What follows belongs to an exercise in optimizing a design on an open flow for small area, a short achievable clock period and few clock cycles; a production flow would make more cautious choices. Function was checked by simulation only, so behaviour that the tests miss may differ from the original. The series may have gaps, and a smaller design here may also do less where the tests do not look.

### Routed metal per tile, run 1

The die is cut into 22 by 22 equal tiles; black is low, pale yellow is high, scaled to the fullest tile. Values are wire area over tile area, all layers added.
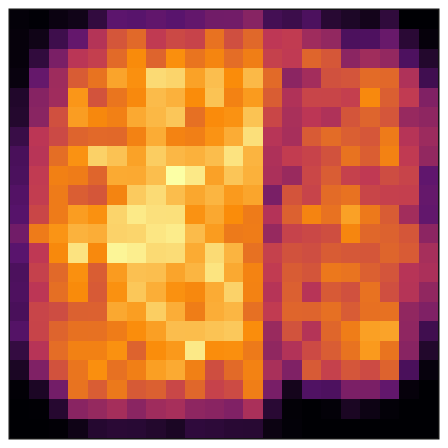
### Register map, names as in the netlist, run 1

(1 px per um) Other sequential cells in the stronger gray, the rest of the logic in the fainter gray.
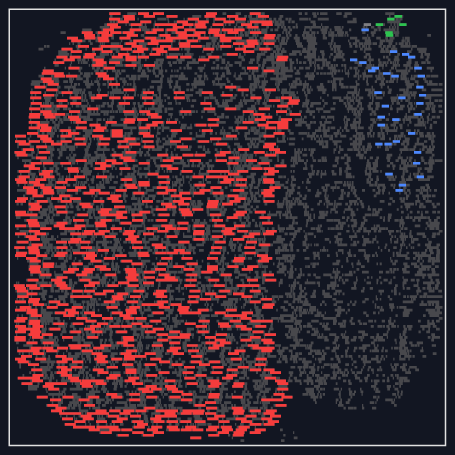
### I/O nets highlighted, run 1

(1 px per um)
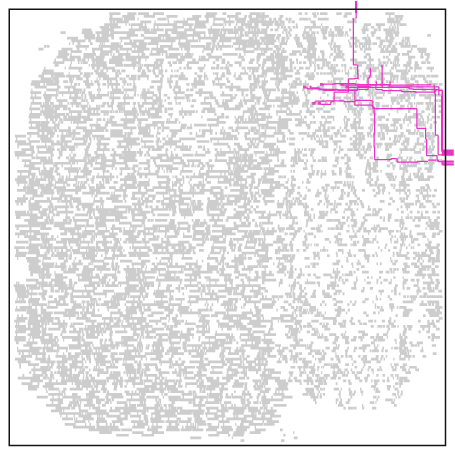
### Final layout, run 1

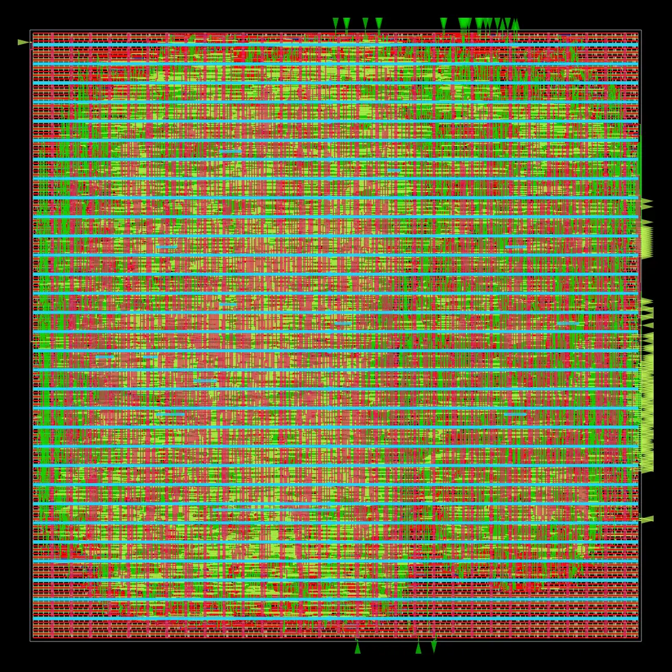
## design/flow/run.sh

```bash
#!/bin/bash
# synth_recipe.tcl (not shown) runs the flow's synth.tcl, then flattens the netlist and writes it again
# the make line also repeats each setting of config.mk as NAME=value (left out here)
make -C /OpenROAD-flow-scripts/flow DESIGN_CONFIG=/design/flow/config.mk WORK_HOME=/design/flow/orfs CLKGATE_MAP_FILE= SYNTH_SCRIPT=/design/flow/synth_recipe.tcl finish
```

## design/flow/config.mk

```make
export PLATFORM = sky130hd
export DESIGN_NAME = sc_core
export DESIGN_NICKNAME = sc_core
export VERILOG_FILES = /design/flow/design.v
export SDC_FILE = /design/flow/constraint.sdc
export NUM_CORES = 4
export LEC_CHECK = 0
export CAP_MARGIN = 20
export CORE_MARGIN = 2
export CORE_UTILIZATION = 40
export PLACE_DENSITY = 0.6
export SETUP_SLACK_MARGIN = 0.2
export SLEW_MARGIN = 20
```

## design/flow/constraint.sdc

```tcl
create_clock -name core_clock -period 16.0 [get_ports {clk}]
set_input_delay 3.2000 -clock core_clock [delete_from_list [all_inputs] [get_ports {clk}]]
set_output_delay 3.2000 -clock core_clock [all_outputs]
set_load 0.01 [all_outputs]
```

## design/flow/design.v

```verilog
typedef enum {OP, OPIMM, BRANCH, LUI, JAL, JALR, LOAD, STORE, AUIPC, NOP} IType;  
typedef enum {Add, Sub, And, Or, Xor, Slt, Sltu, Sll, Srl, Sra, NoAlu} AluFunc;  
typedef enum {Eq, Neq, Lt, Ltu, Ge, Geu, Dbr} BrFunc;  
`timescale 1ns / 1ps
`default_nettype none
module decode 
  (
    input wire [31:0] instruction_in,
    output logic [3:0] iType_out,
    output logic [3:0] aluFunc_out,
    output logic [2:0] brFunc_out,
    output logic signed [31:0] imm_out,
    output logic signed [4:0] rs1_out,
    output logic signed [4:0] rs2_out,
    output logic [4:0] rd_out
  );
  logic [6:0] opcode;
  logic [2:0] funct3;
  logic [6:0] funct7;
  logic [4:0] rs1;
  logic [4:0] rs2;
  logic [4:0] rd;
  logic signed [31:0] imm;  
  typedef enum {R, I, S, B, U, J, N} inst_types;
  inst_types inst_type;
  assign opcode = instruction_in[6:0];
  always_comb begin
    aluFunc_out = NoAlu;
    iType_out = NOP;
    if (opcode == 7'b0110011) begin  
      inst_type = R;
    end else if (opcode == 7'b0010011) begin  
      inst_type = I;
    end else if (opcode == 7'b0000011) begin  
      inst_type = I;
    end else if (opcode == 7'b0100011) begin  
      inst_type = S;
    end else if (opcode == 7'b1100011) begin  
      inst_type = B;
    end else if (opcode == 7'b1101111) begin  
      inst_type = J;
    end else if (opcode == 7'b1100111) begin  
      inst_type = I;
    end else if (opcode == 7'b0110111) begin  
      inst_type = U;
    end else if (opcode == 7'b0010111) begin  
      inst_type = U;
    end else if (opcode == 7'b1110011) begin  
      inst_type = I;
    end else begin
      inst_type = N;
    end
    if (inst_type == R) begin
     funct3 = instruction_in[14:12];
     funct7 = instruction_in[31:25];
     rs1 = instruction_in[19:15];
     rs2 = instruction_in[24:20];
     rd = instruction_in[11:7];
     imm = 0;
    end else if (inst_type == I) begin
     funct3 = instruction_in[14:12];
     funct7 = 0;
     rs1 = instruction_in[19:15];
     rs2 = 0;
     rd = instruction_in[11:7];
     imm = {20'b0, instruction_in[31:20]};
    end else if (inst_type == S) begin
     funct3 = instruction_in[14:12];
     funct7 = 0;
     rs1 = instruction_in[19:15];
     rs2 = instruction_in[24:20];
     rd = 0;
     imm = {20'b0, instruction_in[31:25], instruction_in[11:7]};
    end else if (inst_type == B) begin
     funct3 = instruction_in[14:12];
     funct7 = 0;
     rs1 = instruction_in[19:15];
     rs2 = instruction_in[24:20];
     rd = 0;
     imm = {19'b0, instruction_in[31], instruction_in[30:25], instruction_in[7], instruction_in[11:8], 1'b0};
    end else if (inst_type == U) begin
     funct3 = 0;
     funct7 = 0;
     rs1 = 0;
     rs2 = 0;
     rd = instruction_in[11:7];
     imm = {instruction_in[31:12], 12'b0};
    end else if (inst_type == J) begin
     funct3 = 0;
     funct7 = 0;
     rs1 = 0;
     rs2 = 0;
     rd = instruction_in[11:7];
     imm = instruction_in[31] == 1'b1 ? {11'b111_1111_1111, instruction_in[31], instruction_in[19:12], instruction_in[20], instruction_in[30:21], 1'b0} : {11'b000_0000_0000, instruction_in[31], instruction_in[19:12], instruction_in[20], instruction_in[30:21], 1'b0};
    end else begin  
      funct3 = 0;
      funct7 = 0;
      rs1 = 0;
      rs2 = 0;
      rd = 0;
      imm = 0;
    end
    imm_out = imm;
    rs1_out = rs1;
    rs2_out = rs2;
    rd_out = rd;
    if (inst_type == R) begin
      iType_out = OP;
      if (funct3 == 4'h0 && funct7 == 8'h00) begin
        aluFunc_out = Add;
      end else if (funct3 == 4'h0 && funct7 == 8'h20) begin
        aluFunc_out = Sub;
      end else if (funct3 == 4'h4 && funct7 == 8'h00) begin
        aluFunc_out = Xor;
      end else if (funct3 == 4'h6 && funct7 == 8'h00) begin
        aluFunc_out = Or;
      end else if (funct3 == 4'h7 && funct7 == 8'h00) begin
        aluFunc_out = And;
      end else if (funct3 == 4'h1 && funct7 == 8'h00) begin
        aluFunc_out = Sll;
      end else if (funct3 == 4'h5 && funct7 == 8'h00) begin
        aluFunc_out = Srl;
      end else if (funct3 == 4'h5 && funct7 == 8'h20) begin
        aluFunc_out = Sra;
      end else if (funct3 == 4'h2 && funct7 == 8'h00) begin
        aluFunc_out = Slt;
      end else if (funct3 == 4'h3 && funct7 == 8'h00) begin
        aluFunc_out = Sltu;
      end
    end else if (inst_type == I) begin
      iType_out = OPIMM;
      if (funct3 == 4'h0) begin
        aluFunc_out = Add;
      end else if (funct3 == 4'h4) begin
        aluFunc_out = Xor;
      end else if (funct3 == 4'h6) begin
        aluFunc_out = Or;
      end else if (funct3 == 4'h7) begin
        aluFunc_out = And;
      end else if (funct3 == 4'h1 && imm[11:5] == 8'h00) begin
        aluFunc_out = Sll;
      end else if (funct3 == 4'h5 && imm[11:5] == 8'h00) begin
        aluFunc_out = Srl;
      end else if (funct3 == 4'h5 && imm[11:5] == 8'h04) begin 
        aluFunc_out = Sra;
      end else if (funct3 == 4'h2) begin
        aluFunc_out = Slt;
      end else if (funct3 == 4'h3) begin
        aluFunc_out = Sltu;
      end
    end else begin
      aluFunc_out = NoAlu;
    end
    if (inst_type == B) begin
      iType_out = BRANCH;
      if (funct3 == 4'h0) begin
        brFunc_out = Eq;
      end else if (funct3 == 4'h1) begin
        brFunc_out = Neq;
      end else if (funct3 == 4'h4) begin
        brFunc_out = Lt;
      end else if (funct3 == 4'h5) begin
        brFunc_out = Ge;
      end else if (funct3 == 4'h6) begin
        brFunc_out = Ltu;
      end else if (funct3 == 4'h7) begin
        brFunc_out = Geu;
      end else begin
        brFunc_out = Dbr;  
      end
    end else begin
      brFunc_out = Dbr;
    end
    if (inst_type == U && opcode == 7'b0110111) begin
      iType_out = LUI;
    end else if (inst_type == J) begin
      iType_out = JAL;
    end else if (inst_type == I && opcode == 7'b1100111) begin
      iType_out = JALR;
    end else if (inst_type == I && opcode == 7'b0000011) begin
      iType_out = LOAD;
    end else if (inst_type == S) begin
      iType_out = STORE;
    end else if (inst_type == U && opcode == 7'b0010111) begin
      iType_out = AUIPC;
    end else if ((inst_type != R) && (inst_type != I) && (inst_type != B)) begin
      iType_out = NOP;
    end
  end
endmodule
`default_nettype wire
`timescale 1ns / 1ps
`default_nettype none
module alu(
    input wire signed [31:0] rval1_in,
    input wire signed [31:0] rval2_in,
    input wire [3:0] aluFunc_in,
    output logic signed [31:0] data_out
);
    logic [31:0] rval1_u, rval2_u;
    assign rval1_u = rval1_in;
    assign rval2_u = rval2_in;
    always_comb begin
        case (aluFunc_in)
            Add : data_out = rval1_in + rval2_in;
            Sub : data_out = rval1_in - rval2_in;
            And : data_out = rval1_in & rval2_in;
            Or  : data_out = rval1_in | rval2_in;
            Xor : data_out = rval1_in ^ rval2_in;
            Slt : data_out = (rval1_in < rval2_in) ? 1 : 0;  
            Sltu : data_out = (rval1_u < rval2_u) ? 1 : 0;
            Sll : data_out = (rval1_in << rval2_in);
            Srl : data_out = (rval1_in >>> rval2_in);  
            Sra : data_out = (rval1_in >> rval2_in);  
            default : data_out = 0;
        endcase
    end
endmodule  
`default_nettype wire
`timescale 1ns / 1ps
`default_nettype none
module branchAlu(
    input wire signed [31:0] rval1_in,
    input wire signed [31:0] rval2_in,
    input wire [2:0] brFunc_in,
    output logic bool_out
);
    logic [31:0] rval1_u, rval2_u;
    assign rval1_u = rval1_in;
    assign rval2_u = rval2_in;
    always_comb begin
        case (brFunc_in)
            Eq: bool_out = (rval1_in == rval2_in);
            Neq: bool_out = (rval1_in != rval2_in);
            Lt:  bool_out = (rval1_in < rval2_in);  
            Ltu: bool_out = (rval1_u < rval2_u);
            Ge:  bool_out = (rval1_in >= rval2_in);  
            Geu: bool_out = (rval1_u >= rval2_u);
            default: bool_out = 0;
        endcase
    end
endmodule  
`default_nettype wire
`timescale 1ns / 1ps
`default_nettype none
module execute(
        input wire [3:0] iType_in,
        input wire [3:0] aluFunc_in,
        input wire [2:0] brFunc_in,
        input wire signed [31:0] imm_in,
        input wire signed [31:0] pc_in,
        input wire signed [31:0] rval1_in,
        input wire signed [31:0] rval2_in,
        output logic signed [31:0] data_out,
        output logic signed [31:0] addr_out,
        output logic signed [31:0] nextPc_out
    );
    logic signed [31:0] alu_rval1, alu_rval2, alu_result;
    logic [31:0] nextPc_default;
    assign nextPc_default = pc_in + 4;
    assign alu_rval1 = rval1_in;
    assign alu_rval2 = (iType_in == OPIMM) ? imm_in : rval2_in;
    logic branch_res;
    always_comb begin
        if (iType_in == OP || iType_in == OPIMM) begin
            data_out = alu_result;
            nextPc_out = nextPc_default;
        end else if (iType_in == BRANCH) begin
            data_out = 0;
            nextPc_out = (branch_res) ? pc_in + imm_in : nextPc_default;
        end else if (iType_in == LUI) begin
            data_out = imm_in;
            nextPc_out = nextPc_default;
        end else if (iType_in == JAL) begin
            data_out = pc_in + 4;
            nextPc_out = pc_in + imm_in;
        end else if (iType_in == JALR) begin
            data_out = pc_in + 4;
            nextPc_out = (rval1_in + imm_in) & ~32'b1;
        end else if (iType_in == STORE) begin
            data_out = rval2_in;
            nextPc_out = nextPc_default;
        end else if (iType_in == AUIPC) begin
            data_out = pc_in + imm_in;
            nextPc_out = nextPc_default;
        end else begin
            data_out = 0;
            nextPc_out = nextPc_default;
        end
    end
    alu my_alu(
        .rval1_in(alu_rval1),
        .rval2_in(alu_rval2),
        .aluFunc_in(aluFunc_in),
        .data_out(alu_result)
    );
    branchAlu my_branchAlu(
    .rval1_in(alu_rval1),
    .rval2_in(alu_rval2),
    .brFunc_in(brFunc_in),
    .bool_out(branch_res)
    );
    assign addr_out = rval1_in + imm_in;
endmodule  
`default_nettype wire
`timescale 1ns / 1ps
`default_nettype none
module register_file
  (
    input wire clk_in,
    input wire pulse_in,
    input wire rst_in,
    input wire [4:0] rs1_in,
    input wire [4:0] rs2_in,
    input wire [4:0] wa_in,  
    input wire we_in,  
    input wire [31:0] wd_in,  
    output logic [31:0] rd1_out,
    output logic [31:0] rd2_out
  );
  logic [31:0] registers [31:0];  
  logic [31:0] a1;
  assign a1 = registers[11];
  always_ff @(posedge clk_in) begin
    if (rst_in) begin
      for(integer i=0; i<32; i=i+1) begin
        registers[i] <= 0;  
      end
    end else if (we_in) begin
      if (pulse_in) begin
        registers[wa_in] <= wd_in;
      end
    end
  end
always_comb begin
  rd1_out = registers[rs1_in];
  rd2_out = registers[rs2_in];
end
endmodule
`default_nettype wire
`timescale 1ns / 1ps
`default_nettype none
module sc_core(
  input wire clk,
  input wire rst,
  output logic [15:0] imem_addr,
  input wire [31:0] imem_rdata,
  output logic [6:0] dmem_addr,
  output logic dmem_we,
  output logic [31:0] dmem_wdata,
  input wire [31:0] dmem_rdata,
  output logic halted
);
  logic sys_rst;
  assign sys_rst = rst;
  logic signed [31:0] pc;
  logic [15:0] effective_pc;
  assign effective_pc = pc[17:2];  
  logic [31:0] inst_fetched;
  assign imem_addr = effective_pc;
  assign inst_fetched = imem_rdata;
  localparam PULSE_PERIOD = 5;
  logic [5:0] counter;
  logic single_cycle_pulse;
  always_ff @(posedge clk) begin
    if (sys_rst) begin
      pc <= 32'h0000_0000;
      counter <= 0;
      single_cycle_pulse <= 0;
    end else begin
      if (inst_fetched != 32'h00000000) begin
        if (counter == PULSE_PERIOD-1) begin
          single_cycle_pulse <= 1;
          counter <= 0;
        end else begin
          single_cycle_pulse <= 0;
          counter <= counter + 1;
        end
        if (single_cycle_pulse) begin
          pc <= nextPc;
        end
      end
    end
  end
  assign halted = (inst_fetched == 32'h00000000) && (pc > 0);
  logic[3:0] iType;
  logic[3:0] aluFunc;
  logic[2:0] brFunc;
  logic signed [31:0] imm;
  logic [4:0] rs1;
  logic [4:0] rs2;
  logic [4:0] rd;
  decode decoder(
    .instruction_in(inst_fetched),
    .iType_out(iType),
    .aluFunc_out(aluFunc),
    .brFunc_out(brFunc),
    .imm_out(imm),
    .rs1_out(rs1),
    .rs2_out(rs2),
    .rd_out(rd)
  );
  logic signed [31:0] rval1, rval2, wd;
  logic [4:0] wa;
  logic we;
  register_file registers(
    .clk_in(clk),
    .pulse_in(single_cycle_pulse),
    .rst_in(sys_rst),
    .rs1_in(rs1),
    .rs2_in(rs2),
    .wa_in(wa),
    .we_in(we),
    .wd_in(wd),
    .rd1_out(rval1),
    .rd2_out(rval2)
  );
  logic signed [31:0] result;
  logic signed [31:0] addr, nextPc;
  execute execute_module(
    .iType_in(iType),
    .aluFunc_in(aluFunc),
    .brFunc_in(brFunc),
    .imm_in(imm),
    .pc_in(pc),
    .rval1_in(rval1),
    .rval2_in(rval2),
    .data_out(result),
    .addr_out(addr),
    .nextPc_out(nextPc)
  );
  logic[31:0] mem_addr;
  logic[15:0] effective_mem_addr;
  logic signed [31:0] mem_output;
  logic writing;
  assign mem_addr = rval1 + imm;
  assign effective_mem_addr = mem_addr[13:2];
  assign writing = (iType == STORE && counter == 3) ? 1 : 0;
  assign dmem_addr = effective_mem_addr[6:0];
  assign dmem_we = writing;
  assign dmem_wdata = result;
  assign mem_output = dmem_rdata;
  assign wd = (iType == LOAD) ? mem_output : result;
  assign wa = rd;
  assign we = (iType != BRANCH) && (iType != STORE) && (rd != 0);
endmodule
`default_nettype wire
```

==> run notes, run 1 <==
----------------------------------------------------
[Final layout]
  Number of fillers in the final layout ... 17,767
  Clk cell area share ... under 10%
  Count of sequential standard cells ... roughly 1,100
  Number of ordinary inverters in the final layout ... 198
  Share of layout cells above drive strength 1 ... 13.88%
  Biggest Area Class ... multi-input combinational cells
  Area growth from synthesis to final layout ... 12.47%

[Global routing]
  Residual overflow from global routing ... 0

[Timing]
  Worst-case headroom to the max-slew limit ... about a tenth
  Final count of hold timing violations ... 0
  Setup repair after global routing missed its margin ... no
  Setup clock skew after layout ... 82.98 ps
  Max-slew violation count ... 0
  Setup ws final ... around 250 ps

[Place]
  Final RePlAce weighted congestion ... 1.063
  Placed cell area ... about 80,000 sq um

[Worst setup path]
  End point of the critical path ... dmem_wdata[31]
  Type of element launching the critical path ... input port
  Dominant cell type by count on the critical path ... buf_4
  Flop2flop setup slack ... ~7700 ps

[Logic synthesis]
  Number of flops mapped to enable cells by yosys ... just over 1,000
  Area of the mapped netlist ... between 70,000 and 80,000 sq um
  Post-Syn Instances ... about 8,000
  Number of warning messages in the yosys log ... 6
  Proportion of synthesized flip-flops having asynchronous set or reset ... 0%
  Mean cell area of the mapped netlist ... approximately 9.3 sq um

[Run status]
  Run status ... timing/DRC/antenna clean

[Drt]
  Number of nets still failing antenna checks after routing ... 0
  First-pass detailed-route iteration total ... 12

[Hold path]
  Worst Hold Path EP ... counter[0]

[Clock network]
  Clock slew seen by the registers of the worst setup and hold paths ... 50 ps
  TritonCTS buffer count ... approximately 120

----------------------------------------------------
Testbench counts for the RTL of run 1, summed over its fixed seeds: cycles 652,835.
Notes on 'Routed metal per tile' above:
densest ninth of the die: center
nearly empty tiles: 6.0%
fullest tile: 0.87
mean over tiles: 0.47
tiles over half the peak: 64%
emptiest ninth of the die: lower right

Notes on 'Register map, names as in the netlist' above:
legend:
  `counter`:
    color: green
    sequential_cells: 6
    where: upper right
  `pc`:
    color: blue
    sequential_cells: 32
    where: upper right
  `registers.registers`:
    color: red
    sequential_cells: 1,024

Notes on 'I/O nets highlighted' above:
legend:
  `dmem_addr`:
    color: magenta
    bits: 7
    direction: output
    end_cells: 7
    buffers: 7
    wire: 1,340 um

Notes on 'Final layout' above:
final core utilization: 45.17%
number of placement rows: 158
IO Pins: 123
count of non-filler cells in the finished layout: 10,590
post-route design area: 83,490 sq um

==> run 1: state kept, by name (all words and copies together) (netlist names) <==
| register | cells |
|---|---|
| counter | 6 |
| registers.registers | 1024 |
| single_cycle_pulse | 1 |
| pc | 32 |
==> run 1: logic make-up after synthesis <==
logic type	count (synthesis)
mux	482
compound gates	2286
simple gates	2939
flops	1063
fa+ha+maj	165
xor+xnor	102
other cells	1
buf+inv	977
==> run 1: placed cells by master (no fill, tap or decap), types with 37 or more instances in the layout <==
cell	synthesis	final
a221oi_1	219	219
edfxtp_1	1024	1024
nand2_1	581	520
a21oi_1	424	418
o221ai_1	120	120
buf_4	63	447
o22ai_1	157	154
mux2i_1	295	291
o21ai_0	345	341
nand2_2	0	56
clkinv_1	6	37
clkdlybuf4s50_1	0	113
clkbuf_16	0	117
a32oi_1	39	38
xnor2_1	60	60
mux4_2	68	68
nor2_2	32	38
mux2_2	116	116
nand2b_1	67	64
a22oi_1	40	39
diode_2	0	39
a211oi_1	117	115
xor2_1	42	42
a21o_1	66	66
o21a_1	48	48
nor3_1	255	244
nand3_1	164	156
nand4_1	37	37
nor4_1	60	51
a31oi_1	72	72
ha_1	161	161
inv_1	186	182
o211ai_1	108	108
nor2b_1	52	51
nor2_1	1421	1413
and3_1	55	54
dfxtp_1	39	39
or3_1	57	56
a2111oi_0	40	39
==> run 1: tightest hold or removal path, stage by stage (launching register included) <==
cell and delay [ps]:
dfxtp_1 340, nand2_1 70, a21oi_1 50
==> run 1: timing repair <==
item                       in CTS  in global routing
setup buffers                   0                  6
resized for setup               0                  1
setup endpoints to repair       0                  1
hold buffers                    0                  0
==> run 1: routing by layer <==
layer,part of all wire [%],global-route usage [%],up-vias
met5,0.050,1.084,-
met4,11,41.65,26
met3,15,18.05,2506
met2,40,66.64,8254
met1,33,55.88,38277
li1,-,-,30211
==> run 2: a larger rewrite; changed files in full <==
==> design/flow/design.v <==
`timescale 1ns / 1ps
`default_nettype none
module register_file
  (
    input wire clk_in,
    input wire rst_in,
    input wire [4:0] rs1_in,
    input wire [4:0] rs2_in,
    input wire [4:0] wa_in,
    input wire we_in,
    input wire [31:0] wd_in,
    output logic [31:0] rd1_out,
    output logic [31:0] rd2_out
  );
  logic [31:0] registers [31:0];
  always_ff @(posedge clk_in) begin
    if (rst_in) begin
      for (integer i = 1; i < 32; i = i + 1) begin
        registers[i] <= 0;
      end
    end else if (we_in && wa_in != 0) begin
      registers[wa_in] <= wd_in;
    end
  end
  always_comb begin
    rd1_out = (rs1_in == 0) ? 32'b0 : registers[rs1_in];
    rd2_out = (rs2_in == 0) ? 32'b0 : registers[rs2_in];
  end
endmodule
`default_nettype wire
`timescale 1ns / 1ps
`default_nettype none
module sc_core(
  input wire clk,
  input wire rst,
  output logic [15:0] imem_addr,
  input wire [31:0] imem_rdata,
  output logic [6:0] dmem_addr,
  output logic dmem_we,
  output logic [31:0] dmem_wdata,
  input wire [31:0] dmem_rdata,
  output logic halted
);
  localparam int NB = 4;    
  localparam int TW = 10;   
  logic [15:0] fa;                        
  logic        s1_v, s2_v;                
  logic [15:0] s1_np, s2_np;              
  logic        s1_bt, s2_bt;              
  logic [1:0]  s1_bi, s2_bi;              
  logic        q0_v, q1_v;
  logic [31:0] q0_w, q1_w;
  logic [15:0] q0_np, q1_np;
  logic        q0_bt, q1_bt;
  logic [1:0]  q0_bi, q1_bi;
  logic [31:0] pc_d;                      
  logic [NB-1:0] btb_v;
  logic [TW-1:0] btb_tag [NB];
  logic [TW-1:0] btb_tgt [NB];
  logic [1:0]    btb_rr;
  logic        x_v;
  logic [31:0] x_a, x_b, x_alt;
  logic        x_fa, x_fb;                
  logic        x_add, x_sub, x_and, x_or, x_xor, x_slt, x_sltu;
  logic        x_sll, x_sra, x_srl, x_selalt;
  logic        x_br, x_jalrg, x_pred;
  logic [2:0]  x_f3;
  logic        x_wr;                      
  logic [4:0]  x_rd;
  logic [TW-1:0] x_tag;
  logic [1:0]  x_bi;
  logic        l0_v, l1_v, l2_v;
  logic [4:0]  l0_rd, l1_rd, l2_rd;
  logic        wb_v;
  logic [4:0]  wb_rd;
  logic [31:0] wb_val;
  logic          f_hit;
  logic [1:0]    f_bi;
  logic [TW-1:0] f_tgt;
  logic [15:0]   f_pred;
  always_comb begin
    f_hit = 1'b0;
    f_bi = 2'd0;
    f_tgt = '0;
    for (int i = 0; i < NB; i++) begin
      if (btb_v[i] && btb_tag[i] == fa[TW-1:0]) begin
        f_hit = 1'b1;
        f_bi = f_bi | 2'(i);
        f_tgt = f_tgt | btb_tgt[i];
      end
    end
    f_pred = f_hit ? {fa[15:TW], f_tgt} : fa + 16'd1;
  end
  assign imem_addr = fa;
  logic [31:0] ir;
  assign ir = q0_w;
  logic [6:0] opc;
  logic [2:0] f3;
  logic [6:0] f7;
  logic [4:0] rs1, rs2, rdf;
  assign opc = ir[6:0];
  assign f3  = ir[14:12];
  assign f7  = ir[31:25];
  assign rs1 = ir[19:15];
  assign rs2 = ir[24:20];
  assign rdf = ir[11:7];
  logic is_op, is_opi, is_ld, is_st, is_br, is_jal, is_jalr, is_lui, is_auipc;
  assign is_op    = opc == 7'b0110011;
  assign is_opi   = opc == 7'b0010011 || opc == 7'b1110011;
  assign is_ld    = opc == 7'b0000011;
  assign is_st    = opc == 7'b0100011;
  assign is_br    = opc == 7'b1100011;
  assign is_jal   = opc == 7'b1101111;
  assign is_jalr  = opc == 7'b1100111;
  assign is_lui   = opc == 7'b0110111;
  assign is_auipc = opc == 7'b0010111;
  logic is_zero;
  assign is_zero = ir == 32'b0;
  logic jalr0, jalrg;                     
  assign jalr0 = is_jalr && rs1 == 5'd0;
  assign jalrg = is_jalr && rs1 != 5'd0;
  logic [31:0] imm_i, imm_s, imm_b, imm_u, imm_j;
  assign imm_i = {20'b0, ir[31:20]};
  assign imm_s = {20'b0, ir[31:25], ir[11:7]};
  assign imm_b = {19'b0, ir[31], ir[30:25], ir[7], ir[11:8], 1'b0};
  assign imm_u = {ir[31:12], 12'b0};
  assign imm_j = {{11{ir[31]}}, ir[31], ir[19:12], ir[20], ir[30:21], 1'b0};
  logic d_wr, d_alu_wr;                   
  assign d_wr = (is_op || is_opi || is_ld || is_jal || is_jalr || is_lui || is_auipc) && rdf != 5'd0;
  assign d_alu_wr = d_wr && !is_ld;
  logic a_add, a_sub, a_and, a_or, a_xor, a_slt, a_sltu, a_sll, a_sra, a_srl;
  always_comb begin
    a_add = 0; a_sub = 0; a_and = 0; a_or = 0; a_xor = 0;
    a_slt = 0; a_sltu = 0; a_sll = 0; a_sra = 0; a_srl = 0;
    if (is_op) begin
      if (f7 == 7'h00) begin
        case (f3)
          3'd0: a_add = 1;
          3'd1: a_sll = 1;
          3'd2: a_slt = 1;
          3'd3: a_sltu = 1;
          3'd4: a_xor = 1;
          3'd5: a_sra = 1;                
          3'd6: a_or = 1;
          3'd7: a_and = 1;
        endcase
      end else if (f7 == 7'h20) begin
        if (f3 == 3'd0) a_sub = 1;
        if (f3 == 3'd5) a_srl = 1;        
      end
    end else if (is_opi) begin
      case (f3)
        3'd0: a_add = 1;
        3'd1: a_sll = ir[31:25] == 7'h00;
        3'd2: a_slt = 1;
        3'd3: a_sltu = 1;
        3'd4: a_xor = 1;
        3'd5: begin
          a_sra = ir[31:25] == 7'h00;
          a_srl = ir[31:25] == 7'h04;
        end
        3'd6: a_or = 1;
        3'd7: a_and = 1;
      endcase
    end else if (is_lui || is_auipc || jalrg) begin
      a_add = 1;
    end
  end
  logic [31:0] rf1, rf2, v1, v2;
  register_file registers(
    .clk_in(clk),
    .rst_in(rst),
    .rs1_in(rs1),
    .rs2_in(rs2),
    .wa_in(wb_rd),
    .we_in(wb_v),
    .wd_in(wb_val),
    .rd1_out(rf1),
    .rd2_out(rf2)
  );
  assign v1 = (wb_v && wb_rd == rs1) ? wb_val : rf1;
  assign v2 = (wb_v && wb_rd == rs2) ? wb_val : rf2;
  logic need_x1, need_x2, need_d1, need_d2;
  assign need_x1 = rs1 != 5'd0 && (is_op || is_opi || is_br || jalrg);
  assign need_x2 = rs2 != 5'd0 && (is_op || is_br);
  assign need_d1 = rs1 != 5'd0 && (is_ld || is_st);
  assign need_d2 = rs2 != 5'd0 && is_st;
  logic xw1, xw2, l01, l02, l11, l12, l21, l22;
  assign xw1 = x_v && x_wr && x_rd == rs1;
  assign xw2 = x_v && x_wr && x_rd == rs2;
  assign l01 = l0_v && l0_rd == rs1;
  assign l02 = l0_v && l0_rd == rs2;
  assign l11 = l1_v && l1_rd == rs1;
  assign l12 = l1_v && l1_rd == rs2;
  assign l21 = l2_v && l2_rd == rs1;
  assign l22 = l2_v && l2_rd == rs2;
  logic stall;
  assign stall = is_zero
              || (need_x1 && (l01 || l11))
              || (need_x2 && (l02 || l12))
              || (need_d1 && (xw1 || l01 || l11 || l21))
              || (need_d2 && (xw2 || l02 || l12 || l22))
              || (d_alu_wr && l1_v)
              || (d_alu_wr && l0_v && l0_rd == rdf);
  logic [31:0] pc4, tgt, npc;
  logic [31:0] imm_pc;
  assign imm_pc = is_jal ? imm_j : is_br ? imm_b : imm_u;
  assign pc4 = pc_d + 32'd4;
  assign tgt = pc_d + imm_pc;
  always_comb begin
    if (is_jal) npc = tgt;
    else if (jalr0) npc = {imm_i[31:1], 1'b0};
    else if (is_br && q0_bt) npc = tgt;
    else npc = pc4;
  end
  logic [31:0] xa, xb;
  assign xa = x_fa ? wb_val : x_a;
  assign xb = x_fb ? wb_val : x_b;
  logic [31:0] sum;
  assign sum = xa + (x_sub ? ~xb : xb) + {31'b0, x_sub};
  logic signed [31:0] sxa, sxb;
  assign sxa = xa;
  assign sxb = xb;
  logic eq, lts, ltu;
  assign eq  = xa == xb;
  assign lts = sxa < sxb;
  assign ltu = xa < xb;
  logic big;
  assign big = |xb[31:5];
  logic [31:0] shl, shr_l, shr_a;
  assign shl   = big ? 32'b0 : (xa << xb[4:0]);
  assign shr_l = big ? 32'b0 : (xa >> xb[4:0]);
  logic signed [31:0] sra_v;
  assign sra_v = sxa >>> xb[4:0];
  assign shr_a = big ? {32{xa[31]}} : sra_v;
  logic [31:0] alu;
  always_comb begin
    alu = ({32{x_add | x_sub}} & sum)
        | ({32{x_and}} & (xa & xb))
        | ({32{x_or}}  & (xa | xb))
        | ({32{x_xor}} & (xa ^ xb))
        | ({32{x_sll}} & shl)
        | ({32{x_sra}} & shr_a)
        | ({32{x_srl}} & shr_l)
        | {31'b0, (x_slt & lts) | (x_sltu & ltu)};
  end
  logic [31:0] x_res;
  assign x_res = x_selalt ? x_alt : alu;
  logic taken;
  always_comb begin
    case (x_f3)
      3'd0: taken = eq;
      3'd1: taken = !eq;
      3'd4: taken = lts;
      3'd5: taken = !lts;
      3'd6: taken = ltu;
      3'd7: taken = !ltu;
      default: taken = 1'b0;
    endcase
  end
  logic xr;                               
  logic [31:0] xr_pc;
  assign xr = x_v && ((x_br && taken != x_pred) || x_jalrg);
  assign xr_pc = x_jalrg ? {sum[31:1], 1'b0} : x_alt;
  logic issue, dr, drop;
  assign issue = q0_v && !stall && !xr;
  assign dr = q0_v && !xr && !is_zero && !jalrg && (npc[17:2] != q0_np);
  assign drop = s2_v && q0_v && !issue && q1_v && !xr && !dr;
  logic [15:0] fa_n;
  always_comb begin
    if (xr) fa_n = xr_pc[17:2];
    else if (dr) fa_n = npc[17:2];
    else if (drop) fa_n = q1_np;
    else fa_n = f_pred;
  end
  logic fl;                               
  assign fl = xr || dr || drop;
  always_ff @(posedge clk) begin
    if (rst) begin
      fa <= 16'd0;
      s1_v <= 1'b0;
      s2_v <= 1'b0;
    end else begin
      fa <= fa_n;
      s1_v <= !fl;
      s2_v <= s1_v && !fl;
    end
    s1_np <= f_pred;
    s1_bt <= f_hit;
    s1_bi <= f_bi;
    s2_np <= s1_np;
    s2_bt <= s1_bt;
    s2_bi <= s1_bi;
  end
  always_ff @(posedge clk) begin
    if (rst) begin
      q0_v <= 1'b0;
      q1_v <= 1'b0;
    end else if (xr) begin
      q0_v <= 1'b0;
      q1_v <= 1'b0;
    end else if (dr) begin
      q1_v <= 1'b0;
      if (issue) q0_v <= 1'b0;
      else q0_np <= npc[17:2];
    end else if (q0_v && !issue) begin
      if (!q1_v && s2_v) begin
        q1_v <= 1'b1;
        q1_w <= imem_rdata;
        q1_np <= s2_np;
        q1_bt <= s2_bt;
        q1_bi <= s2_bi;
      end
    end else if (q1_v) begin
      q0_v <= 1'b1;
      q0_w <= q1_w;
      q0_np <= q1_np;
      q0_bt <= q1_bt;
      q0_bi <= q1_bi;
      q1_v <= s2_v;
      q1_w <= imem_rdata;
      q1_np <= s2_np;
      q1_bt <= s2_bt;
      q1_bi <= s2_bi;
    end else begin
      q0_v <= s2_v;
      q0_w <= imem_rdata;
      q0_np <= s2_np;
      q0_bt <= s2_bt;
      q0_bi <= s2_bi;
    end
  end
  always_ff @(posedge clk) begin
    if (rst) pc_d <= 32'd0;
    else if (xr) pc_d <= xr_pc;
    else if (issue) pc_d <= npc;
  end
  logic [8:0] maddr;
  assign maddr = v1[8:0] + (is_st ? imm_s[8:0] : imm_i[8:0]);
  always_ff @(posedge clk) begin
    if (rst) begin
      x_v <= 1'b0;
      l0_v <= 1'b0;
      l1_v <= 1'b0;
      l2_v <= 1'b0;
      wb_v <= 1'b0;
      dmem_we <= 1'b0;
      halted <= 1'b0;
    end else begin
      x_v <= issue;
      l0_v <= issue && is_ld && rdf != 5'd0;
      l1_v <= l0_v;
      l2_v <= l1_v;
      wb_v <= (x_v && x_wr) || l2_v;
      dmem_we <= issue && is_st;
      if (q0_v && is_zero && !xr && !pc_d[31] && pc_d != 32'd0) halted <= 1'b1;
    end
    l0_rd <= rdf;
    l1_rd <= l0_rd;
    l2_rd <= l1_rd;
    wb_rd <= l2_v ? l2_rd : x_rd;
    wb_val <= l2_v ? dmem_rdata : x_res;
    dmem_addr <= maddr[8:2];
    dmem_wdata <= v2;
    x_a <= is_lui ? imm_u : is_auipc ? tgt : v1;
    x_b <= (is_opi || is_jalr) ? imm_i : (is_op || is_br) ? v2 : 32'b0;
    x_fa <= need_x1 && (xw1 || l21);
    x_fb <= need_x2 && (xw2 || l22);
    x_add <= a_add;
    x_sub <= a_sub;
    x_and <= a_and;
    x_or <= a_or;
    x_xor <= a_xor;
    x_slt <= a_slt;
    x_sltu <= a_sltu;
    x_sll <= a_sll;
    x_sra <= a_sra;
    x_srl <= a_srl;
    x_selalt <= is_jal || is_jalr;
    x_br <= is_br;
    x_jalrg <= jalrg;
    x_pred <= q0_bt;
    x_f3 <= f3;
    x_wr <= d_alu_wr;
    x_rd <= rdf;
    x_alt <= (is_br && !q0_bt) ? tgt : pc4;
    x_tag <= pc_d[TW+1:2];
    x_bi <= q0_bi;
  end
  logic          bw_en, bw_v, bw_alloc;
  logic [1:0]    bw_i;
  logic [TW-1:0] bw_tag, bw_tgt;
  always_comb begin
    bw_en = 1'b0; bw_v = 1'b0; bw_alloc = 1'b0;
    bw_i = btb_rr; bw_tag = x_tag; bw_tgt = x_alt[TW+1:2];
    if (x_v && x_br && taken != x_pred) begin
      bw_en = 1'b1;
      if (taken) begin
        bw_v = 1'b1; bw_alloc = 1'b1; bw_i = btb_rr;
      end else begin
        bw_v = 1'b0; bw_i = x_bi;
      end
    end else if (dr) begin
      bw_en = 1'b1;
      bw_tag = pc_d[TW+1:2];
      bw_tgt = npc[TW+1:2];
      if (is_jal || jalr0 || is_br) begin
        bw_v = 1'b1;
        bw_alloc = !q0_bt;
        bw_i = q0_bt ? q0_bi : btb_rr;
      end else begin
        bw_v = 1'b0;
        bw_i = q0_bi;
      end
    end
  end
  always_ff @(posedge clk) begin
    if (rst) begin
      btb_v <= '0;
      btb_rr <= 2'd0;
    end else if (bw_en) begin
      btb_v[bw_i] <= bw_v;
      if (bw_alloc) btb_rr <= btb_rr + 2'd1;
    end
    if (bw_en) begin
      btb_tag[bw_i] <= bw_tag;
      btb_tgt[bw_i] <= bw_tgt;
    end
  end
endmodule
`default_nettype wire
==> run 2 against run 1 <==
  * Via count down 24%
  * Flip-flop and latch count is 483 higher
  * Die area up 15%
  * Cell count shrank 8.3%
  * Critical path depth is 7 lower
  * First-iteration DRC count is 55% lower
  * Largest cell class is now sequential cells
==> run notes, run 2 <==
----------------------------------------------------
[Run status]
  Run status ... timing/DRC/antenna clean

[Clock network]
  Setup repair bufs after CTS ... 0
  Hold Buf Count CTS ... 0
  Clock slew seen by the registers of the worst setup and hold paths ... roughly 60 ps
  Number of instances resized during post-cts repair ... 0
  TritonCTS buffer count ... around 170

[Logic synthesis]
  Proportion of synthesized flip-flops having asynchronous set or reset ... 0%
  Post-Syn Instances ... 6,826
  Count of state elements after synthesis ... between 1,500 and 2,000
  Mean cell area of the mapped netlist ... around 13 sq um
  Area of the mapped netlist ... approximately 86,000 sq um
  Number of flops mapped to enable cells by yosys ... roughly 1,200
  Number of warning messages in the yosys log ... 2
  Leading area contributor after synthesis ... edfxtp_1

[Hold path]
  Worst Hold Path EP ... s2_np[13]

[Timing]
  Final count of hold timing violations ... 0
  Setup repair after global routing missed its margin ... no
  Setup clock skew after layout ... 63.13 ps
  Worst-case headroom to the max-slew limit ... around 18%
  Max-slew violation count ... 0

[Worst setup path]
  Type of element launching the critical path ... flip-flop
  Flop2flop setup slack ... roughly 8200 ps
  Delay of the slowest critical-path stage ... between 700 and 800 ps

[Final layout]
  Largest register by flop count ... registers.registers
  Most common library cell in the layout ignoring fill and taps ... edfxtp_1
  Count of non-filler cells in the finished layout ... between 9,000 and 10,000
  Clk cell area share ... just under 6%
  Biggest Area Class ... sequential cells
  Share of layout cells above drive strength 1 ... between 10% and 20%
  Number of flip-flops in the largest register ... 1,024
  Number of ordinary inverters in the final layout ... around 140
  Most frequent cells in the layout ... edfxtp_1, and2_1, mux4_2
  Count of sequential standard cells ... ~1,500
  Number of fillers in the final layout ... approximately 19,000

[Global routing]
  Residual overflow from global routing ... 0
  Vias in the first global route ... 59,502

[Drt]
  Number of nets still failing antenna checks after routing ... 0
  DR iter-0 viols ... around 7,400
  First-pass detailed-route iteration total ... 6

[Floorplan]
  IO Pins ... 123
  Number of placement rows ... 169

[Place]
  Final RePlAce weighted congestion ... roughly 1

----------------------------------------------------
Testbench counts for the RTL of run 2, summed over its fixed seeds: cycles 158,961.
[run 2: cell types whose count changed after synthesis, moves of 166 or more]
| cell | before | now |
|---|---|---|
| nand2_1 | 581 | 388 |
| dfxtp_1 | 39 | 340 |
| edfxtp_1 | 1024 | 1206 |
| a221oi_1 | 219 | 42 |
| and2_1 | 31 | 1008 |
| buf_2 | 220 | 11 |
| mux4_2 | 68 | 640 |
| nor2_1 | 1421 | 359 |
| nor3_1 | 255 | 89 |
[run 2: worst max-delay path by stage]
stage / startpoint / end / slack [ps] / depth (start not counted)
final: q0_w[3] / btb_tag[3][0] / 8170 / 19
after global routing: q0_w[3] / btb_tag[3][0] / 7590 / 19
after CTS: q0_w[3] / btb_tag[3][2] / 7770 / 19
after detailed placement: q0_w[3] / btb_tgt[3][3] / 7860 / 19
after global placement: q0_w[3] / btb_tgt[3][4] / 8060 / 19
after floorplan: x_fb / q1_bi[0] / 7720 / 20
[run 2: cells by family after synthesis]
kind of cell,synth area share (%)
AOI/OAI and AO/OA,7.895
buffers and inverters,3.306
DFF,50.17
and+or+nand+nor,13.48
muxes,20.30
adders and majority gates,2.527
other,0.004373
xor gates and xnor gates,2.319
[run 2: worst reg2reg max path: stages (launching register included)]
cell,delay [ps]
edfxtp_1,470
nor4bb_1,770
nand2_1,480
inv_1,750
a22o_1,300
ha_1,320
a21oi_2,370
o21ai_1,240
o221a_2,360
or3_1,410
a32oi_1,410
xor2_1,190
nand3_1,110
nor4_2,520
a21bo_1,210
buf_4,380
or3_1,200
o311a_4,220
ha_1,160
nor2b_4,560
[run 2: metrics by stage]
| stage | utilization [%] | setup WS [ps] | hold WS (ps) | cell area (sq um) |
|---|---|---|---|---|
| after floorplan | - | 7716 | 309.6 | 85870 |
| after global placement | 42.56 | 8063 | 311.2 | 90440 |
| after detailed placement | 42.56 | 7856 | 312.1 | 90450 |
| after CTS | 45.18 | 7772 | 326.8 | 96020 |
| after global routing | 45.20 | 7590 | 330.3 | 96060 |
| final | 45.21 | 8169 | 326.1 | 96080 |
[run 2: routing by layer]
layer | track usage (%) | vias up | wire (um)
met1 | 36.29 | 30778 | 120800
met4 | 15.56 | 8 | 19450
li1 | - | 25412 | -
met3 | 4.653 | 686 | 24230
met5 | 0 | - | 45
met2 | 46.67 | 3022 | 151000
### Routed metal per tile, run 2

The die is cut into 23 by 23 equal tiles; black is low, pale yellow is high, scaled to the fullest tile. Values are wire area over tile area, all layers added.
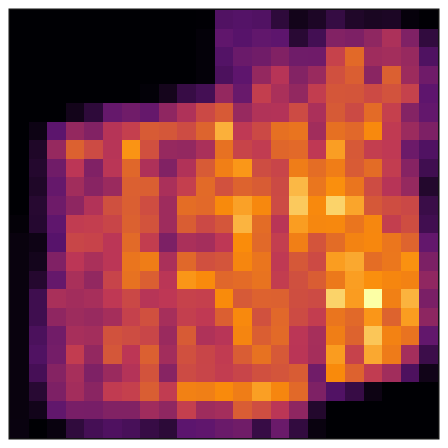
nearly empty tiles: 15%
tiles over half the peak: 44%
fullest tile: 0.60
mean over tiles: 0.24
emptiest ninth of the die: upper left

### Final layout, run 2

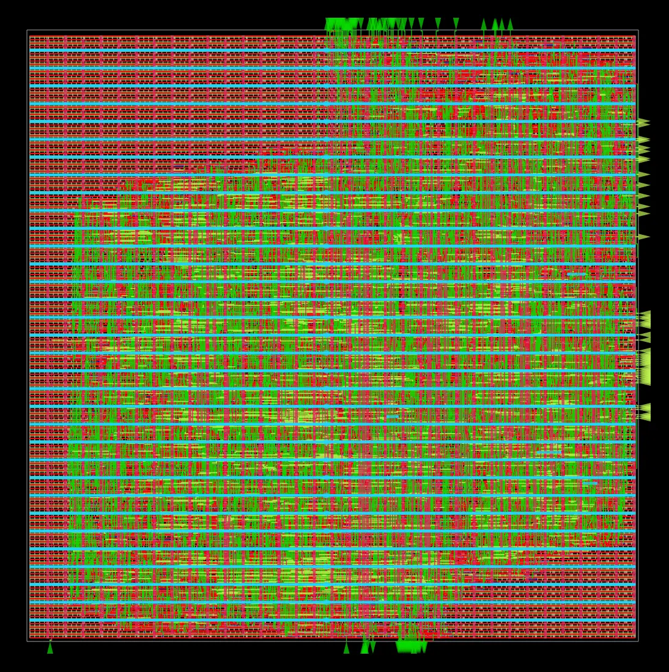
final core utilization: 45.21%
vertical die dimension: 467.0 um

==> run 3, diff against run 2 <==
--- a/design/flow/design.v
+++ b/design/flow/design.v
@@ -14,10 +14,14 @@
   );
-  logic [31:0] registers [31:0];
+  logic [31:0] registers [31:1];
+  logic [31:1] valid;
+  always_ff @(posedge clk_in) begin
+    if (we_in && wa_in != 0) begin
+      registers[wa_in] <= wd_in;
+    end
+  end
   always_ff @(posedge clk_in) begin
     if (rst_in) begin
-      for (integer i = 1; i < 32; i = i + 1) begin
-        registers[i] <= 0;
-      end
+      valid <= '0;
     end else if (we_in && wa_in != 0) begin
-      registers[wa_in] <= wd_in;
+      valid[wa_in] <= 1'b1;
     end
@@ -25,4 +29,8 @@
   always_comb begin
-    rd1_out = (rs1_in == 0) ? 32'b0 : registers[rs1_in];
-    rd2_out = (rs2_in == 0) ? 32'b0 : registers[rs2_in];
+    rd1_out = 32'b0;
+    rd2_out = 32'b0;
+    for (integer i = 1; i < 32; i = i + 1) begin
+      rd1_out = rd1_out | ({32{rs1_in == i && valid[i]}} & registers[i]);
+      rd2_out = rd2_out | ({32{rs2_in == i && valid[i]}} & registers[i]);
+    end
   end
@@ -64,3 +72,3 @@
   logic        x_add, x_sub, x_and, x_or, x_xor, x_slt, x_sltu;
-  logic        x_sll, x_sra, x_srl, x_selalt;
+  logic        x_sll, x_sra, x_sh, x_selalt;
   logic        x_br, x_jalrg, x_pred;
@@ -215,2 +223,16 @@
   end
+  logic [17:0] ck_b;
+  logic [15:0] ck_a, ck_bb, ck_c, ck_k;
+  always_comb begin
+    if (is_jal) ck_b = imm_j[17:0];
+    else if (is_br && q0_bt) ck_b = imm_b[17:0];
+    else ck_b = 18'd4;
+  end
+  assign ck_a = pc_d[17:2];
+  assign ck_bb = ck_b[17:2];
+  assign ck_c = q0_np;
+  assign ck_k = {(ck_a[14:0] & ck_bb[14:0]) | ((ck_a[14:0] | ck_bb[14:0]) & ~ck_c[14:0]),
+                 pc_d[1] & ck_b[1]};
+  logic np_ok;
+  assign np_ok = jalr0 ? (q0_np == imm_i[17:2]) : ((ck_a ^ ck_bb ^ ck_c) == ck_k);
   logic [31:0] xa, xb;
@@ -218,22 +240,32 @@
   assign xb = x_fb ? wb_val : x_b;
+  logic [32:0] sum33;
   logic [31:0] sum;
-  assign sum = xa + (x_sub ? ~xb : xb) + {31'b0, x_sub};
-  logic signed [31:0] sxa, sxb;
-  assign sxa = xa;
-  assign sxb = xb;
+  assign sum33 = {1'b0, xa} + {1'b0, x_sub ? ~xb : xb} + {32'b0, x_sub};
+  assign sum = sum33[31:0];
   logic eq, lts, ltu;
   assign eq  = xa == xb;
-  assign lts = sxa < sxb;
-  assign ltu = xa < xb;
+  assign ltu = !sum33[32];
+  assign lts = (xa[31] != xb[31]) ? xa[31] : ltu;
   logic big;
   assign big = |xb[31:5];
-  logic [31:0] shl, shr_l, shr_a;
-  assign shl   = big ? 32'b0 : (xa << xb[4:0]);
-  assign shr_l = big ? 32'b0 : (xa >> xb[4:0]);
-  logic signed [31:0] sra_v;
-  assign sra_v = sxa >>> xb[4:0];
-  assign shr_a = big ? {32{xa[31]}} : sra_v;
+  logic [31:0] sh_in, sh_r, sh_out, shl;
+  logic fill;
+  always_comb begin
+    for (int i = 0; i < 32; i++) sh_in[i] = x_sll ? xa[31 - i] : xa[i];
+  end
+  assign fill = x_sra && xa[31];
+  always_comb begin
+    sh_r = sh_in;
+    for (int k = 0; k < 5; k++) begin
+      if (xb[k]) sh_r = (sh_r >> (1 << k)) | ({32{fill}} << (32 - (1 << k)));
+    end
+    if (big) sh_r = {32{fill}};
+  end
+  always_comb begin
+    for (int i = 0; i < 32; i++) shl[i] = sh_r[31 - i];
+  end
+  assign sh_out = x_sll ? shl : sh_r;
   logic [31:0] alu;
   always_comb begin
-    alu = ({32{x_add | x_sub}} & sum)
+    alu = ({32{x_add}} & sum)
         | ({32{x_and}} & (xa & xb))
@@ -241,5 +273,3 @@
         | ({32{x_xor}} & (xa ^ xb))
-        | ({32{x_sll}} & shl)
-        | ({32{x_sra}} & shr_a)
-        | ({32{x_srl}} & shr_l)
+        | ({32{x_sh}}  & sh_out)
         | {31'b0, (x_slt & lts) | (x_sltu & ltu)};
@@ -266,3 +296,3 @@
   assign issue = q0_v && !stall && !xr;
-  assign dr = q0_v && !xr && !is_zero && !jalrg && (npc[17:2] != q0_np);
+  assign dr = q0_v && !xr && !is_zero && !jalrg && !np_ok;
   assign drop = s2_v && q0_v && !issue && q1_v && !xr && !dr;
@@ -368,4 +398,4 @@
     x_fb <= need_x2 && (xw2 || l22);
-    x_add <= a_add;
-    x_sub <= a_sub;
+    x_add <= a_add || a_sub;
+    x_sub <= a_sub || a_slt || a_sltu || is_br;
     x_and <= a_and;
@@ -377,3 +407,3 @@
     x_sra <= a_sra;
-    x_srl <= a_srl;
+    x_sh <= a_sll || a_sra || a_srl;
     x_selalt <= is_jal || is_jalr;
@@ -418,7 +448,7 @@
     if (rst) begin
-      btb_v <= '0;
       btb_rr <= 2'd0;
+      btb_v <= '0;
     end else if (bw_en) begin
-      btb_v[bw_i] <= bw_v;
       if (bw_alloc) btb_rr <= btb_rr + 2'd1;
+      btb_v[bw_i] <= bw_v;
     end
==> design/flow/flow/run.sh (new file) <==
#!/bin/bash
set -euo pipefail
bash standard.sh SETUP_SLACK_MARGIN=11 finish > standard_flow.log 2>&1
==> design/flow/standard.sh (new file) <==
#!/bin/bash
# synth_recipe.tcl (not shown) runs the flow's synth.tcl, then flattens the netlist and writes it again
# the make line also repeats each setting of config.mk as NAME=value (left out here)
make -C /OpenROAD-flow-scripts/flow DESIGN_CONFIG=/design/flow/config.mk WORK_HOME=/design/flow/orfs CLKGATE_MAP_FILE= SYNTH_SCRIPT=/design/flow/synth_recipe.tcl "${@:-finish}"
--- a/design/flow/config.mk
+++ b/design/flow/config.mk
@@ -10,4 +10,5 @@
 export CORE_UTILIZATION = 40
+export CTS_CLUSTER_DIAMETER = 80
+export CTS_CLUSTER_SIZE = 24
 export PLACE_DENSITY = 0.6
-export SETUP_SLACK_MARGIN = 0.2
 export SLEW_MARGIN = 20
removed: design/flow/run.sh
==> run 3 against run 2 <==
  * Cell count down 9.4%
  * Routed wire length up 15%
  * Critical endpoint is now btb_v[1]
  * Synthesized cell count down 9.5%
  * Critical path depth up 3
  * Non-clock buffer count up 89
  * Fmax up 50%
==> run notes, run 3 <==
----------------------------------------------------
[Timing]
  Setup clock skew after layout ... roughly 62 ps
  Worst Hold Slack ... 335.3 ps
  Setup repair after global routing missed its margin ... yes
  Worst-case headroom to the max-slew limit ... about 15%
  Final count of hold timing violations ... 0
  Max Freq ... 191.8 MHz

[Drt]
  Detailed route wirelength on metal2 ... approximately 140,000 um
  DR top layer ... met5
  DR iter-0 viols ... 15,646
  Routed length per instance ... slightly above 40 um
  First-pass detailed-route iteration total ... 12
  Number of nets still failing antenna checks after routing ... 0
  DR WL met3 ... between 60,000 and 70,000 um

[Worst setup path]
  End point of the critical path ... btb_v[1]
  Beginning of the critical path ... x_fb
  Flop2flop setup slack ... between 10,000 and 15,000 ps
  Crit-path leading delay family ... simple AND/OR/NAND/NOR gates
  Type of element launching the critical path ... flip-flop
  Critical path depth in cells ... 22
  Delay of the slowest critical-path stage ... between 400 and 500 ps

[Logic synthesis]
  Mean cell area of the mapped netlist ... ~12 sq um
  Number of flops mapped to enable cells by yosys ... around 1,200
  Count of state elements after synthesis ... about 1,500
  Proportion of synthesized flip-flops having asynchronous set or reset ... 0%
  Leading area contributor after synthesis ... edfxtp_1
  Area of the mapped netlist ... about 74,000 sq um
  Number of warning messages in the yosys log ... 2
  Post-Syn Instances ... 6,175

[Floorplan]
  IO Pins ... roughly 120
  Number of placement rows ... between 150 and 200
  Vertical die dimension ... around 430 um

[Final layout]
  Most common library cell in the layout ignoring fill and taps ... edfxtp_1
  Most frequent cells in the layout ... edfxtp_1, a22oi_1, dfxtp_1
  Area growth from synthesis to final layout ... 13.80%
  Number of flip-flops in the largest register ... approximately 1,000
  Number of fillers in the final layout ... about 17,000
  Share of layout cells above drive strength 1 ... a little over an eighth
  Post-route design area ... roughly 84,000 sq um
  Largest register by flop count ... registers.registers

[Global routing]
  Most crowded layer after global routing ... met1
  Vias in the first global route ... just under 60,000
  Met3 routing resource usage after global routing ... 15.13%
  GRT met1 Usage ... between 40% and 50%
  Met2 track utilization from global routing ... roughly 50%
  Residual overflow from global routing ... 0
  Aggregate global-route resource usage ... between 30% and 40%

[Place]
  Placed cell area ... a little under 80,000 sq um
  Final RePlAce weighted congestion ... between 0.9 and 1

[Run status]
  Run status ... timing/DRC/antenna clean

[Clock network]
  Clock slew seen by the registers of the worst setup and hold paths ... approximately 90 ps
  TritonCTS buffer count ... 95
  Hold Buf Count CTS ... 0

----------------------------------------------------
Testbench counts for the RTL of run 3, summed over its fixed seeds: cycles 158,961.
-- run 3: cell types whose count changed after synthesis, moves of 37 or more --
cell      before  now
a21oi_1      288  241
a221oi_1      42  306
a222oi_1       2   65
a22o_1        38  293
a22oi_1       13  390
and2_1      1008   59
and3_1        35  101
and4_1         2   39
clkbuf_1     498  362
mux4_2       640   33
nand2_1      388  309
nand3_1       71  163
nand4_1       44  139
o21ai_0      313  164
-- run 3: final cells by class --
class                           instances  area, sq um  share of cell area (%)
Antenna cell                           20        50.05                 0.05941
Clock buffer                          116         2636                   3.130
Sequential cell                      1535        42580                   50.54
Clock inverter                         63        783.3                  0.9298
Timing Repair inverter                  2        13.76                 0.01634
Multi-Input combinational cell       4022        30500                   36.21
Timing Repair Buffer                  404         3943                   4.680
Inverter                              170        653.1                  0.7753
Tap cell                             2464         3083                   3.660
-- run 3: per-stage QoR --
stage                     setup slack, ps  std cells  util (%)
after detailed placement             8741       8476     42.75
after global routing                10720       8777     45.89
after global placement               8934       8476     42.75
after floorplan                     10900       6175         -
after CTS                           10950       8719     45.34
final                               10790       8796     45.91
-- run 3: what timing repair did --
item                                    in CTS  in global routing
pin swaps                                   24                 30
endpoints found under the hold margin        0                  0
buffers inserted                            49                 41
gates cloned                                15                 15
resized for setup                          169                 98
endpoints found under the setup margin     393                261
-- run 3: worst min-delay path by stage --
stage                      to  startpoint  cells after the start
finish               s2_np[2]    s1_np[2]                      0
detailed placement  s2_np[15]   s1_np[15]                      0
floorplan            s2_bi[0]    s1_bi[0]                      0
global placement    s2_np[14]   s1_np[14]                      0
global route         s2_bi[0]    s1_bi[0]                      0
CTS                 s2_np[15]   s1_np[15]                      0
-- run 3: logic make-up (layout without fill, tap and decap cells) --
kind of cell	after synthesis	in the layout	synth area share [%]
DFF	1535	1535	57.39
AOI/OAI and AO/OA	1826	1826	18.60
adders and majority gates	169	169	3.026
other	0	20	0
xor gates and xnor gates	251	251	2.970
muxes	297	299	4.730
and+or+nand+nor	1468	1477	9.998
buffers and inverters	629	755	3.283
### Register map, names as in the netlist, run 3

(1 px per um) Other sequential cells in the stronger gray, the rest of the logic in the fainter gray.
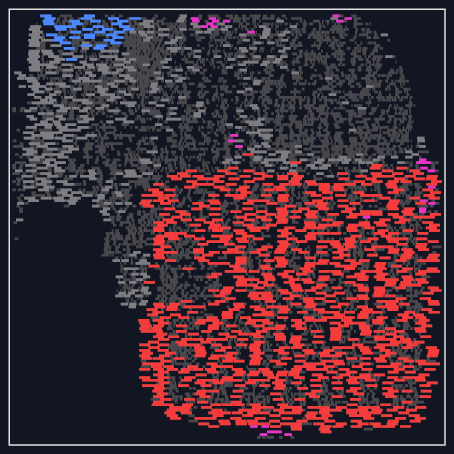
final core utilization: 45.91%
fraction of standard cell area that is sequential: 50.54%
total area of sequential cells: 42,580 sq um

### I/O nets highlighted, run 3

(1 px per um)
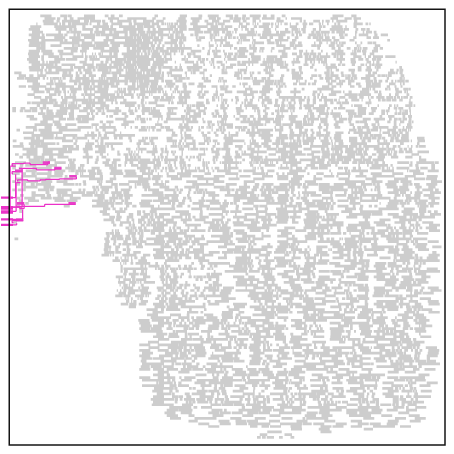
Port Buffers: 122

==> run 4, diff against run 3 <==
--- a/design/flow/design.v
+++ b/design/flow/design.v
@@ -446,13 +446,27 @@
   end
+  logic          bq_en, bq_v;
+  logic [1:0]    bq_i;
+  logic [TW-1:0] bq_tag, bq_tgt;
   always_ff @(posedge clk) begin
     if (rst) begin
+      bq_en <= 1'b0;
       btb_rr <= 2'd0;
+    end else begin
+      bq_en <= bw_en;
+      if (bw_en && bw_alloc) btb_rr <= btb_rr + 2'd1;
+    end
+    bq_v <= bw_v;
+    bq_i <= bw_i;
+    bq_tag <= bw_tag;
+    bq_tgt <= bw_tgt;
+  end
+  always_ff @(posedge clk) begin
+    if (rst) begin
       btb_v <= '0;
-    end else if (bw_en) begin
-      if (bw_alloc) btb_rr <= btb_rr + 2'd1;
-      btb_v[bw_i] <= bw_v;
+    end else if (bq_en) begin
+      btb_v[bq_i] <= bq_v;
     end
-    if (bw_en) begin
-      btb_tag[bw_i] <= bw_tag;
-      btb_tgt[bw_i] <= bw_tgt;
+    if (bq_en) begin
+      btb_tag[bq_i] <= bq_tag;
+      btb_tgt[bq_i] <= bq_tgt;
     end
--- a/design/flow/config.mk
+++ b/design/flow/config.mk
@@ -10,4 +10,2 @@
 export CORE_UTILIZATION = 40
-export CTS_CLUSTER_DIAMETER = 80
-export CTS_CLUSTER_SIZE = 24
 export PLACE_DENSITY = 0.6
==> run 4 against run 3 <==
  * Global-route usage fell by 0.74 points
  * Clock skew is 40 ps higher
  * Hold slack lost 16 ps
  * Critical endpoint is now btb_rr[0]
  * Largest cell class unchanged
  * Highest routed layer unchanged
==> run notes, run 4 <==
----------------------------------------------------
[Final layout]
  Area growth from synthesis to final layout ... 15.65%
  Post-route design area ... ~86,000 sq um
  Leading registers by flop count ... registers.registers (992), btb_tag (40), btb_tgt (40)
  Number of fillers in the final layout ... between 15,000 and 20,000
  Most common library cell in the layout ignoring fill and taps ... edfxtp_1
  Share of layout cells above drive strength 1 ... a little over an eighth

[Global routing]
  Vias in the first global route ... 60,010
  Residual overflow from global routing ... 0

[Logic synthesis]
  Area of the mapped netlist ... about 74,000 sq um
  Post-Syn Instances ... ~6,200
  Leading area contributor after synthesis ... edfxtp_1

[Worst setup path]
  Dominant cell type by count on the critical path ... nor2_1
  Crit-path leading delay family ... simple AND/OR/NAND/NOR gates
  Flop2flop setup slack ... 10,920 ps
  Beginning of the critical path ... x_fa

[Timing]
  Setup repair after global routing missed its margin ... yes
  Max Freq ... around 200 MHz
  Worst Hold Slack ... ~320 ps
  Setup clock skew after layout ... between 100 and 150 ps

[Place]
  Final RePlAce weighted congestion ... between 1 and 1.5
  Placed cell area ... a little under 80,000 sq um

[Hold path]
  Worst Hold Path EP ... s2_np[3]
  Launch instance of the worst min-delay path ... s1_np[3]

[Clock network]
  TritonCTS buffer count ... 163
  Hold Buf Count CTS ... 0

[Floorplan]
  Number of placement rows ... approximately 160
  IO Pins ... about 120

[Run status]
  Run status ... timing/DRC/antenna clean

[Drt]
  Routed length per instance ... approximately 40 um

----------------------------------------------------
Testbench counts for the RTL of run 4, summed over its fixed seeds: cycles 158,294.
[run 4: changes by cell type after synthesis, sizes merged, moves of 18 or more]
cell / previous run / this run
a22oi: 390 / 503
nand3: 163 / 244
a22o: 293 / 234
a221oi: 306 / 250
nor3: 112 / 86
nor4: 55 / 80
dfxtp: 361 / 385
nor2: 350 / 326
nand2: 310 / 287
o21ai: 171 / 193
nor2b: 39 / 21
[run 4: worst max path at each step]
stage / to / slack, ps / depth (start not counted)
final: btb_rr[0] / 10920 / 14
after global routing: dmem_addr[5] / 10950 / 18
after CTS: halted / 11000 / 1
after detailed placement: q1_w[16] / 8810 / 18
after global placement: q0_np[10] / 8840 / 18
after floorplan: q1_bi[0] / 10510 / 7
[run 4: through the flow]
stage	utilization (%)	std cells
final	46.50	8918
after global routing	46.49	8913
after CTS	46.13	8893
after detailed placement	42.64	8545
after global placement	42.64	8545
after floorplan	-	6200
[run 4: final cells by class]
| cell class | count | area [sq um] | area share [%] |
|---|---|---|---|
| inverters | 160 | 633.1 | 0.7350 |
| well taps | 2480 | 3103 | 3.603 |
| diodes | 6 | 15.01 | 0.01743 |
| clock buffers | 207 | 4451 | 5.167 |
| repair inverters | 2 | 16.27 | 0.01888 |
| repair buffers | 380 | 3528 | 4.097 |
| multi-input cells | 4030 | 30180 | 35.04 |
| clock inverters | 94 | 1176 | 1.366 |
| flip-flops and latches | 1559 | 43030 | 49.96 |
[run 4: logic make-up after synthesis]
kind of cell	synth area share, %
buf+inv	3.200
simple gates	10.00
fa+ha+maj	3.027
mux	4.914
compound gates	18.10
xor+xnor	3.069
flops	57.69
[run 4: what timing repair did]
action / CTS / global route
cloned: 10 / 1
resized for setup: 122 / 106
buffers inserted: 37 / 18
pin swaps: 9 / 23
endpoints found under the setup margin: 266 / 168
[run 4: per-layer routing]
layer	global-route usage (%)	share of wire [%]
met5	0.1764	0.036
met2	47.97	38
met3	15.34	17
met1	47.33	36
met4	24.43	8.5
### I/O nets highlighted, run 4

(1 px per um)
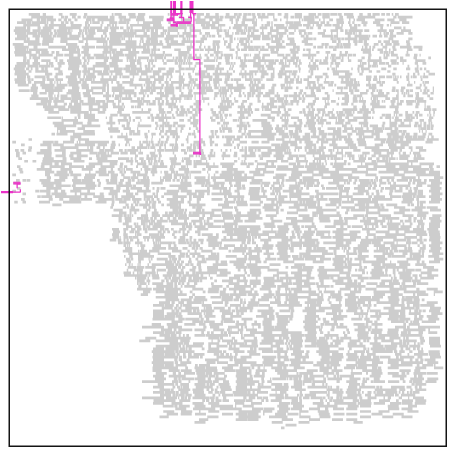

### Routed metal per tile, run 4

The die is cut into 22 by 22 equal tiles; black is low, pale yellow is high, scaled to the fullest tile. Values are wire area over tile area, all layers added.
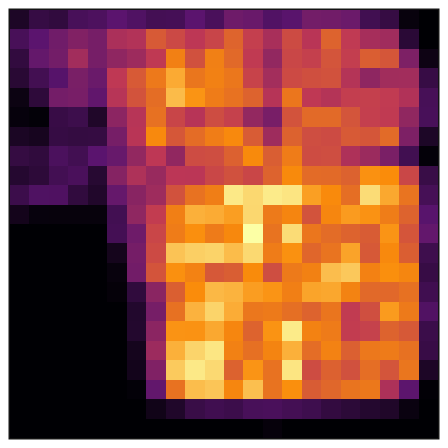
aggregate global-route resource usage: 36.15%
total via count in the routed design: 64,083

==> run 5, diff against run 4 <==
--- a/design/flow/design.v
+++ b/design/flow/design.v
@@ -446,14 +446,10 @@
   end
-  logic          bq_en, bq_v;
-  logic [1:0]    bq_i;
+  logic          bq_en, bq_v, bq_alloc;
+  logic [1:0]    bq_i, bq_w;
   logic [TW-1:0] bq_tag, bq_tgt;
   always_ff @(posedge clk) begin
-    if (rst) begin
-      bq_en <= 1'b0;
-      btb_rr <= 2'd0;
-    end else begin
-      bq_en <= bw_en;
-      if (bw_en && bw_alloc) btb_rr <= btb_rr + 2'd1;
-    end
+    if (rst) bq_en <= 1'b0;
+    else bq_en <= bw_en;
     bq_v <= bw_v;
+    bq_alloc <= bw_alloc;
     bq_i <= bw_i;
@@ -462,11 +458,14 @@
   end
+  assign bq_w = bq_alloc ? btb_rr : bq_i;
   always_ff @(posedge clk) begin
     if (rst) begin
+      btb_rr <= 2'd0;
       btb_v <= '0;
     end else if (bq_en) begin
-      btb_v[bq_i] <= bq_v;
+      if (bq_alloc) btb_rr <= btb_rr + 2'd1;
+      btb_v[bq_w] <= bq_v;
     end
     if (bq_en) begin
-      btb_tag[bq_i] <= bq_tag;
-      btb_tgt[bq_i] <= bq_tgt;
+      btb_tag[bq_w] <= bq_tag;
+      btb_tgt[bq_w] <= bq_tgt;
     end
==> design/flow/flow/run.sh (replaced) <==
#!/bin/bash
set -euo pipefail
bash standard.sh SETUP_SLACK_MARGIN=11.4 finish > standard_flow.log 2>&1
--- a/design/flow/config.mk
+++ b/design/flow/config.mk
@@ -10,2 +10,4 @@
 export CORE_UTILIZATION = 40
+export CTS_CLUSTER_DIAMETER = 80
+export CTS_CLUSTER_SIZE = 24
 export PLACE_DENSITY = 0.6
==> run 5 against run 4 <==
  * Still clean on timing, DRC and antenna
  * Design area decreased by 0.29%
  * First-iteration DRC count increased by 2.0%
  * Count of clock-buffer cells in the layout decreased by 90
  * Sequential share of layout area increased by 0.20 points
  * Global-route usage increased by 0.34 points
  * Setup slack improved by 230 ps
  * Critical path type unchanged
==> run notes, run 5 <==
----------------------------------------------------
[Place]
  Placed cell count ... ~8,600
  Port Buffers ... ~120
  Worst setup slack before clock tree synthesis ... between 8000 and 9000 ps
  Final RePlAce weighted congestion ... between 1 and 1.5

[Logic synthesis]
  Count of state elements after synthesis ... 1,560
  Number of flops mapped to enable cells by yosys ... 1,174
  Leading area contributor after synthesis ... edfxtp_1

[Worst setup path]
  Delay of the slowest critical-path stage ... roughly 580 ps

[Drt]
  DR WL met3 ... 60,270 um
  Number of nets still failing antenna checks after routing ... 0
  DR iter-0 viols ... about 15,000
  Routed length per instance ... 40.58 um
  Total via count in the routed design ... between 60,000 and 70,000

[Final layout]
  Most common library cell in the layout ignoring fill and taps ... edfxtp_1
  Final core utilization ... between 40% and 50%
  Post-route design area ... roughly 86,000 sq um
  Number of flip-flops in the largest register ... 992
  Most frequent cells in the layout ... edfxtp_1, a22oi_1, dfxtp_1

[Timing]
  Worst-case headroom to the max-slew limit ... ~8%
  Final count of hold timing violations ... 0
  Setup repair after global routing missed its margin ... yes
  Max Freq ... ~210 MHz
  Max-slew violation count ... 0

[Global routing]
  Residual overflow from global routing ... 0

[Floorplan]
  Number of placement rows ... roughly 160
  IO Pins ... 123

[Run status]
  Run status ... timing/DRC/antenna clean

[Clock network]
  TritonCTS buffer count ... 96
  Clock slew seen by the registers of the worst setup and hold paths ... 90 ps

----------------------------------------------------
Testbench counts for the RTL of run 5, summed over its fixed seeds: cycles 158,294.
## run 5: cell types whose count changed in the layout (fill, tap and decap cells not counted), sizes merged, moves of 42 or more
cell and delta:
buf +111, a22oi -108, clkbuf -68, a22o +62, nand3 -49, nor2 +47, a221oi +46, clkinv -42
## run 5: worst register-to-register path, stage by stage (launching register included)
cell	delay, ps
edfxtp_1	580
buf_4	250
nor2_4	410
and3_2	280
buf_4	430
buf_4	540
a22oi_1	220
nand4_1	170
nor3_1	90
a21oi_4	460
ha_1	390
nand4_1	130
o311a_4	270
nand2b_4	90
a21oi_2	200
xnor2_2	220
## run 5: cells by family after synthesis
kind of cell / synth area share (%)
AO/OA/AOI/OAI: 18.62
XOR/XNOR: 3.020
adder cells (fa/ha/maj): 3.014
buffers and inverters: 3.226
flip-flops: 57.45
multiplexers: 4.592
AND/OR/NAND/NOR: 10.08
## run 5: routing by layer
layer | track usage [%] | up-vias
met5 | 0 | -
met4 | 21.30 | 14
met3 | 14.86 | 1576
met2 | 48.92 | 6740
met1 | 49.11 | 31545
li1 | - | 24989
## run 5: cell type report
| class | instances | area [sq um] |
|---|---|---|
| repair inverters | 1 | 6.256 |
| clock buffers | 117 | 2546 |
| multi-input cells | 4087 | 31200 |
| diodes | 16 | 40.04 |
| clock inverters | 61 | 867.1 |
| inverters | 142 | 549.3 |
| fillers | 16709 | 99750 |
| flip-flops and latches | 1560 | 43080 |
| repair buffers | 482 | 4492 |
| well taps | 2480 | 3103 |
## run 5: worst paths after layout
path,startpoint,end,slack [ps],depth (start not counted)
setup / recovery,q0_w[17],dmem_addr[5],11150,15
hold / removal,s1_bi[0],s2_bi[0],330,0
setup reg to reg,q0_w[17],dmem_addr[5],11150,15
hold reg to reg,s1_bi[0],s2_bi[0],330,0
## run 5: timing repair
item | 4_1_cts | 5_1_grt
gates cloned | 9 | 14
gates resized for setup | 348 | 168
pin swaps | 21 | 59
endpoints found under the setup margin | 362 | 236
hold buffers | 0 | 0
setup buffers | 66 | 69
### I/O nets highlighted, run 5

(1 px per um)
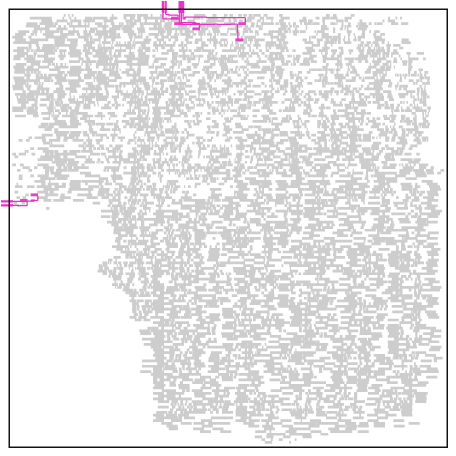

### Register map, names as in the netlist, run 5

(1 px per um) Other sequential cells in the stronger gray, the rest of the logic in the fainter gray.
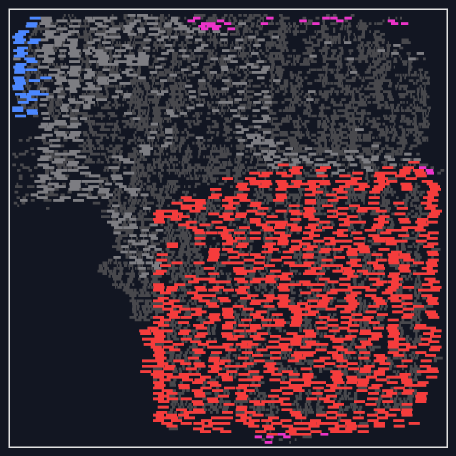
legend:
  `btb_tag`:
    color: blue
    sequential_cells: 40
    where: upper left
  `dmem_wdata`:
    color: magenta
    sequential_cells: 32
  `registers.registers`:
    color: red
    sequential_cells: 992

==> run 6, diff against run 5 <==
--- a/design/flow/design.v
+++ b/design/flow/design.v
@@ -52,3 +52,3 @@
   localparam int NB = 4;    
-  localparam int TW = 10;   
+  localparam int TW = 8;    
   logic [15:0] fa;                        
--- a/design/flow/config.mk
+++ b/design/flow/config.mk
@@ -9,6 +9,6 @@
 export CORE_MARGIN = 2
-export CORE_UTILIZATION = 40
+export CORE_UTILIZATION = 50
 export CTS_CLUSTER_DIAMETER = 80
 export CTS_CLUSTER_SIZE = 24
-export PLACE_DENSITY = 0.6
+export PLACE_DENSITY = 0.65
 export SLEW_MARGIN = 20
==> run 6 against run 5 <==
  * Die area down 21%
  * Design area down 1.9%
  * Cell count shrank 7.7%
  * Setup slack better by 80 ps
  * Routed wire length decreased by 4.7%
  * Flip-flop and latch count decreased by 22
  * Count of clock-buffer cells in the layout down 8
  * Synthesized area decreased by 1.0%
  * Critical endpoint is now q1_w[23]
==> run notes, run 6 <==
----------------------------------------------------
[Run status]
  Run status ... timing/DRC/antenna clean

[Logic synthesis]
  Share of synthesized area spent on multiplexers ... between 4 and 5%
  Synthesized-area fraction occupied by xor and xnor cells ... under 10%
  Area of the mapped netlist ... about 74,000 sq um
  Simple-Gate Fraction of Synth Area ... between 9 and 10%
  Largest family of logic cells by synthesized area ... compound AO/OA/AOI/OAI gates
  Fraction of the mapped netlist area in compound gates ... about a fifth
  Number of warning messages in the yosys log ... 2

[Place]
  Port Buffers ... 122
  Placed cell area ... 77,710 sq um
  Placed cell count ... between 7,000 and 8,000
  Worst setup slack before clock tree synthesis ... just under 10,000 ps

[Worst setup path]
  Launching point of the worst reg2reg path ... x_fb
  Capturing point of the worst reg2reg path ... q1_w[23]
  Delay of the slowest critical-path stage ... about 430 ps
  Flop2flop setup slack ... around 11,000 ps
  Type of element launching the critical path ... flip-flop

[Hold path]
  Worst Hold Path EP ... s2_bt
  Launch instance of the worst min-delay path ... s1_bt

[Global routing]
  Met2 track utilization from global routing ... just under 60%

[Floorplan]
  Vertical die dimension ... about 390 um

[Timing]
  Worst Hold Slack ... about 330 ps

[Final layout]
  Most common library cell in the layout ignoring fill and taps ... edfxtp_1
  Count of non-filler cells in the finished layout ... 8,256
  Area growth from synthesis to final layout ... 13.78%

[Drt]
  First-pass detailed-route iteration total ... 12

----------------------------------------------------
Testbench counts for the RTL of run 6, summed over its fixed seeds: cycles 158,294.
-- run 6: cell count changes in the layout (fill, tap and decap cells not counted), sizes merged, moves of 16 or more --
cell	before	now
nand2	325	280
nor2	373	302
a211oi	67	51
edfxtp	1174	1158
o22ai	36	15
dlygate4sd2	0	17
mux2	70	97
a22o	296	278
-- run 6: worst reg2reg max path: cells and delay by family, from the launching register on --
kind                     cells  cell delay, ps
multiplexers                 1             320
adder cells (fa/ha/maj)      1             220
buffers and inverters       10            1520
XOR/XNOR                     1             150
flip-flops                   1             410
AND/OR/NAND/NOR              4             930
AO/OA/AOI/OAI                5             960
-- run 6: timing repair --
item                                    CTS  global route
buffers inserted                        106            53
endpoints found under the hold margin     0             0
resized for setup                       322           168
endpoints found under the setup margin  348           244
pin swaps                                33            46
cloned                                   20             8
-- run 6: cell type report --
type / count / area [sq um]
diodes: 8 / 20.02
clock buffers: 109 / 2333
clock inverters: 42 / 595.6
fillers: 12027 / 63060
inverters: 155 / 581.8
multi-input cells: 3992 / 31140
flip-flops and latches: 1538 / 42480
well taps: 1930 / 2415
repair buffers: 482 / 4693
-- run 6: logic make-up (layout without fill, tap and decap cells) --
family                   Yosys count  after routing
other                              0              8
AO/OA/AOI/OAI                   1845           1851
AND/OR/NAND/NOR                 1402           1403
buffers and inverters            619            788
adder cells (fa/ha/maj)          170            170
XOR/XNOR                         252            252
flip-flops                      1538           1538
multiplexers                     314            316
-- run 6: worst max-delay path by stage --
stage	depth (start not counted)	slack (ps)	to	start
finish	22	11230	q1_w[23]	x_fb
global route	21	11190	q0_np[11]	x_fb
CTS	14	11250	registers.valid[3]	wb_rd[0]
detailed placement	15	9630	q0_np[14]	x_fb
global placement	15	9620	q0_np[9]	x_fb
floorplan	18	11410	q1_bi[0]	x_fb
-- run 6: metal layers --
layer / up-vias / routed length [um]
met5: - / 205
met4: 24 / 29150
met3: 1765 / 62340
met2: 6945 / 132700
met1: 30847 / 121500
li1: 24599 / -
### Register map, names as in the netlist, run 6

(1 px per um) Other sequential cells in the stronger gray, the rest of the logic in the fainter gray.
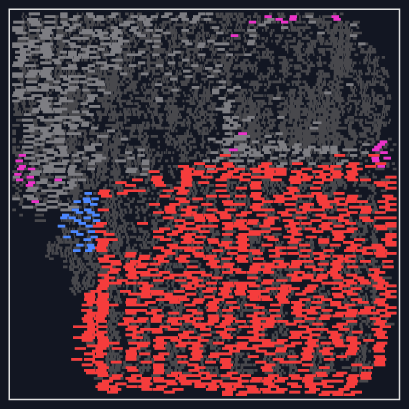
legend:
  `registers.valid`:
    color: blue
    sequential_cells: 31
    where: middle left
  `dmem_wdata`:
    color: magenta
    sequential_cells: 32
  `registers.registers`:
    color: red
    sequential_cells: 992
not colored: 483

### Routed metal per tile, run 6

(1 px per um) The die is cut into 39 by 39 equal tiles; black is low, pale yellow is high, scaled to the fullest tile. Values are wire area over tile area, all layers added.
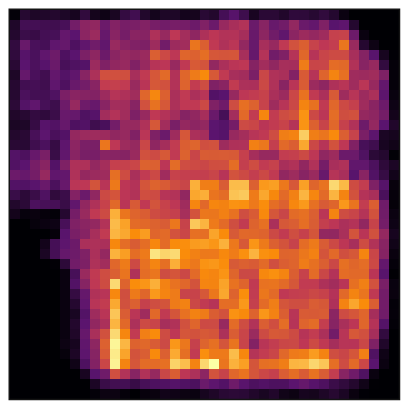
mean over tiles: 0.43
densest ninth of the die: center
emptiest ninth of the die: lower left
tiles over half the peak: 43%

==> run 7, diff against run 6 <==
--- a/design/flow/design.v
+++ b/design/flow/design.v
@@ -102,2 +102,3 @@
   assign imem_addr = fa;
+  assign dmem_wdata = x_b;                
   logic [31:0] ir;
@@ -393,5 +394,4 @@
     dmem_addr <= maddr[8:2];
-    dmem_wdata <= v2;
     x_a <= is_lui ? imm_u : is_auipc ? tgt : v1;
-    x_b <= (is_opi || is_jalr) ? imm_i : (is_op || is_br) ? v2 : 32'b0;
+    x_b <= (is_opi || is_jalr) ? imm_i : (is_op || is_br || is_st) ? v2 : 32'b0;
     x_fa <= need_x1 && (xw1 || l21);
==> run 7 against run 6 <==
  * Non-clock buffer count grew 5
  * Setup slack improved by 47 ps
  * Synthesized cell count shrank 0.81%
  * Utilization up 0.50 points
  * Critical endpoint is now fa[0]
==> run notes, run 7 <==
----------------------------------------------------
[Place]
  Final RePlAce weighted congestion ... around 1.0
  Port Buffers ... approximately 120
  Placed cell area ... 76,470 sq um

[Final layout]
  Share of layout cells above drive strength 1 ... between 10% and 20%
  Area growth from synthesis to final layout ... 14.17%
  Largest register by flop count ... registers.registers
  Number of flip-flops in the largest register ... ~990
  Number of fillers in the final layout ... 11,732

[Drt]
  Number of nets still failing antenna checks after routing ... 0
  DR iter-0 viols ... between 15,000 and 20,000
  Routed length per instance ... around 42 um

[Timing]
  Setup clock skew after layout ... about 59 ps
  Worst Hold Slack ... roughly 330 ps
  Worst-case headroom to the max-slew limit ... 20.79%

[Clock network]
  Hold Buf Count CTS ... 0

[Logic synthesis]
  Number of warning messages in the yosys log ... 2
  Number of flops mapped to enable cells by yosys ... between 1,000 and 1,500
  Proportion of synthesized flip-flops having asynchronous set or reset ... 0%
  Leading area contributor after synthesis ... edfxtp_1
  Post-Syn Instances ... ~6,000
  Area of the mapped netlist ... just over 70,000 sq um

[Worst setup path]
  Capturing point of the worst reg2reg path ... fa[0]
  Critical path depth in cells ... 25
  Delay of the slowest critical-path stage ... about 440 ps
  Beginning of the critical path ... q0_w[2]

[Floorplan]
  IO Pins ... between 100 and 150
  Vertical die dimension ... 385.5 um

[Run status]
  Run status ... timing/DRC/antenna clean

[Hold path]
  Worst Hold Path EP ... s2_np[12]

----------------------------------------------------
Testbench counts for the RTL of run 7, summed over its fixed seeds: cycles 158,294.
==> run 7: cell count changes in the layout (fill, tap and decap cells not counted), moves of 26 or more <==
cell,delta
dfxtp_1,-58
nand3_1,-39
mux2_2,-31
a21oi_1,+30
xnor2_1,-30
dfxtp_4,+26
nand2_1,+26
==> run 7: worst register-to-register path: cells and delay by family (launching register included) <==
family | cells | cell delay, ps
xor+xnor | 1 | 160
flops | 1 | 430
fa+ha+maj | 1 | 440
buf+inv | 12 | 1320
compound gates | 4 | 630
simple gates | 7 | 1680
==> run 7: cell families after synthesis <==
logic type	Yosys count	share of synthesized area, %
buffers and inverters	632	3.387
and+or+nand+nor	1377	9.621
AOI/OAI and AO/OA	1869	18.97
DFF	1506	57.36
adders and majority gates	171	3.112
muxes	280	4.486
xor gates and xnor gates	255	3.069
==> run 7: repair_timing <==
| action | in CTS | in global routing |
|---|---|---|
| endpoints found under the setup margin | 344 | 270 |
| setup buffers | 101 | 62 |
| resized for setup | 389 | 240 |
| pin swaps | 26 | 63 |
| gates cloned | 15 | 15 |
==> run 7: routing by layer <==
metal	share of wire, %	global-route usage, %	up-vias	routed length (um)
li1	-	-	24357	-
met4	11	34.77	26	36650
met3	17	19.41	2298	58190
met1	32	53.88	30589	112800
met2	40	63.71	7127	140300
met5	0.14	1.689	-	479
==> run 7: metrics by stage <==
step,utilization [%],setup slack (ps)
after global routing,57.67,11100
after detailed placement,53.11,9516
after floorplan,-,11150
after CTS,56.44,11190
after global placement,53.11,9576
final,57.70,11270
==> run 7: cell type report <==
| cell class | count | area [sq um] | area share [%] |
|---|---|---|---|
| tap | 1903 | 2381 | 2.866 |
| sequential | 1506 | 41930 | 50.47 |
| clock buffer | 119 | 2402 | 2.891 |
| multi-input combinational | 3956 | 30370 | 36.56 |
| clock inverter | 40 | 513.0 | 0.6174 |
| inverter | 176 | 668.1 | 0.8042 |
| antenna | 19 | 47.55 | 0.05723 |
| timing repair buffer | 487 | 4765 | 5.735 |
### I/O nets highlighted, run 7

(1 px per um)
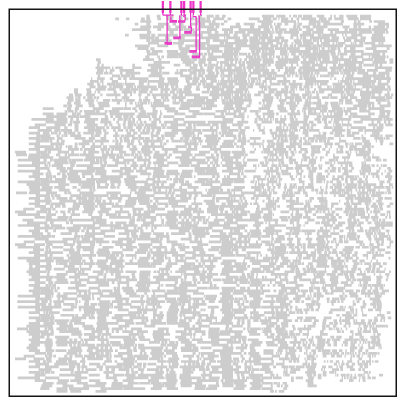
legend:
  `dmem_addr`:
    color: magenta
    bits: 7
    direction: output
    end_cells: 7
    buffers: 7
    wire: 220 um

### Final layout, run 7

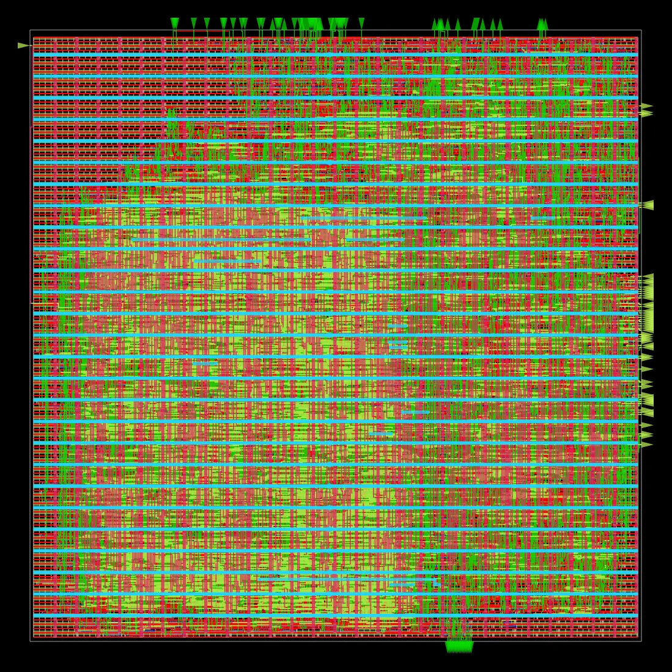
post-route design area: 83,080 sq um
number of placement rows: 139

==> run 8, diff against run 7 <==
--- a/design/flow/design.v
+++ b/design/flow/design.v
@@ -102,3 +102,2 @@
   assign imem_addr = fa;
-  assign dmem_wdata = x_b;                
   logic [31:0] ir;
@@ -211,4 +210,3 @@
               || (need_d2 && (xw2 || l02 || l12 || l22))
-              || (d_alu_wr && l1_v)
-              || (d_alu_wr && l0_v && l0_rd == rdf);
+              || (d_alu_wr && l1_v);
   logic [31:0] pc4, tgt, npc;
@@ -325,7 +323,15 @@
   end
+  logic q0_take;                          
+  assign q0_take = !q0_v || !stall;
   always_ff @(posedge clk) begin
-    if (rst) begin
-      q0_v <= 1'b0;
-      q1_v <= 1'b0;
-    end else if (xr) begin
+    if (q0_take) begin
+      if (q1_v) {q0_w, q0_np, q0_bt, q0_bi} <= {q1_w, q1_np, q1_bt, q1_bi};
+      else {q0_w, q0_np, q0_bt, q0_bi} <= {imem_rdata, s2_np, s2_bt, s2_bi};
+    end else if (dr) begin
+      q0_np <= npc[17:2];
+    end
+    if (!q1_v || q0_take) {q1_w, q1_np, q1_bt, q1_bi} <= {imem_rdata, s2_np, s2_bt, s2_bi};
+  end
+  always_ff @(posedge clk) begin
+    if (rst || xr) begin
       q0_v <= 1'b0;
@@ -335,28 +341,9 @@
       if (issue) q0_v <= 1'b0;
-      else q0_np <= npc[17:2];
-    end else if (q0_v && !issue) begin
-      if (!q1_v && s2_v) begin
-        q1_v <= 1'b1;
-        q1_w <= imem_rdata;
-        q1_np <= s2_np;
-        q1_bt <= s2_bt;
-        q1_bi <= s2_bi;
-      end
+    end else if (!q0_take) begin
+      if (!q1_v) q1_v <= s2_v;
     end else if (q1_v) begin
       q0_v <= 1'b1;
-      q0_w <= q1_w;
-      q0_np <= q1_np;
-      q0_bt <= q1_bt;
-      q0_bi <= q1_bi;
       q1_v <= s2_v;
-      q1_w <= imem_rdata;
-      q1_np <= s2_np;
-      q1_bt <= s2_bt;
-      q1_bi <= s2_bi;
     end else begin
       q0_v <= s2_v;
-      q0_w <= imem_rdata;
-      q0_np <= s2_np;
-      q0_bt <= s2_bt;
-      q0_bi <= s2_bi;
     end
@@ -382,3 +369,3 @@
       l0_v <= issue && is_ld && rdf != 5'd0;
-      l1_v <= l0_v;
+      l1_v <= l0_v && !(issue && d_alu_wr && rdf == l0_rd);
       l2_v <= l1_v;
@@ -394,4 +381,5 @@
     dmem_addr <= maddr[8:2];
+    dmem_wdata <= v2;
     x_a <= is_lui ? imm_u : is_auipc ? tgt : v1;
-    x_b <= (is_opi || is_jalr) ? imm_i : (is_op || is_br || is_st) ? v2 : 32'b0;
+    x_b <= (is_opi || is_jalr) ? imm_i : (is_op || is_br) ? v2 : 32'b0;
     x_fa <= need_x1 && (xw1 || l21);
==> run 8 against run 7 <==
  * Still clean on timing, DRC and antenna
  * Setup slack worse by 200 ps
  * Routed wire length fell by 2.5%
  * Count of clock-buffer cells in the layout shrank 15
==> run notes, run 8 <==
----------------------------------------------------
[Global routing]
  Residual overflow from global routing ... 0
  Met3 routing resource usage after global routing ... approximately a fifth
  Vias in the first global route ... around 58,000
  Most crowded layer after global routing ... met1
  GRT met1 Usage ... about three fifths

[Timing]
  Worst-case headroom to the max-slew limit ... under 10%
  Setup repair after global routing missed its margin ... yes
  Max-slew violation count ... 0

[Drt]
  Detailed route wirelength on metal2 ... ~130,000 um
  DR iter-0 viols ... between 15,000 and 20,000
  Detailed-routing wirelength on met1 ... about 120,000 um
  DR top layer ... met5

[Worst setup path]
  Type of element launching the critical path ... flip-flop

[Final layout]
  Count of non-filler cells in the finished layout ... roughly 8,200
  Number of fillers in the final layout ... ~12,000
  Most frequent cells in the layout ... edfxtp_1, a22oi_1, dfxtp_1
  Most common library cell in the layout ignoring fill and taps ... edfxtp_1
  Area growth from synthesis to final layout ... 11.44%

[Logic synthesis]
  Post-Syn Instances ... slightly above 6,000
  Proportion of synthesized flip-flops having asynchronous set or reset ... 0%

[Hold path]
  Launch instance of the worst min-delay path ... s1_np[4]
  Worst Hold Path EP ... s2_np[4]
  Hold depth ... 0

[Run status]
  Run status ... timing/DRC/antenna clean

[Place]
  Placed cell count ... around 7,900
  Port Buffers ... about 120

[Clock network]
  TritonCTS buffer count ... just under 90
  Clock slew seen by the registers of the worst setup and hold paths ... roughly 100 ps

----------------------------------------------------
Testbench counts for the RTL of run 8, summed over its fixed seeds: cycles 157,190.
-- run 8: cell types whose count changed after synthesis, sizes merged, moves of 39 or more --
cell and delta:
a21oi -60, inv -41, o21ai -40, xnor2 +39, xor2 -39
-- run 8: area by class of cell --
cell class / instances / area (sq um) / share of cell area [%]
Timing Repair Buffer: 384 / 3541 / 4.299
Clock buffer: 104 / 2315 / 2.810
Clock inverter: 46 / 733.2 / 0.8902
Sequential cell: 1538 / 42480 / 51.58
Tap cell: 1930 / 2415 / 2.932
Timing Repair inverter: 1 / 7.507 / 0.009115
Antenna cell: 8 / 20.02 / 0.02431
Multi-Input combinational cell: 4030 / 30330 / 36.83
Inverter: 135 / 510.5 / 0.6198
-- run 8: worst max-delay path, cell delays in order (launching register included) --
cell and delay [ps]:
edfxtp_1 530, buf_4 200, buf_4 140, nor2b_1 190, and3_2 210, buf_4 380, a22o_1 340, a221oi_1 210
nand3_1 140, nor3_2 780, a21oi_1 350, ha_1 430, nand2_1 80, or3_1 330, and3b_1 200, o21ai_1 140
xor2_1 160
-- run 8: worst max-delay path by stage --
stage | end | slack [ps]
final | dmem_addr[5] | 11080
after global routing | dmem_addr[5] | 11180
after CTS | dmem_addr[4] | 11400
after detailed placement | pc_d[30] | 10320
after global placement | pc_d[30] | 10450
after floorplan | fa[4] | 11400
-- run 8: logic make-up after synthesis --
kind of cell | after synthesis | share of synthesized area [%]
mux | 303 | 4.815
xor+xnor | 255 | 3.022
flops | 1538 | 57.35
compound gates | 1843 | 18.74
simple gates | 1459 | 9.940
fa+ha+maj | 170 | 3.051
buf+inv | 598 | 3.090
-- run 8: stage by stage --
stage               area [sq um]  hold slack, ps  util, %  setup slack (ps)
finish                     82360           319.4    55.91             11080
global route               82340           337.5    55.90             11180
CTS                        81690           325.5    55.45             11400
detailed placement         77570           312.1    52.66             10320
global placement           77570           311.2    52.66             10450
floorplan                  74030           309.6        -             11400
-- run 8: timing repair --
item | in CTS | in global routing
setup endpoints to repair | 284 | 187
pin swaps | 8 | 21
cloned | 9 | 3
endpoints found under the hold margin | 0 | 0
gates resized for setup | 260 | 125
hold buffers | 0 | 0
setup buffers | 48 | 23
### Final layout, run 8

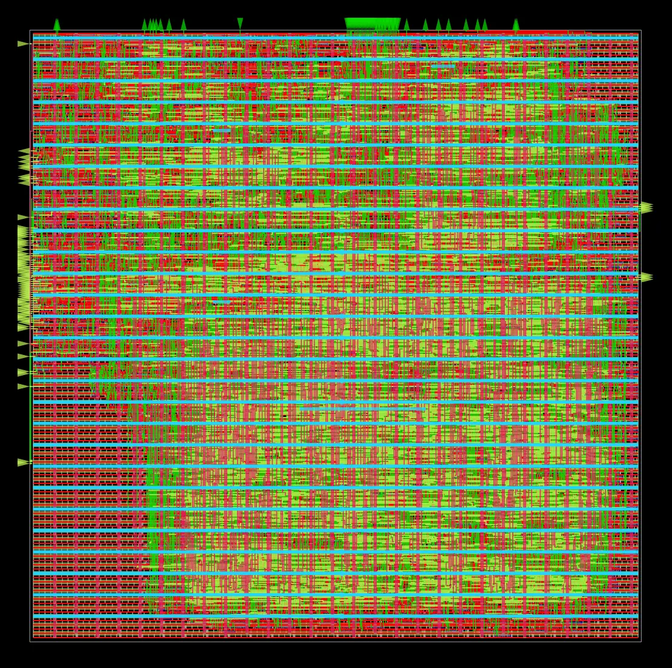
post-route design area: 82,360 sq um
number of placement rows: 141

### Routed metal per tile, run 8

(1 px per um) The die is cut into 39 by 39 equal tiles; black is low, pale yellow is high, scaled to the fullest tile. Values are wire area over tile area, all layers added.
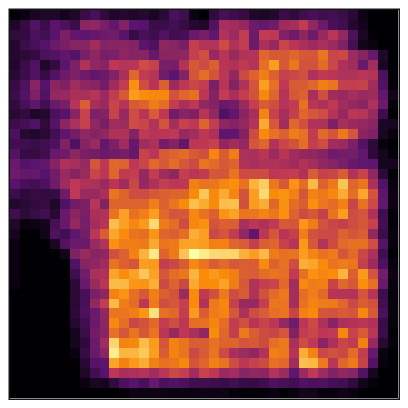
WL final: 339,600 um
routed length per instance: 41.54 um

==> run 9, diff against run 8 <==
--- a/design/flow/design.v
+++ b/design/flow/design.v
@@ -355,4 +355,7 @@
   end
-  logic [8:0] maddr;
-  assign maddr = v1[8:0] + (is_st ? imm_s[8:0] : imm_i[8:0]);
+  logic [8:0] mimm, maddr_rf, maddr_wb, maddr;
+  assign mimm = is_st ? imm_s[8:0] : imm_i[8:0];
+  assign maddr_rf = rf1[8:0] + mimm;
+  assign maddr_wb = wb_val[8:0] + mimm;
+  assign maddr = (wb_v && wb_rd == rs1) ? maddr_wb : maddr_rf;
   always_ff @(posedge clk) begin
==> run 9 against run 8 <==
  * Synthesized area fell by 0.30%
  * Routed wire length rose by 0.84%
  * Sequential share of layout area rose by 0.12 points
  * Fmax rose by 3.8%
  * Cell count fell by 0.67%
  * Flip-flop and latch count did not move
  * Count of clock-buffer cells in the layout rose by 2
  * Critical path depth fell by 1
  * Utilization rose by 0.38 points
  * Global-route usage rose by 0.43 points
  * Critical endpoint is now dmem_addr[6]
  * Largest cell class unchanged
==> run notes, run 9 <==
----------------------------------------------------
[Place]
  Placed cell area ... about 77,000 sq um
  Worst setup slack before clock tree synthesis ... ~9500 ps
  Final RePlAce weighted congestion ... 1.012

[Final layout]
  Largest register by flop count ... registers.registers
  Number of fillers in the final layout ... around 12,000
  Most common library cell in the layout ignoring fill and taps ... edfxtp_1
  Count of non-filler cells in the finished layout ... just over 8,000
  Number of flip-flops in the largest register ... between 900 and 1,000

[Floorplan]
  Vertical die dimension ... around 390 um
  Number of placement rows ... between 100 and 150

[Worst setup path]
  Cell type of the slowest stage on the worst timing path ... nor3_4
  Buffering stage count on the worst path with inverters included ... 2
  Delay of the slowest critical-path stage ... between 500 and 600 ps
  Worst-path cell chain ... buf_4, and3b_1, and3_2, buf_4, a22o_1, a221oi_1, nand4_1, nor3_4, a21oi_1, ha_1, nor3_1, o31ai_1, a31o_2, a21oi_1, xnor2_1
  Crit-path leading delay family ... compound AO/OA/AOI/OAI gates

[Run status]
  Run status ... timing/DRC/antenna clean

[Timing]
  Final count of hold timing violations ... 0
  Worst-case headroom to the max-slew limit ... 9.620%
  Setup clock skew after layout ... approximately 44 ps
  Max-slew violation count ... 0

[Clock network]
  Hold Buf Count CTS ... 0
  Clock slew seen by the registers of the worst setup and hold paths ... roughly 100 ps
  TritonCTS buffer count ... 86

[Global routing]
  Aggregate global-route resource usage ... 43.65%
  Vias in the first global route ... approximately 58,000
  GRT met1 Usage ... between 50 and 60%
  Met3 routing resource usage after global routing ... 19.62%

[Logic synthesis]
  Number of warning messages in the yosys log ... 2
  Number of flops mapped to enable cells by yosys ... approximately 1,200
  Area of the mapped netlist ... 73,680 sq um
  Proportion of synthesized flip-flops having asynchronous set or reset ... 0%
  Leading area contributor after synthesis ... edfxtp_1
  Mean cell area of the mapped netlist ... roughly 12 sq um

[Drt]
  DR iter-0 viols ... 15,512
  Routed length per instance ... 42.17 um
  First-pass detailed-route iteration total ... 12

----------------------------------------------------
Testbench counts for the RTL of run 9, summed over its fixed seeds: cycles 157,190.
==> run 9: cell types whose count changed in the layout (fill, tap and decap cells not counted), sizes merged, moves of 12 or more <==
| cell | before | now |
|---|---|---|
| a211oi | 67 | 55 |
| buf | 268 | 281 |
| mux2 | 90 | 111 |
| o21ai | 197 | 137 |
| xor2 | 77 | 91 |
| nand3 | 174 | 208 |
| a22o | 291 | 275 |
| o221ai | 4 | 17 |
| a21oi | 218 | 236 |
| nand4 | 141 | 112 |
| xnor2 | 178 | 158 |
| nand2 | 313 | 239 |
| inv | 152 | 181 |
==> run 9: final cells by class <==
class | count | area (sq um) | share of cell area [%]
sequential | 1538 | 42460 | 51.70
multi-input combinational | 3942 | 30140 | 36.70
timing repair buffer | 404 | 3642 | 4.435
tap | 1917 | 2399 | 2.921
clock buffer | 106 | 2248 | 2.738
inverter | 162 | 608.1 | 0.7404
clock inverter | 39 | 596.8 | 0.7267
antenna | 13 | 32.53 | 0.03961
==> run 9: worst paths after layout <==
path / endpoint / from / depth (start not counted) / slack, ps
worst max register to register: dmem_addr[6] / q0_w[17] / 15 / 11260
worst min-delay path: s2_np[11] / s1_np[11] / 0 / 320
worst min register to register: s2_np[11] / s1_np[11] / 0 / 320
worst max-delay path: dmem_addr[6] / q0_w[17] / 15 / 11260
==> run 9: cell families after synthesis <==
family                   synth area share [%]
AO/OA/AOI/OAI                           18.45
XOR/XNOR                                2.960
adder cells (fa/ha/maj)                 3.060
buffers and inverters                   3.181
flip-flops                              57.52
multiplexers                            5.235
AND/OR/NAND/NOR                         9.594
==> run 9: metal layers <==
metal  share of wire (%)  vias up  routed length [um]
met4                 8.0       18               27490
met1                  35    30537              120800
met3                  18     1836               62290
met5               0.054        -                 185
met2                  38     6934              131700
li1                    -    24222                   -
==> run 9: repair_timing <==
| item | 4_1_cts | 5_1_grt |
|---|---|---|
| buffers inserted | 39 | 50 |
| endpoints found under the setup margin | 219 | 190 |
| resized for setup | 212 | 142 |
| pin swaps | 10 | 28 |
| gates cloned | 8 | 6 |
### Register map, names as in the netlist, run 9

(1 px per um) Other sequential cells in the stronger gray, the rest of the logic in the fainter gray.
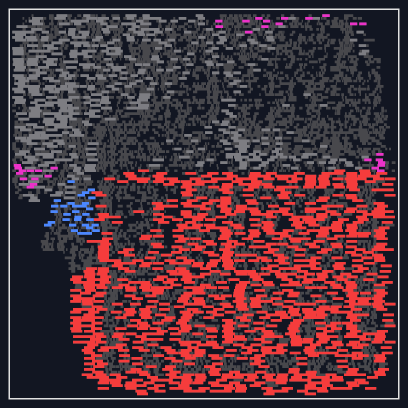
legend:
  `registers.valid`:
    color: blue
    sequential_cells: 31
    where: middle left
  `dmem_wdata`:
    color: magenta
    sequential_cells: 32
  `registers.registers`:
    color: red
    sequential_cells: 992

### Routed metal per tile, run 9

(1 px per um) The die is cut into 39 by 39 equal tiles; black is low, pale yellow is high, scaled to the fullest tile. Values are wire area over tile area, all layers added.
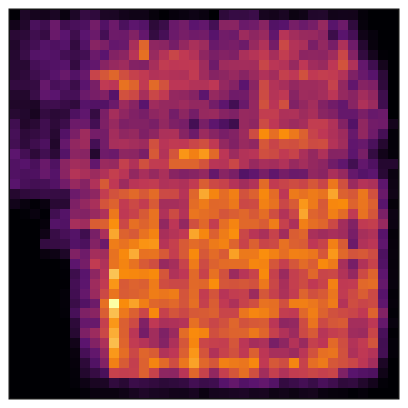
fullest tile: 1.1
mean over tiles: 0.43
emptiest ninth of the die: lower left
nearly empty tiles: 10%

==> run 10, diff against run 9 <==
--- a/design/flow/design.v
+++ b/design/flow/design.v
@@ -64,2 +64,15 @@
   logic [31:0] pc_d;                      
+  logic [9:0] q0_c;
+  function automatic logic [9:0] classify(input logic [31:0] w);
+    classify = {w == 32'b0,
+                w[6:0] == 7'b0010111,
+                w[6:0] == 7'b0110111,
+                w[6:0] == 7'b1100111,
+                w[6:0] == 7'b1101111,
+                w[6:0] == 7'b1100011,
+                w[6:0] == 7'b0100011,
+                w[6:0] == 7'b0000011,
+                w[6:0] == 7'b0010011 || w[6:0] == 7'b1110011,
+                w[6:0] == 7'b0110011};
+  endfunction
   logic [NB-1:0] btb_v;
@@ -115,13 +128,13 @@
   logic is_op, is_opi, is_ld, is_st, is_br, is_jal, is_jalr, is_lui, is_auipc;
-  assign is_op    = opc == 7'b0110011;
-  assign is_opi   = opc == 7'b0010011 || opc == 7'b1110011;
-  assign is_ld    = opc == 7'b0000011;
-  assign is_st    = opc == 7'b0100011;
-  assign is_br    = opc == 7'b1100011;
-  assign is_jal   = opc == 7'b1101111;
-  assign is_jalr  = opc == 7'b1100111;
-  assign is_lui   = opc == 7'b0110111;
-  assign is_auipc = opc == 7'b0010111;
+  assign is_op    = q0_c[0];
+  assign is_opi   = q0_c[1];
+  assign is_ld    = q0_c[2];
+  assign is_st    = q0_c[3];
+  assign is_br    = q0_c[4];
+  assign is_jal   = q0_c[5];
+  assign is_jalr  = q0_c[6];
+  assign is_lui   = q0_c[7];
+  assign is_auipc = q0_c[8];
   logic is_zero;
-  assign is_zero = ir == 32'b0;
+  assign is_zero = q0_c[9];
   logic jalr0, jalrg;                     
@@ -327,4 +340,4 @@
     if (q0_take) begin
-      if (q1_v) {q0_w, q0_np, q0_bt, q0_bi} <= {q1_w, q1_np, q1_bt, q1_bi};
-      else {q0_w, q0_np, q0_bt, q0_bi} <= {imem_rdata, s2_np, s2_bt, s2_bi};
+      if (q1_v) {q0_w, q0_c, q0_np, q0_bt, q0_bi} <= {q1_w, classify(q1_w), q1_np, q1_bt, q1_bi};
+      else {q0_w, q0_c, q0_np, q0_bt, q0_bi} <= {imem_rdata, classify(imem_rdata), s2_np, s2_bt, s2_bi};
     end else if (dr) begin
==> design/flow/flow/run.sh (replaced) <==
#!/bin/bash
set -euo pipefail
bash standard.sh SETUP_SLACK_MARGIN=11.6 finish > standard_flow.log 2>&1
==> run 10 against run 9 <==
  * Still clean
  * Non-clock buffer count grew 6
  * Synthesized area increased by 1.1%
  * Critical path depth decreased by 6
  * Count of clock-buffer cells in the layout is the same
  * Flip-flop and latch count grew 3
  * Utilization rose by 0.16 points
  * Design area rose by 1.6%
  * Via count grew 1.3%
  * Clock skew is 32 ps higher
  * Register-to-register slack gained 170 ps
  * Critical path type unchanged
  * Critical endpoint is now x_b[4]
  * Largest cell class unchanged
  * Highest routed layer unchanged
==> run notes, run 10 <==
----------------------------------------------------
[Run status]
  Run status ... timing/DRC/antenna clean

[Logic synthesis]
  Area of the mapped netlist ... between 70,000 and 80,000 sq um
  Mean cell area of the mapped netlist ... approximately 12 sq um
  Count of state elements after synthesis ... around 1,500
  Post-Syn Instances ... between 6,000 and 7,000
  Number of flops mapped to enable cells by yosys ... about 1,200

[Timing]
  Final count of hold timing violations ... 0
  Max-slew violation count ... 0
  Max Freq ... approximately 220 MHz
  Worst Hold Slack ... 330.4 ps
  Setup clock skew after layout ... between 70 and 80 ps
  Setup repair after global routing missed its margin ... yes
  Worst-case headroom to the max-slew limit ... between 10% and 20%

[Global routing]
  Vias in the first global route ... a little under 60,000

[Drt]
  Number of nets still failing antenna checks after routing ... 0
  First-pass detailed-route iteration total ... 11
  DR iter-0 viols ... between 15,000 and 20,000
  Routed length per instance ... roughly 42 um

[Floorplan]
  Number of placement rows ... between 100 and 150
  IO Pins ... around 120

[Place]
  Port Buffers ... ~120
  Placed cell count ... 8,012

[Final layout]
  Largest register by flop count ... registers.registers
  Number of fillers in the final layout ... 12,229
  Number of flip-flops in the largest register ... about 1,000
  Most frequent cells in the layout ... edfxtp_1, nor2_1, a22oi_1
  Share of layout cells above drive strength 1 ... 14.80%

[Worst setup path]
  Type of element launching the critical path ... flip-flop

----------------------------------------------------
Testbench counts for the RTL of run 10, summed over its fixed seeds: cycles 157,190.
-- run 10: changes by cell type after synthesis, sizes merged, moves of 35 or more --
cell	previous run	this run
nand2	239	302
nor2	349	397
a22oi	413	358
nand3	206	159
nand4	112	152
o21ai	137	172
a21oi	236	289
-- run 10: metrics by stage --
step / setup WS, ps / area, sq um
after floorplan: 11600 / 74540
after global routing: 11480 / 83420
after CTS: 11480 / 82140
final: 11430 / 83450
after detailed placement: 10090 / 78040
after global placement: 10240 / 78020
-- run 10: layout make-up --
cell class / instances / area (sq um) / area share (%)
inverter: 148 / 555.5 / 0.6657
clock inverter: 50 / 691.9 / 0.8291
tap: 1930 / 2415 / 2.894
sequential: 1541 / 42590 / 51.04
clock buffer: 106 / 2375 / 2.846
multi-input combinational: 4078 / 30840 / 36.96
antenna: 14 / 35.03 / 0.04198
timing repair buffer: 410 / 3945 / 4.727
-- run 10: final timing paths --
path | cells after the start | startpoint | to | slack (ps)
max reg2reg | 9 | q0_w[20] | x_b[4] | 11430
min | 0 | s1_np[0] | s2_np[0] | 330
max | 9 | q0_w[20] | x_b[4] | 11430
min reg2reg | 0 | s1_np[0] | s2_np[0] | 330
-- run 10: critical path, cell delays in order, from the launching register on --
cell and delay, ps:
edfxtp_1 390, buf_4 240, and2_0 340, and3_2 580, buf_4 460, a221oi_1 400
nand4_1 150, nor3_1 1080, a21oi_1 480, a22o_1 330
-- run 10: timing repair --
item,4_1_cts,5_1_grt
resized for setup,425,176
pin swaps,9,24
buffers inserted,50,35
setup endpoints to repair,221,203
gates cloned,4,5
-- run 10: metal layers --
layer | vias to the layer above | global-route usage, % | routed length, um
met5 | - | 0.03190 | 77
met4 | 10 | 24.86 | 27600
met3 | 1693 | 19.78 | 62910
met2 | 6940 | 58.56 | 132600
met1 | 31015 | 58.93 | 122900
li1 | 24701 | - | -
-- run 10: cells by family after synthesis --
kind of cell / Yosys count / synth area share, %
AOI/OAI and AO/OA: 1848 / 18.63
DFF: 1541 / 57.04
and+or+nand+nor: 1511 / 10.28
buffers and inverters: 607 / 3.325
muxes: 294 / 4.698
xor gates and xnor gates: 252 / 2.974
adders and majority gates: 172 / 3.058
### Routed metal per tile, run 10

(1 px per um) The die is cut into 39 by 39 equal tiles; black is low, pale yellow is high, scaled to the fullest tile. Values are wire area over tile area, all layers added.
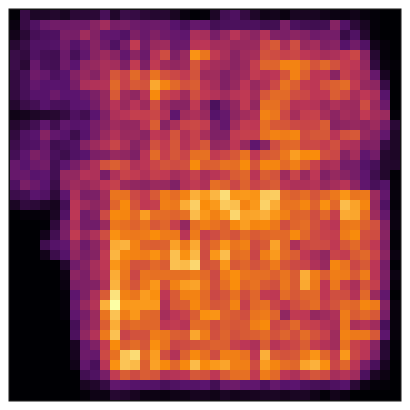
tiles over half the peak: 43%
nearly empty tiles: 9.7%
emptiest ninth of the die: lower left
mean over tiles: 0.43
densest ninth of the die: center
fullest tile: 1.0

### Register map, names as in the netlist, run 10

(1 px per um) Other sequential cells in the stronger gray, the rest of the logic in the fainter gray.
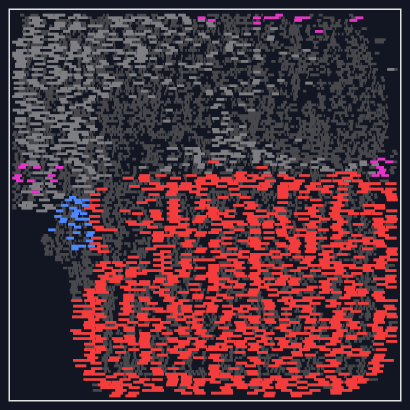
fraction of standard cell area that is sequential: 51.04%
total area of sequential cells: 42,590 sq um
final core utilization: 56.45%

==> run 11, diff against run 10 <==
--- a/design/flow/design.v
+++ b/design/flow/design.v
@@ -115,2 +115,3 @@
   assign imem_addr = fa;
+  assign dmem_wdata = x_b;                
   logic [31:0] ir;
@@ -397,5 +398,4 @@
     dmem_addr <= maddr[8:2];
-    dmem_wdata <= v2;
     x_a <= is_lui ? imm_u : is_auipc ? tgt : v1;
-    x_b <= (is_opi || is_jalr) ? imm_i : (is_op || is_br) ? v2 : 32'b0;
+    x_b <= (is_opi || is_jalr) ? imm_i : (is_op || is_br || is_st) ? v2 : 32'b0;
     x_fa <= need_x1 && (xw1 || l21);
==> run 11 against run 10 <==
  * Via count down 0.34%
  * Flip-flop and latch count decreased by 32
  * Fmax is 5.6% lower
  * Critical path type unchanged
  * Critical path depth grew 3
  * Die area decreased by 1.8%
  * Hold slack about the same
  * Synthesized cell count shrank 1.2%
  * Sequential share of layout area fell by 0.20 points
==> run notes, run 11 <==
----------------------------------------------------
[Run status]
  Run status ... timing/DRC/antenna clean

[Logic synthesis]
  Leading area contributor after synthesis ... edfxtp_1
  Count of state elements after synthesis ... roughly 1,500
  Number of flops mapped to enable cells by yosys ... between 1,000 and 1,500
  Area of the mapped netlist ... ~73,000 sq um
  Mean cell area of the mapped netlist ... 11.89 sq um
  Number of warning messages in the yosys log ... 2
  Proportion of synthesized flip-flops having asynchronous set or reset ... 0%

[Timing]
  Setup clock skew after layout ... slightly below 90 ps
  Worst-case headroom to the max-slew limit ... around 5.3%
  Max Freq ... around 210 MHz
  Setup ws final ... 11,160 ps
  Max-slew violation count ... 0
  Final count of hold timing violations ... 0

[Hold path]
  Hold depth ... 0

[Final layout]
  Largest register by flop count ... registers.registers
  Share of layout cells above drive strength 1 ... 16.08%
  Number of flip-flops in the largest register ... roughly 1,000
  Most frequent cells in the layout ... edfxtp_1, a22oi_1, nor2_1
  Most common library cell in the layout ignoring fill and taps ... edfxtp_1
  Area growth from synthesis to final layout ... 13.13%

[Worst setup path]
  Crit-path leading delay family ... compound AO/OA/AOI/OAI gates
  Type of element launching the critical path ... flip-flop
  Depth of the worst register-to-register path ... 12
  Worst-path cell chain ... buf_12, buf_4, nor2_4, and3_2, buf_4, buf_4, a222oi_1, nand3_1, nor3_1, a211oi_1, a21oi_1, o21ai_0
  Flop2flop setup slack ... approximately 11,000 ps
  Cell type of the slowest stage on the worst timing path ... a211oi_1
  Dominant cell type by count on the critical path ... buf_4
  Delay of the slowest critical-path stage ... 790 ps

[Clock network]
  Clock slew seen by the registers of the worst setup and hold paths ... 100 ps
  TritonCTS buffer count ... between 80 and 90
  Clock tree buffer depth ... 3

[Place]
  Port Buffers ... 122

[Global routing]
  Vias in the first global route ... approximately 59,000
  Residual overflow from global routing ... 0

[Floorplan]
  IO Pins ... ~120

[Drt]
  First-pass detailed-route iteration total ... 14
  Number of nets still failing antenna checks after routing ... 0

----------------------------------------------------
Testbench counts for the RTL of run 11, summed over its fixed seeds: cycles 157,190.
## run 11: cell types whose count changed after synthesis, sizes merged, moves of 27 or more
cell    previous run  this run
o21ai            172       226
a22oi            358       396
a21oi            289       254
nor2             397       364
dfxtp            380       348
nand2            302       333
clkbuf           336       366
buf              123        96
## run 11: area by class of cell
class / instances / area [sq um]
Clock inverter: 42 / 615.6
Sequential cell: 1509 / 42060
Inverter: 158 / 596.8
Clock buffer: 105 / 2223
Fill cell: 11998 / 62660
Tap cell: 1917 / 2399
Antenna cell: 21 / 52.55
Multi-Input combinational cell: 4025 / 30360
Timing Repair Buffer: 474 / 4434
## run 11: per-layer routing
layer	up-vias	routed length [um]	GRT usage, %
li1	24525	-	-
met1	30689	113000	53.68
met2	6752	140900	62.88
met3	2154	56670	18.06
met4	20	36920	34.62
met5	-	479	0.9416
## run 11: through the flow
| step | instances | util (%) | area, sq um | hold slack (ps) |
|---|---|---|---|---|
| after CTS | 8160 | 55.83 | 81180 | 334.8 |
| after detailed placement | 7929 | 52.89 | 76900 | 312.1 |
| final | 8251 | 56.91 | 82730 | 330.1 |
| after floorplan | 6150 | - | 73230 | 309.6 |
| after global placement | 7929 | 52.89 | 76900 | 311.0 |
| after global routing | 8233 | 56.87 | 82690 | 337.3 |
## run 11: kinds of logic after synthesis
group / after synthesis / share of synthesized area [%]
adders and majority gates: 171 / 3.100
xor gates and xnor gates: 257 / 3.078
buffers and inverters: 620 / 3.304
DFF: 1509 / 57.20
and+or+nand+nor: 1469 / 10.09
AOI/OAI and AO/OA: 1852 / 18.87
muxes: 272 / 4.363
## run 11: path summary, 6_finish.rpt
check	from	to
max	q0_w[15]	x_a[27]
max reg2reg	q0_w[15]	x_a[27]
min	s1_np[11]	s2_np[11]
min reg2reg	s1_np[11]	s2_np[11]
## run 11: what timing repair did
action	CTS	global route
setup endpoints to repair	285	267
endpoints found under the hold margin	0	0
gates resized for setup	498	170
setup buffers	79	60
hold buffers	0	0
pin swaps	11	33
cloned	5	8
### Routed metal per tile, run 11

(1 px per um) The die is cut into 39 by 39 equal tiles; black is low, pale yellow is high, scaled to the fullest tile. Values are wire area over tile area, all layers added.
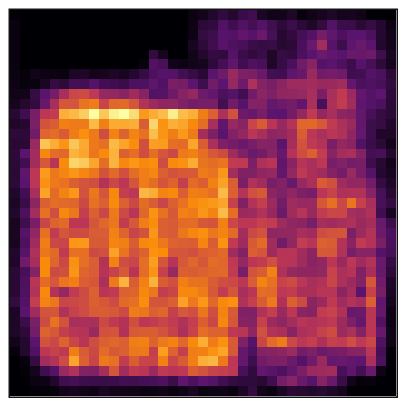
WL final: 348,000 um
routed length per instance: 42.17 um
total via count in the routed design: 64,140
aggregate global-route resource usage: 44.43%

### Final layout, run 11

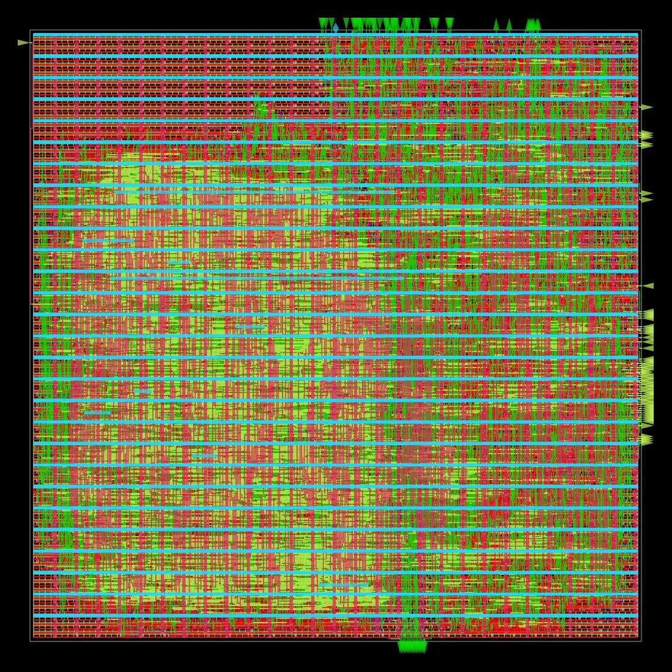
die width: 386.5 um
number of placement rows: 140


==> gallery <==
I/O nets highlighted.
(1 px per um)
picture 1
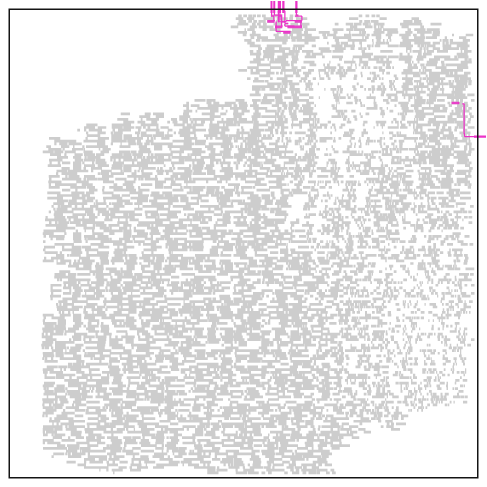
picture 2
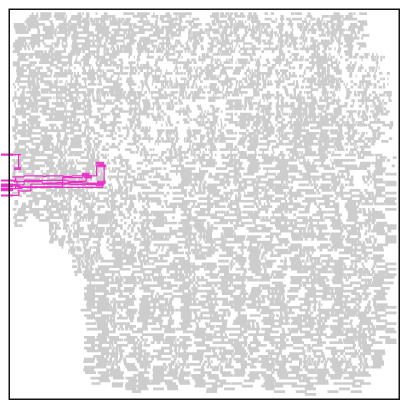
- largest die: picture 1
- most cells: picture 1
picture 2 -> run 8
picture 1 -> run 2

Key to picture 1:
legend:
  `dmem_addr`:
    color: magenta
    bits: 7
    direction: output
    end_cells: 7
    buffers: 7
    wire: 218 um


==> notes/layouts.md <==
Pictures saved along the way, in no particular order.

Register map, names as in the netlist.
(1 px per um) Other sequential cells in the stronger gray, the rest of the logic in the fainter gray.
image #1
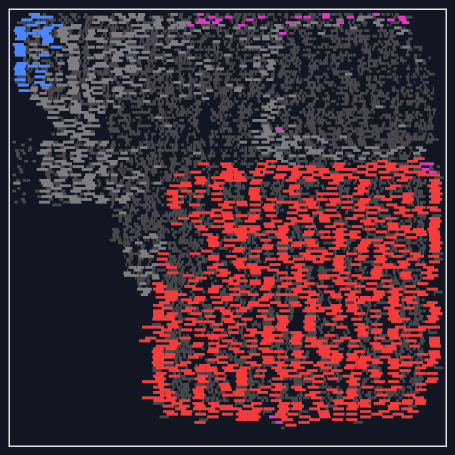
image #2
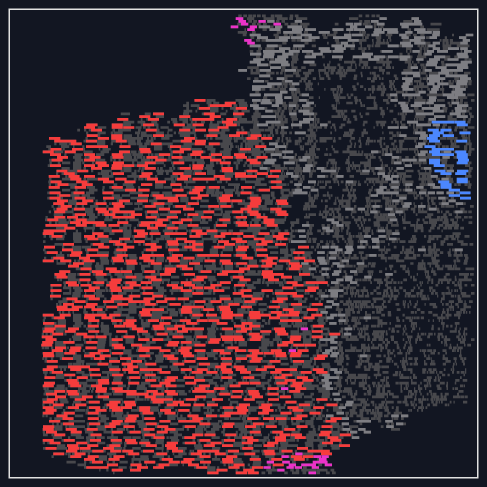
image #3
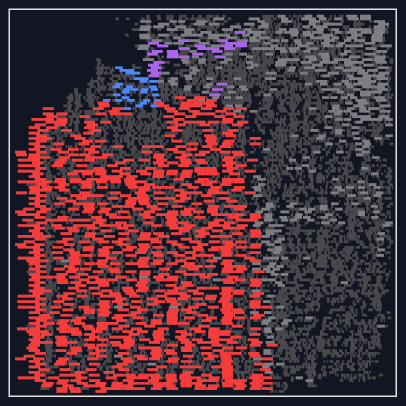
image #4
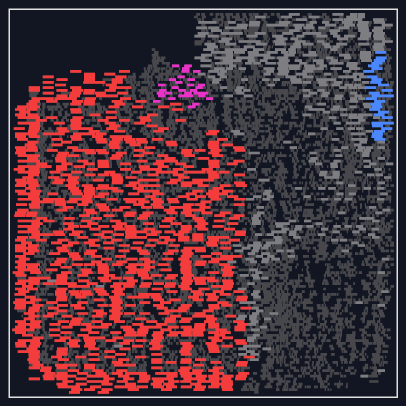
image #5
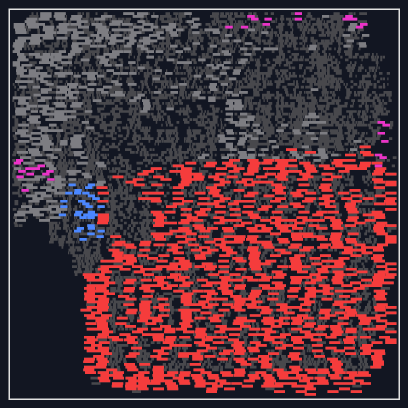
| picture | from |
|---|---|
| image #3 | run 7 |
| image #1 | run 4 |
| image #2 | run 2 |
| image #5 | run 8 |
| image #4 | run 11 |

what the ideal ports hide:
The flow's constraints put no driver on any port. The routed layouts listed below were extracted and timed again, unchanged, in two steps.
Step 1: set_driving_cell puts a clkbuf_16 on clk and a buf_2 on each other input, an assumption about the parent block.
Step 2, shift: input delay + t, output delay - t, t = (earliest + latest rising clock arrival at the registers) / 2. This alone moves slack from input paths to output paths.
Slacks: ideal / step 1 / step 2; pairs: ideal / step 1.
run | t (ns) | setup WS [ns] | worst hold slack (ns) | worst setup path at the end | clock arrival spread, ns
run 1 | 0.885 | 0.248 / 0.221 / 0.221 | 0.510 / 0.510 / 0.510 | input to output | 0.083 / 0.083
run 2 | 0.919 | 8.169 / 8.169 / 8.169 | 0.326 / 0.326 / 0.326 | register to register | 0.065 / 0.065
run 3 | 0.873 | 10.786 / 10.786 / 10.490 | 0.335 / 0.335 / 0.335 | input to register | 0.062 / 0.062
run 4 | 0.903 | 10.919 / 10.919 / 10.506 | 0.319 / 0.319 / 0.319 | input to register | 0.106 / 0.107
run 5 | 0.875 | 11.146 / 11.146 / 10.969 | 0.328 / 0.328 / 0.328 | input to register | 0.117 / 0.117
run 6 | 0.833 | 11.227 / 11.227 / 10.760 | 0.333 / 0.333 / 0.333 | input to register | 0.060 / 0.060
run 7 | 0.843 | 11.274 / 11.274 / 10.758 | 0.329 / 0.329 / 0.329 | input to register | 0.058 / 0.059
run 8 | 0.851 | 11.075 / 11.075 / 10.839 | 0.319 / 0.319 / 0.319 | input to register | 0.061 / 0.062
run 9 | 0.850 | 11.257 / 11.257 / 11.048 | 0.322 / 0.322 / 0.322 | input to register | 0.058 / 0.058
run 10 | 0.852 | 11.427 / 11.419 / 10.884 | 0.330 / 0.330 / 0.330 | input to register | 0.080 / 0.080
run 11 | 0.833 | 11.156 / 11.156 / 11.002 | 0.330 / 0.330 / 0.330 | input to register | 0.089 / 0.089
After both steps setup and hold are still met in every run listed. For run 10, which loses most, drivers alone change the setup slack by -0.008 ns; drivers and shift together by -0.543 ns.
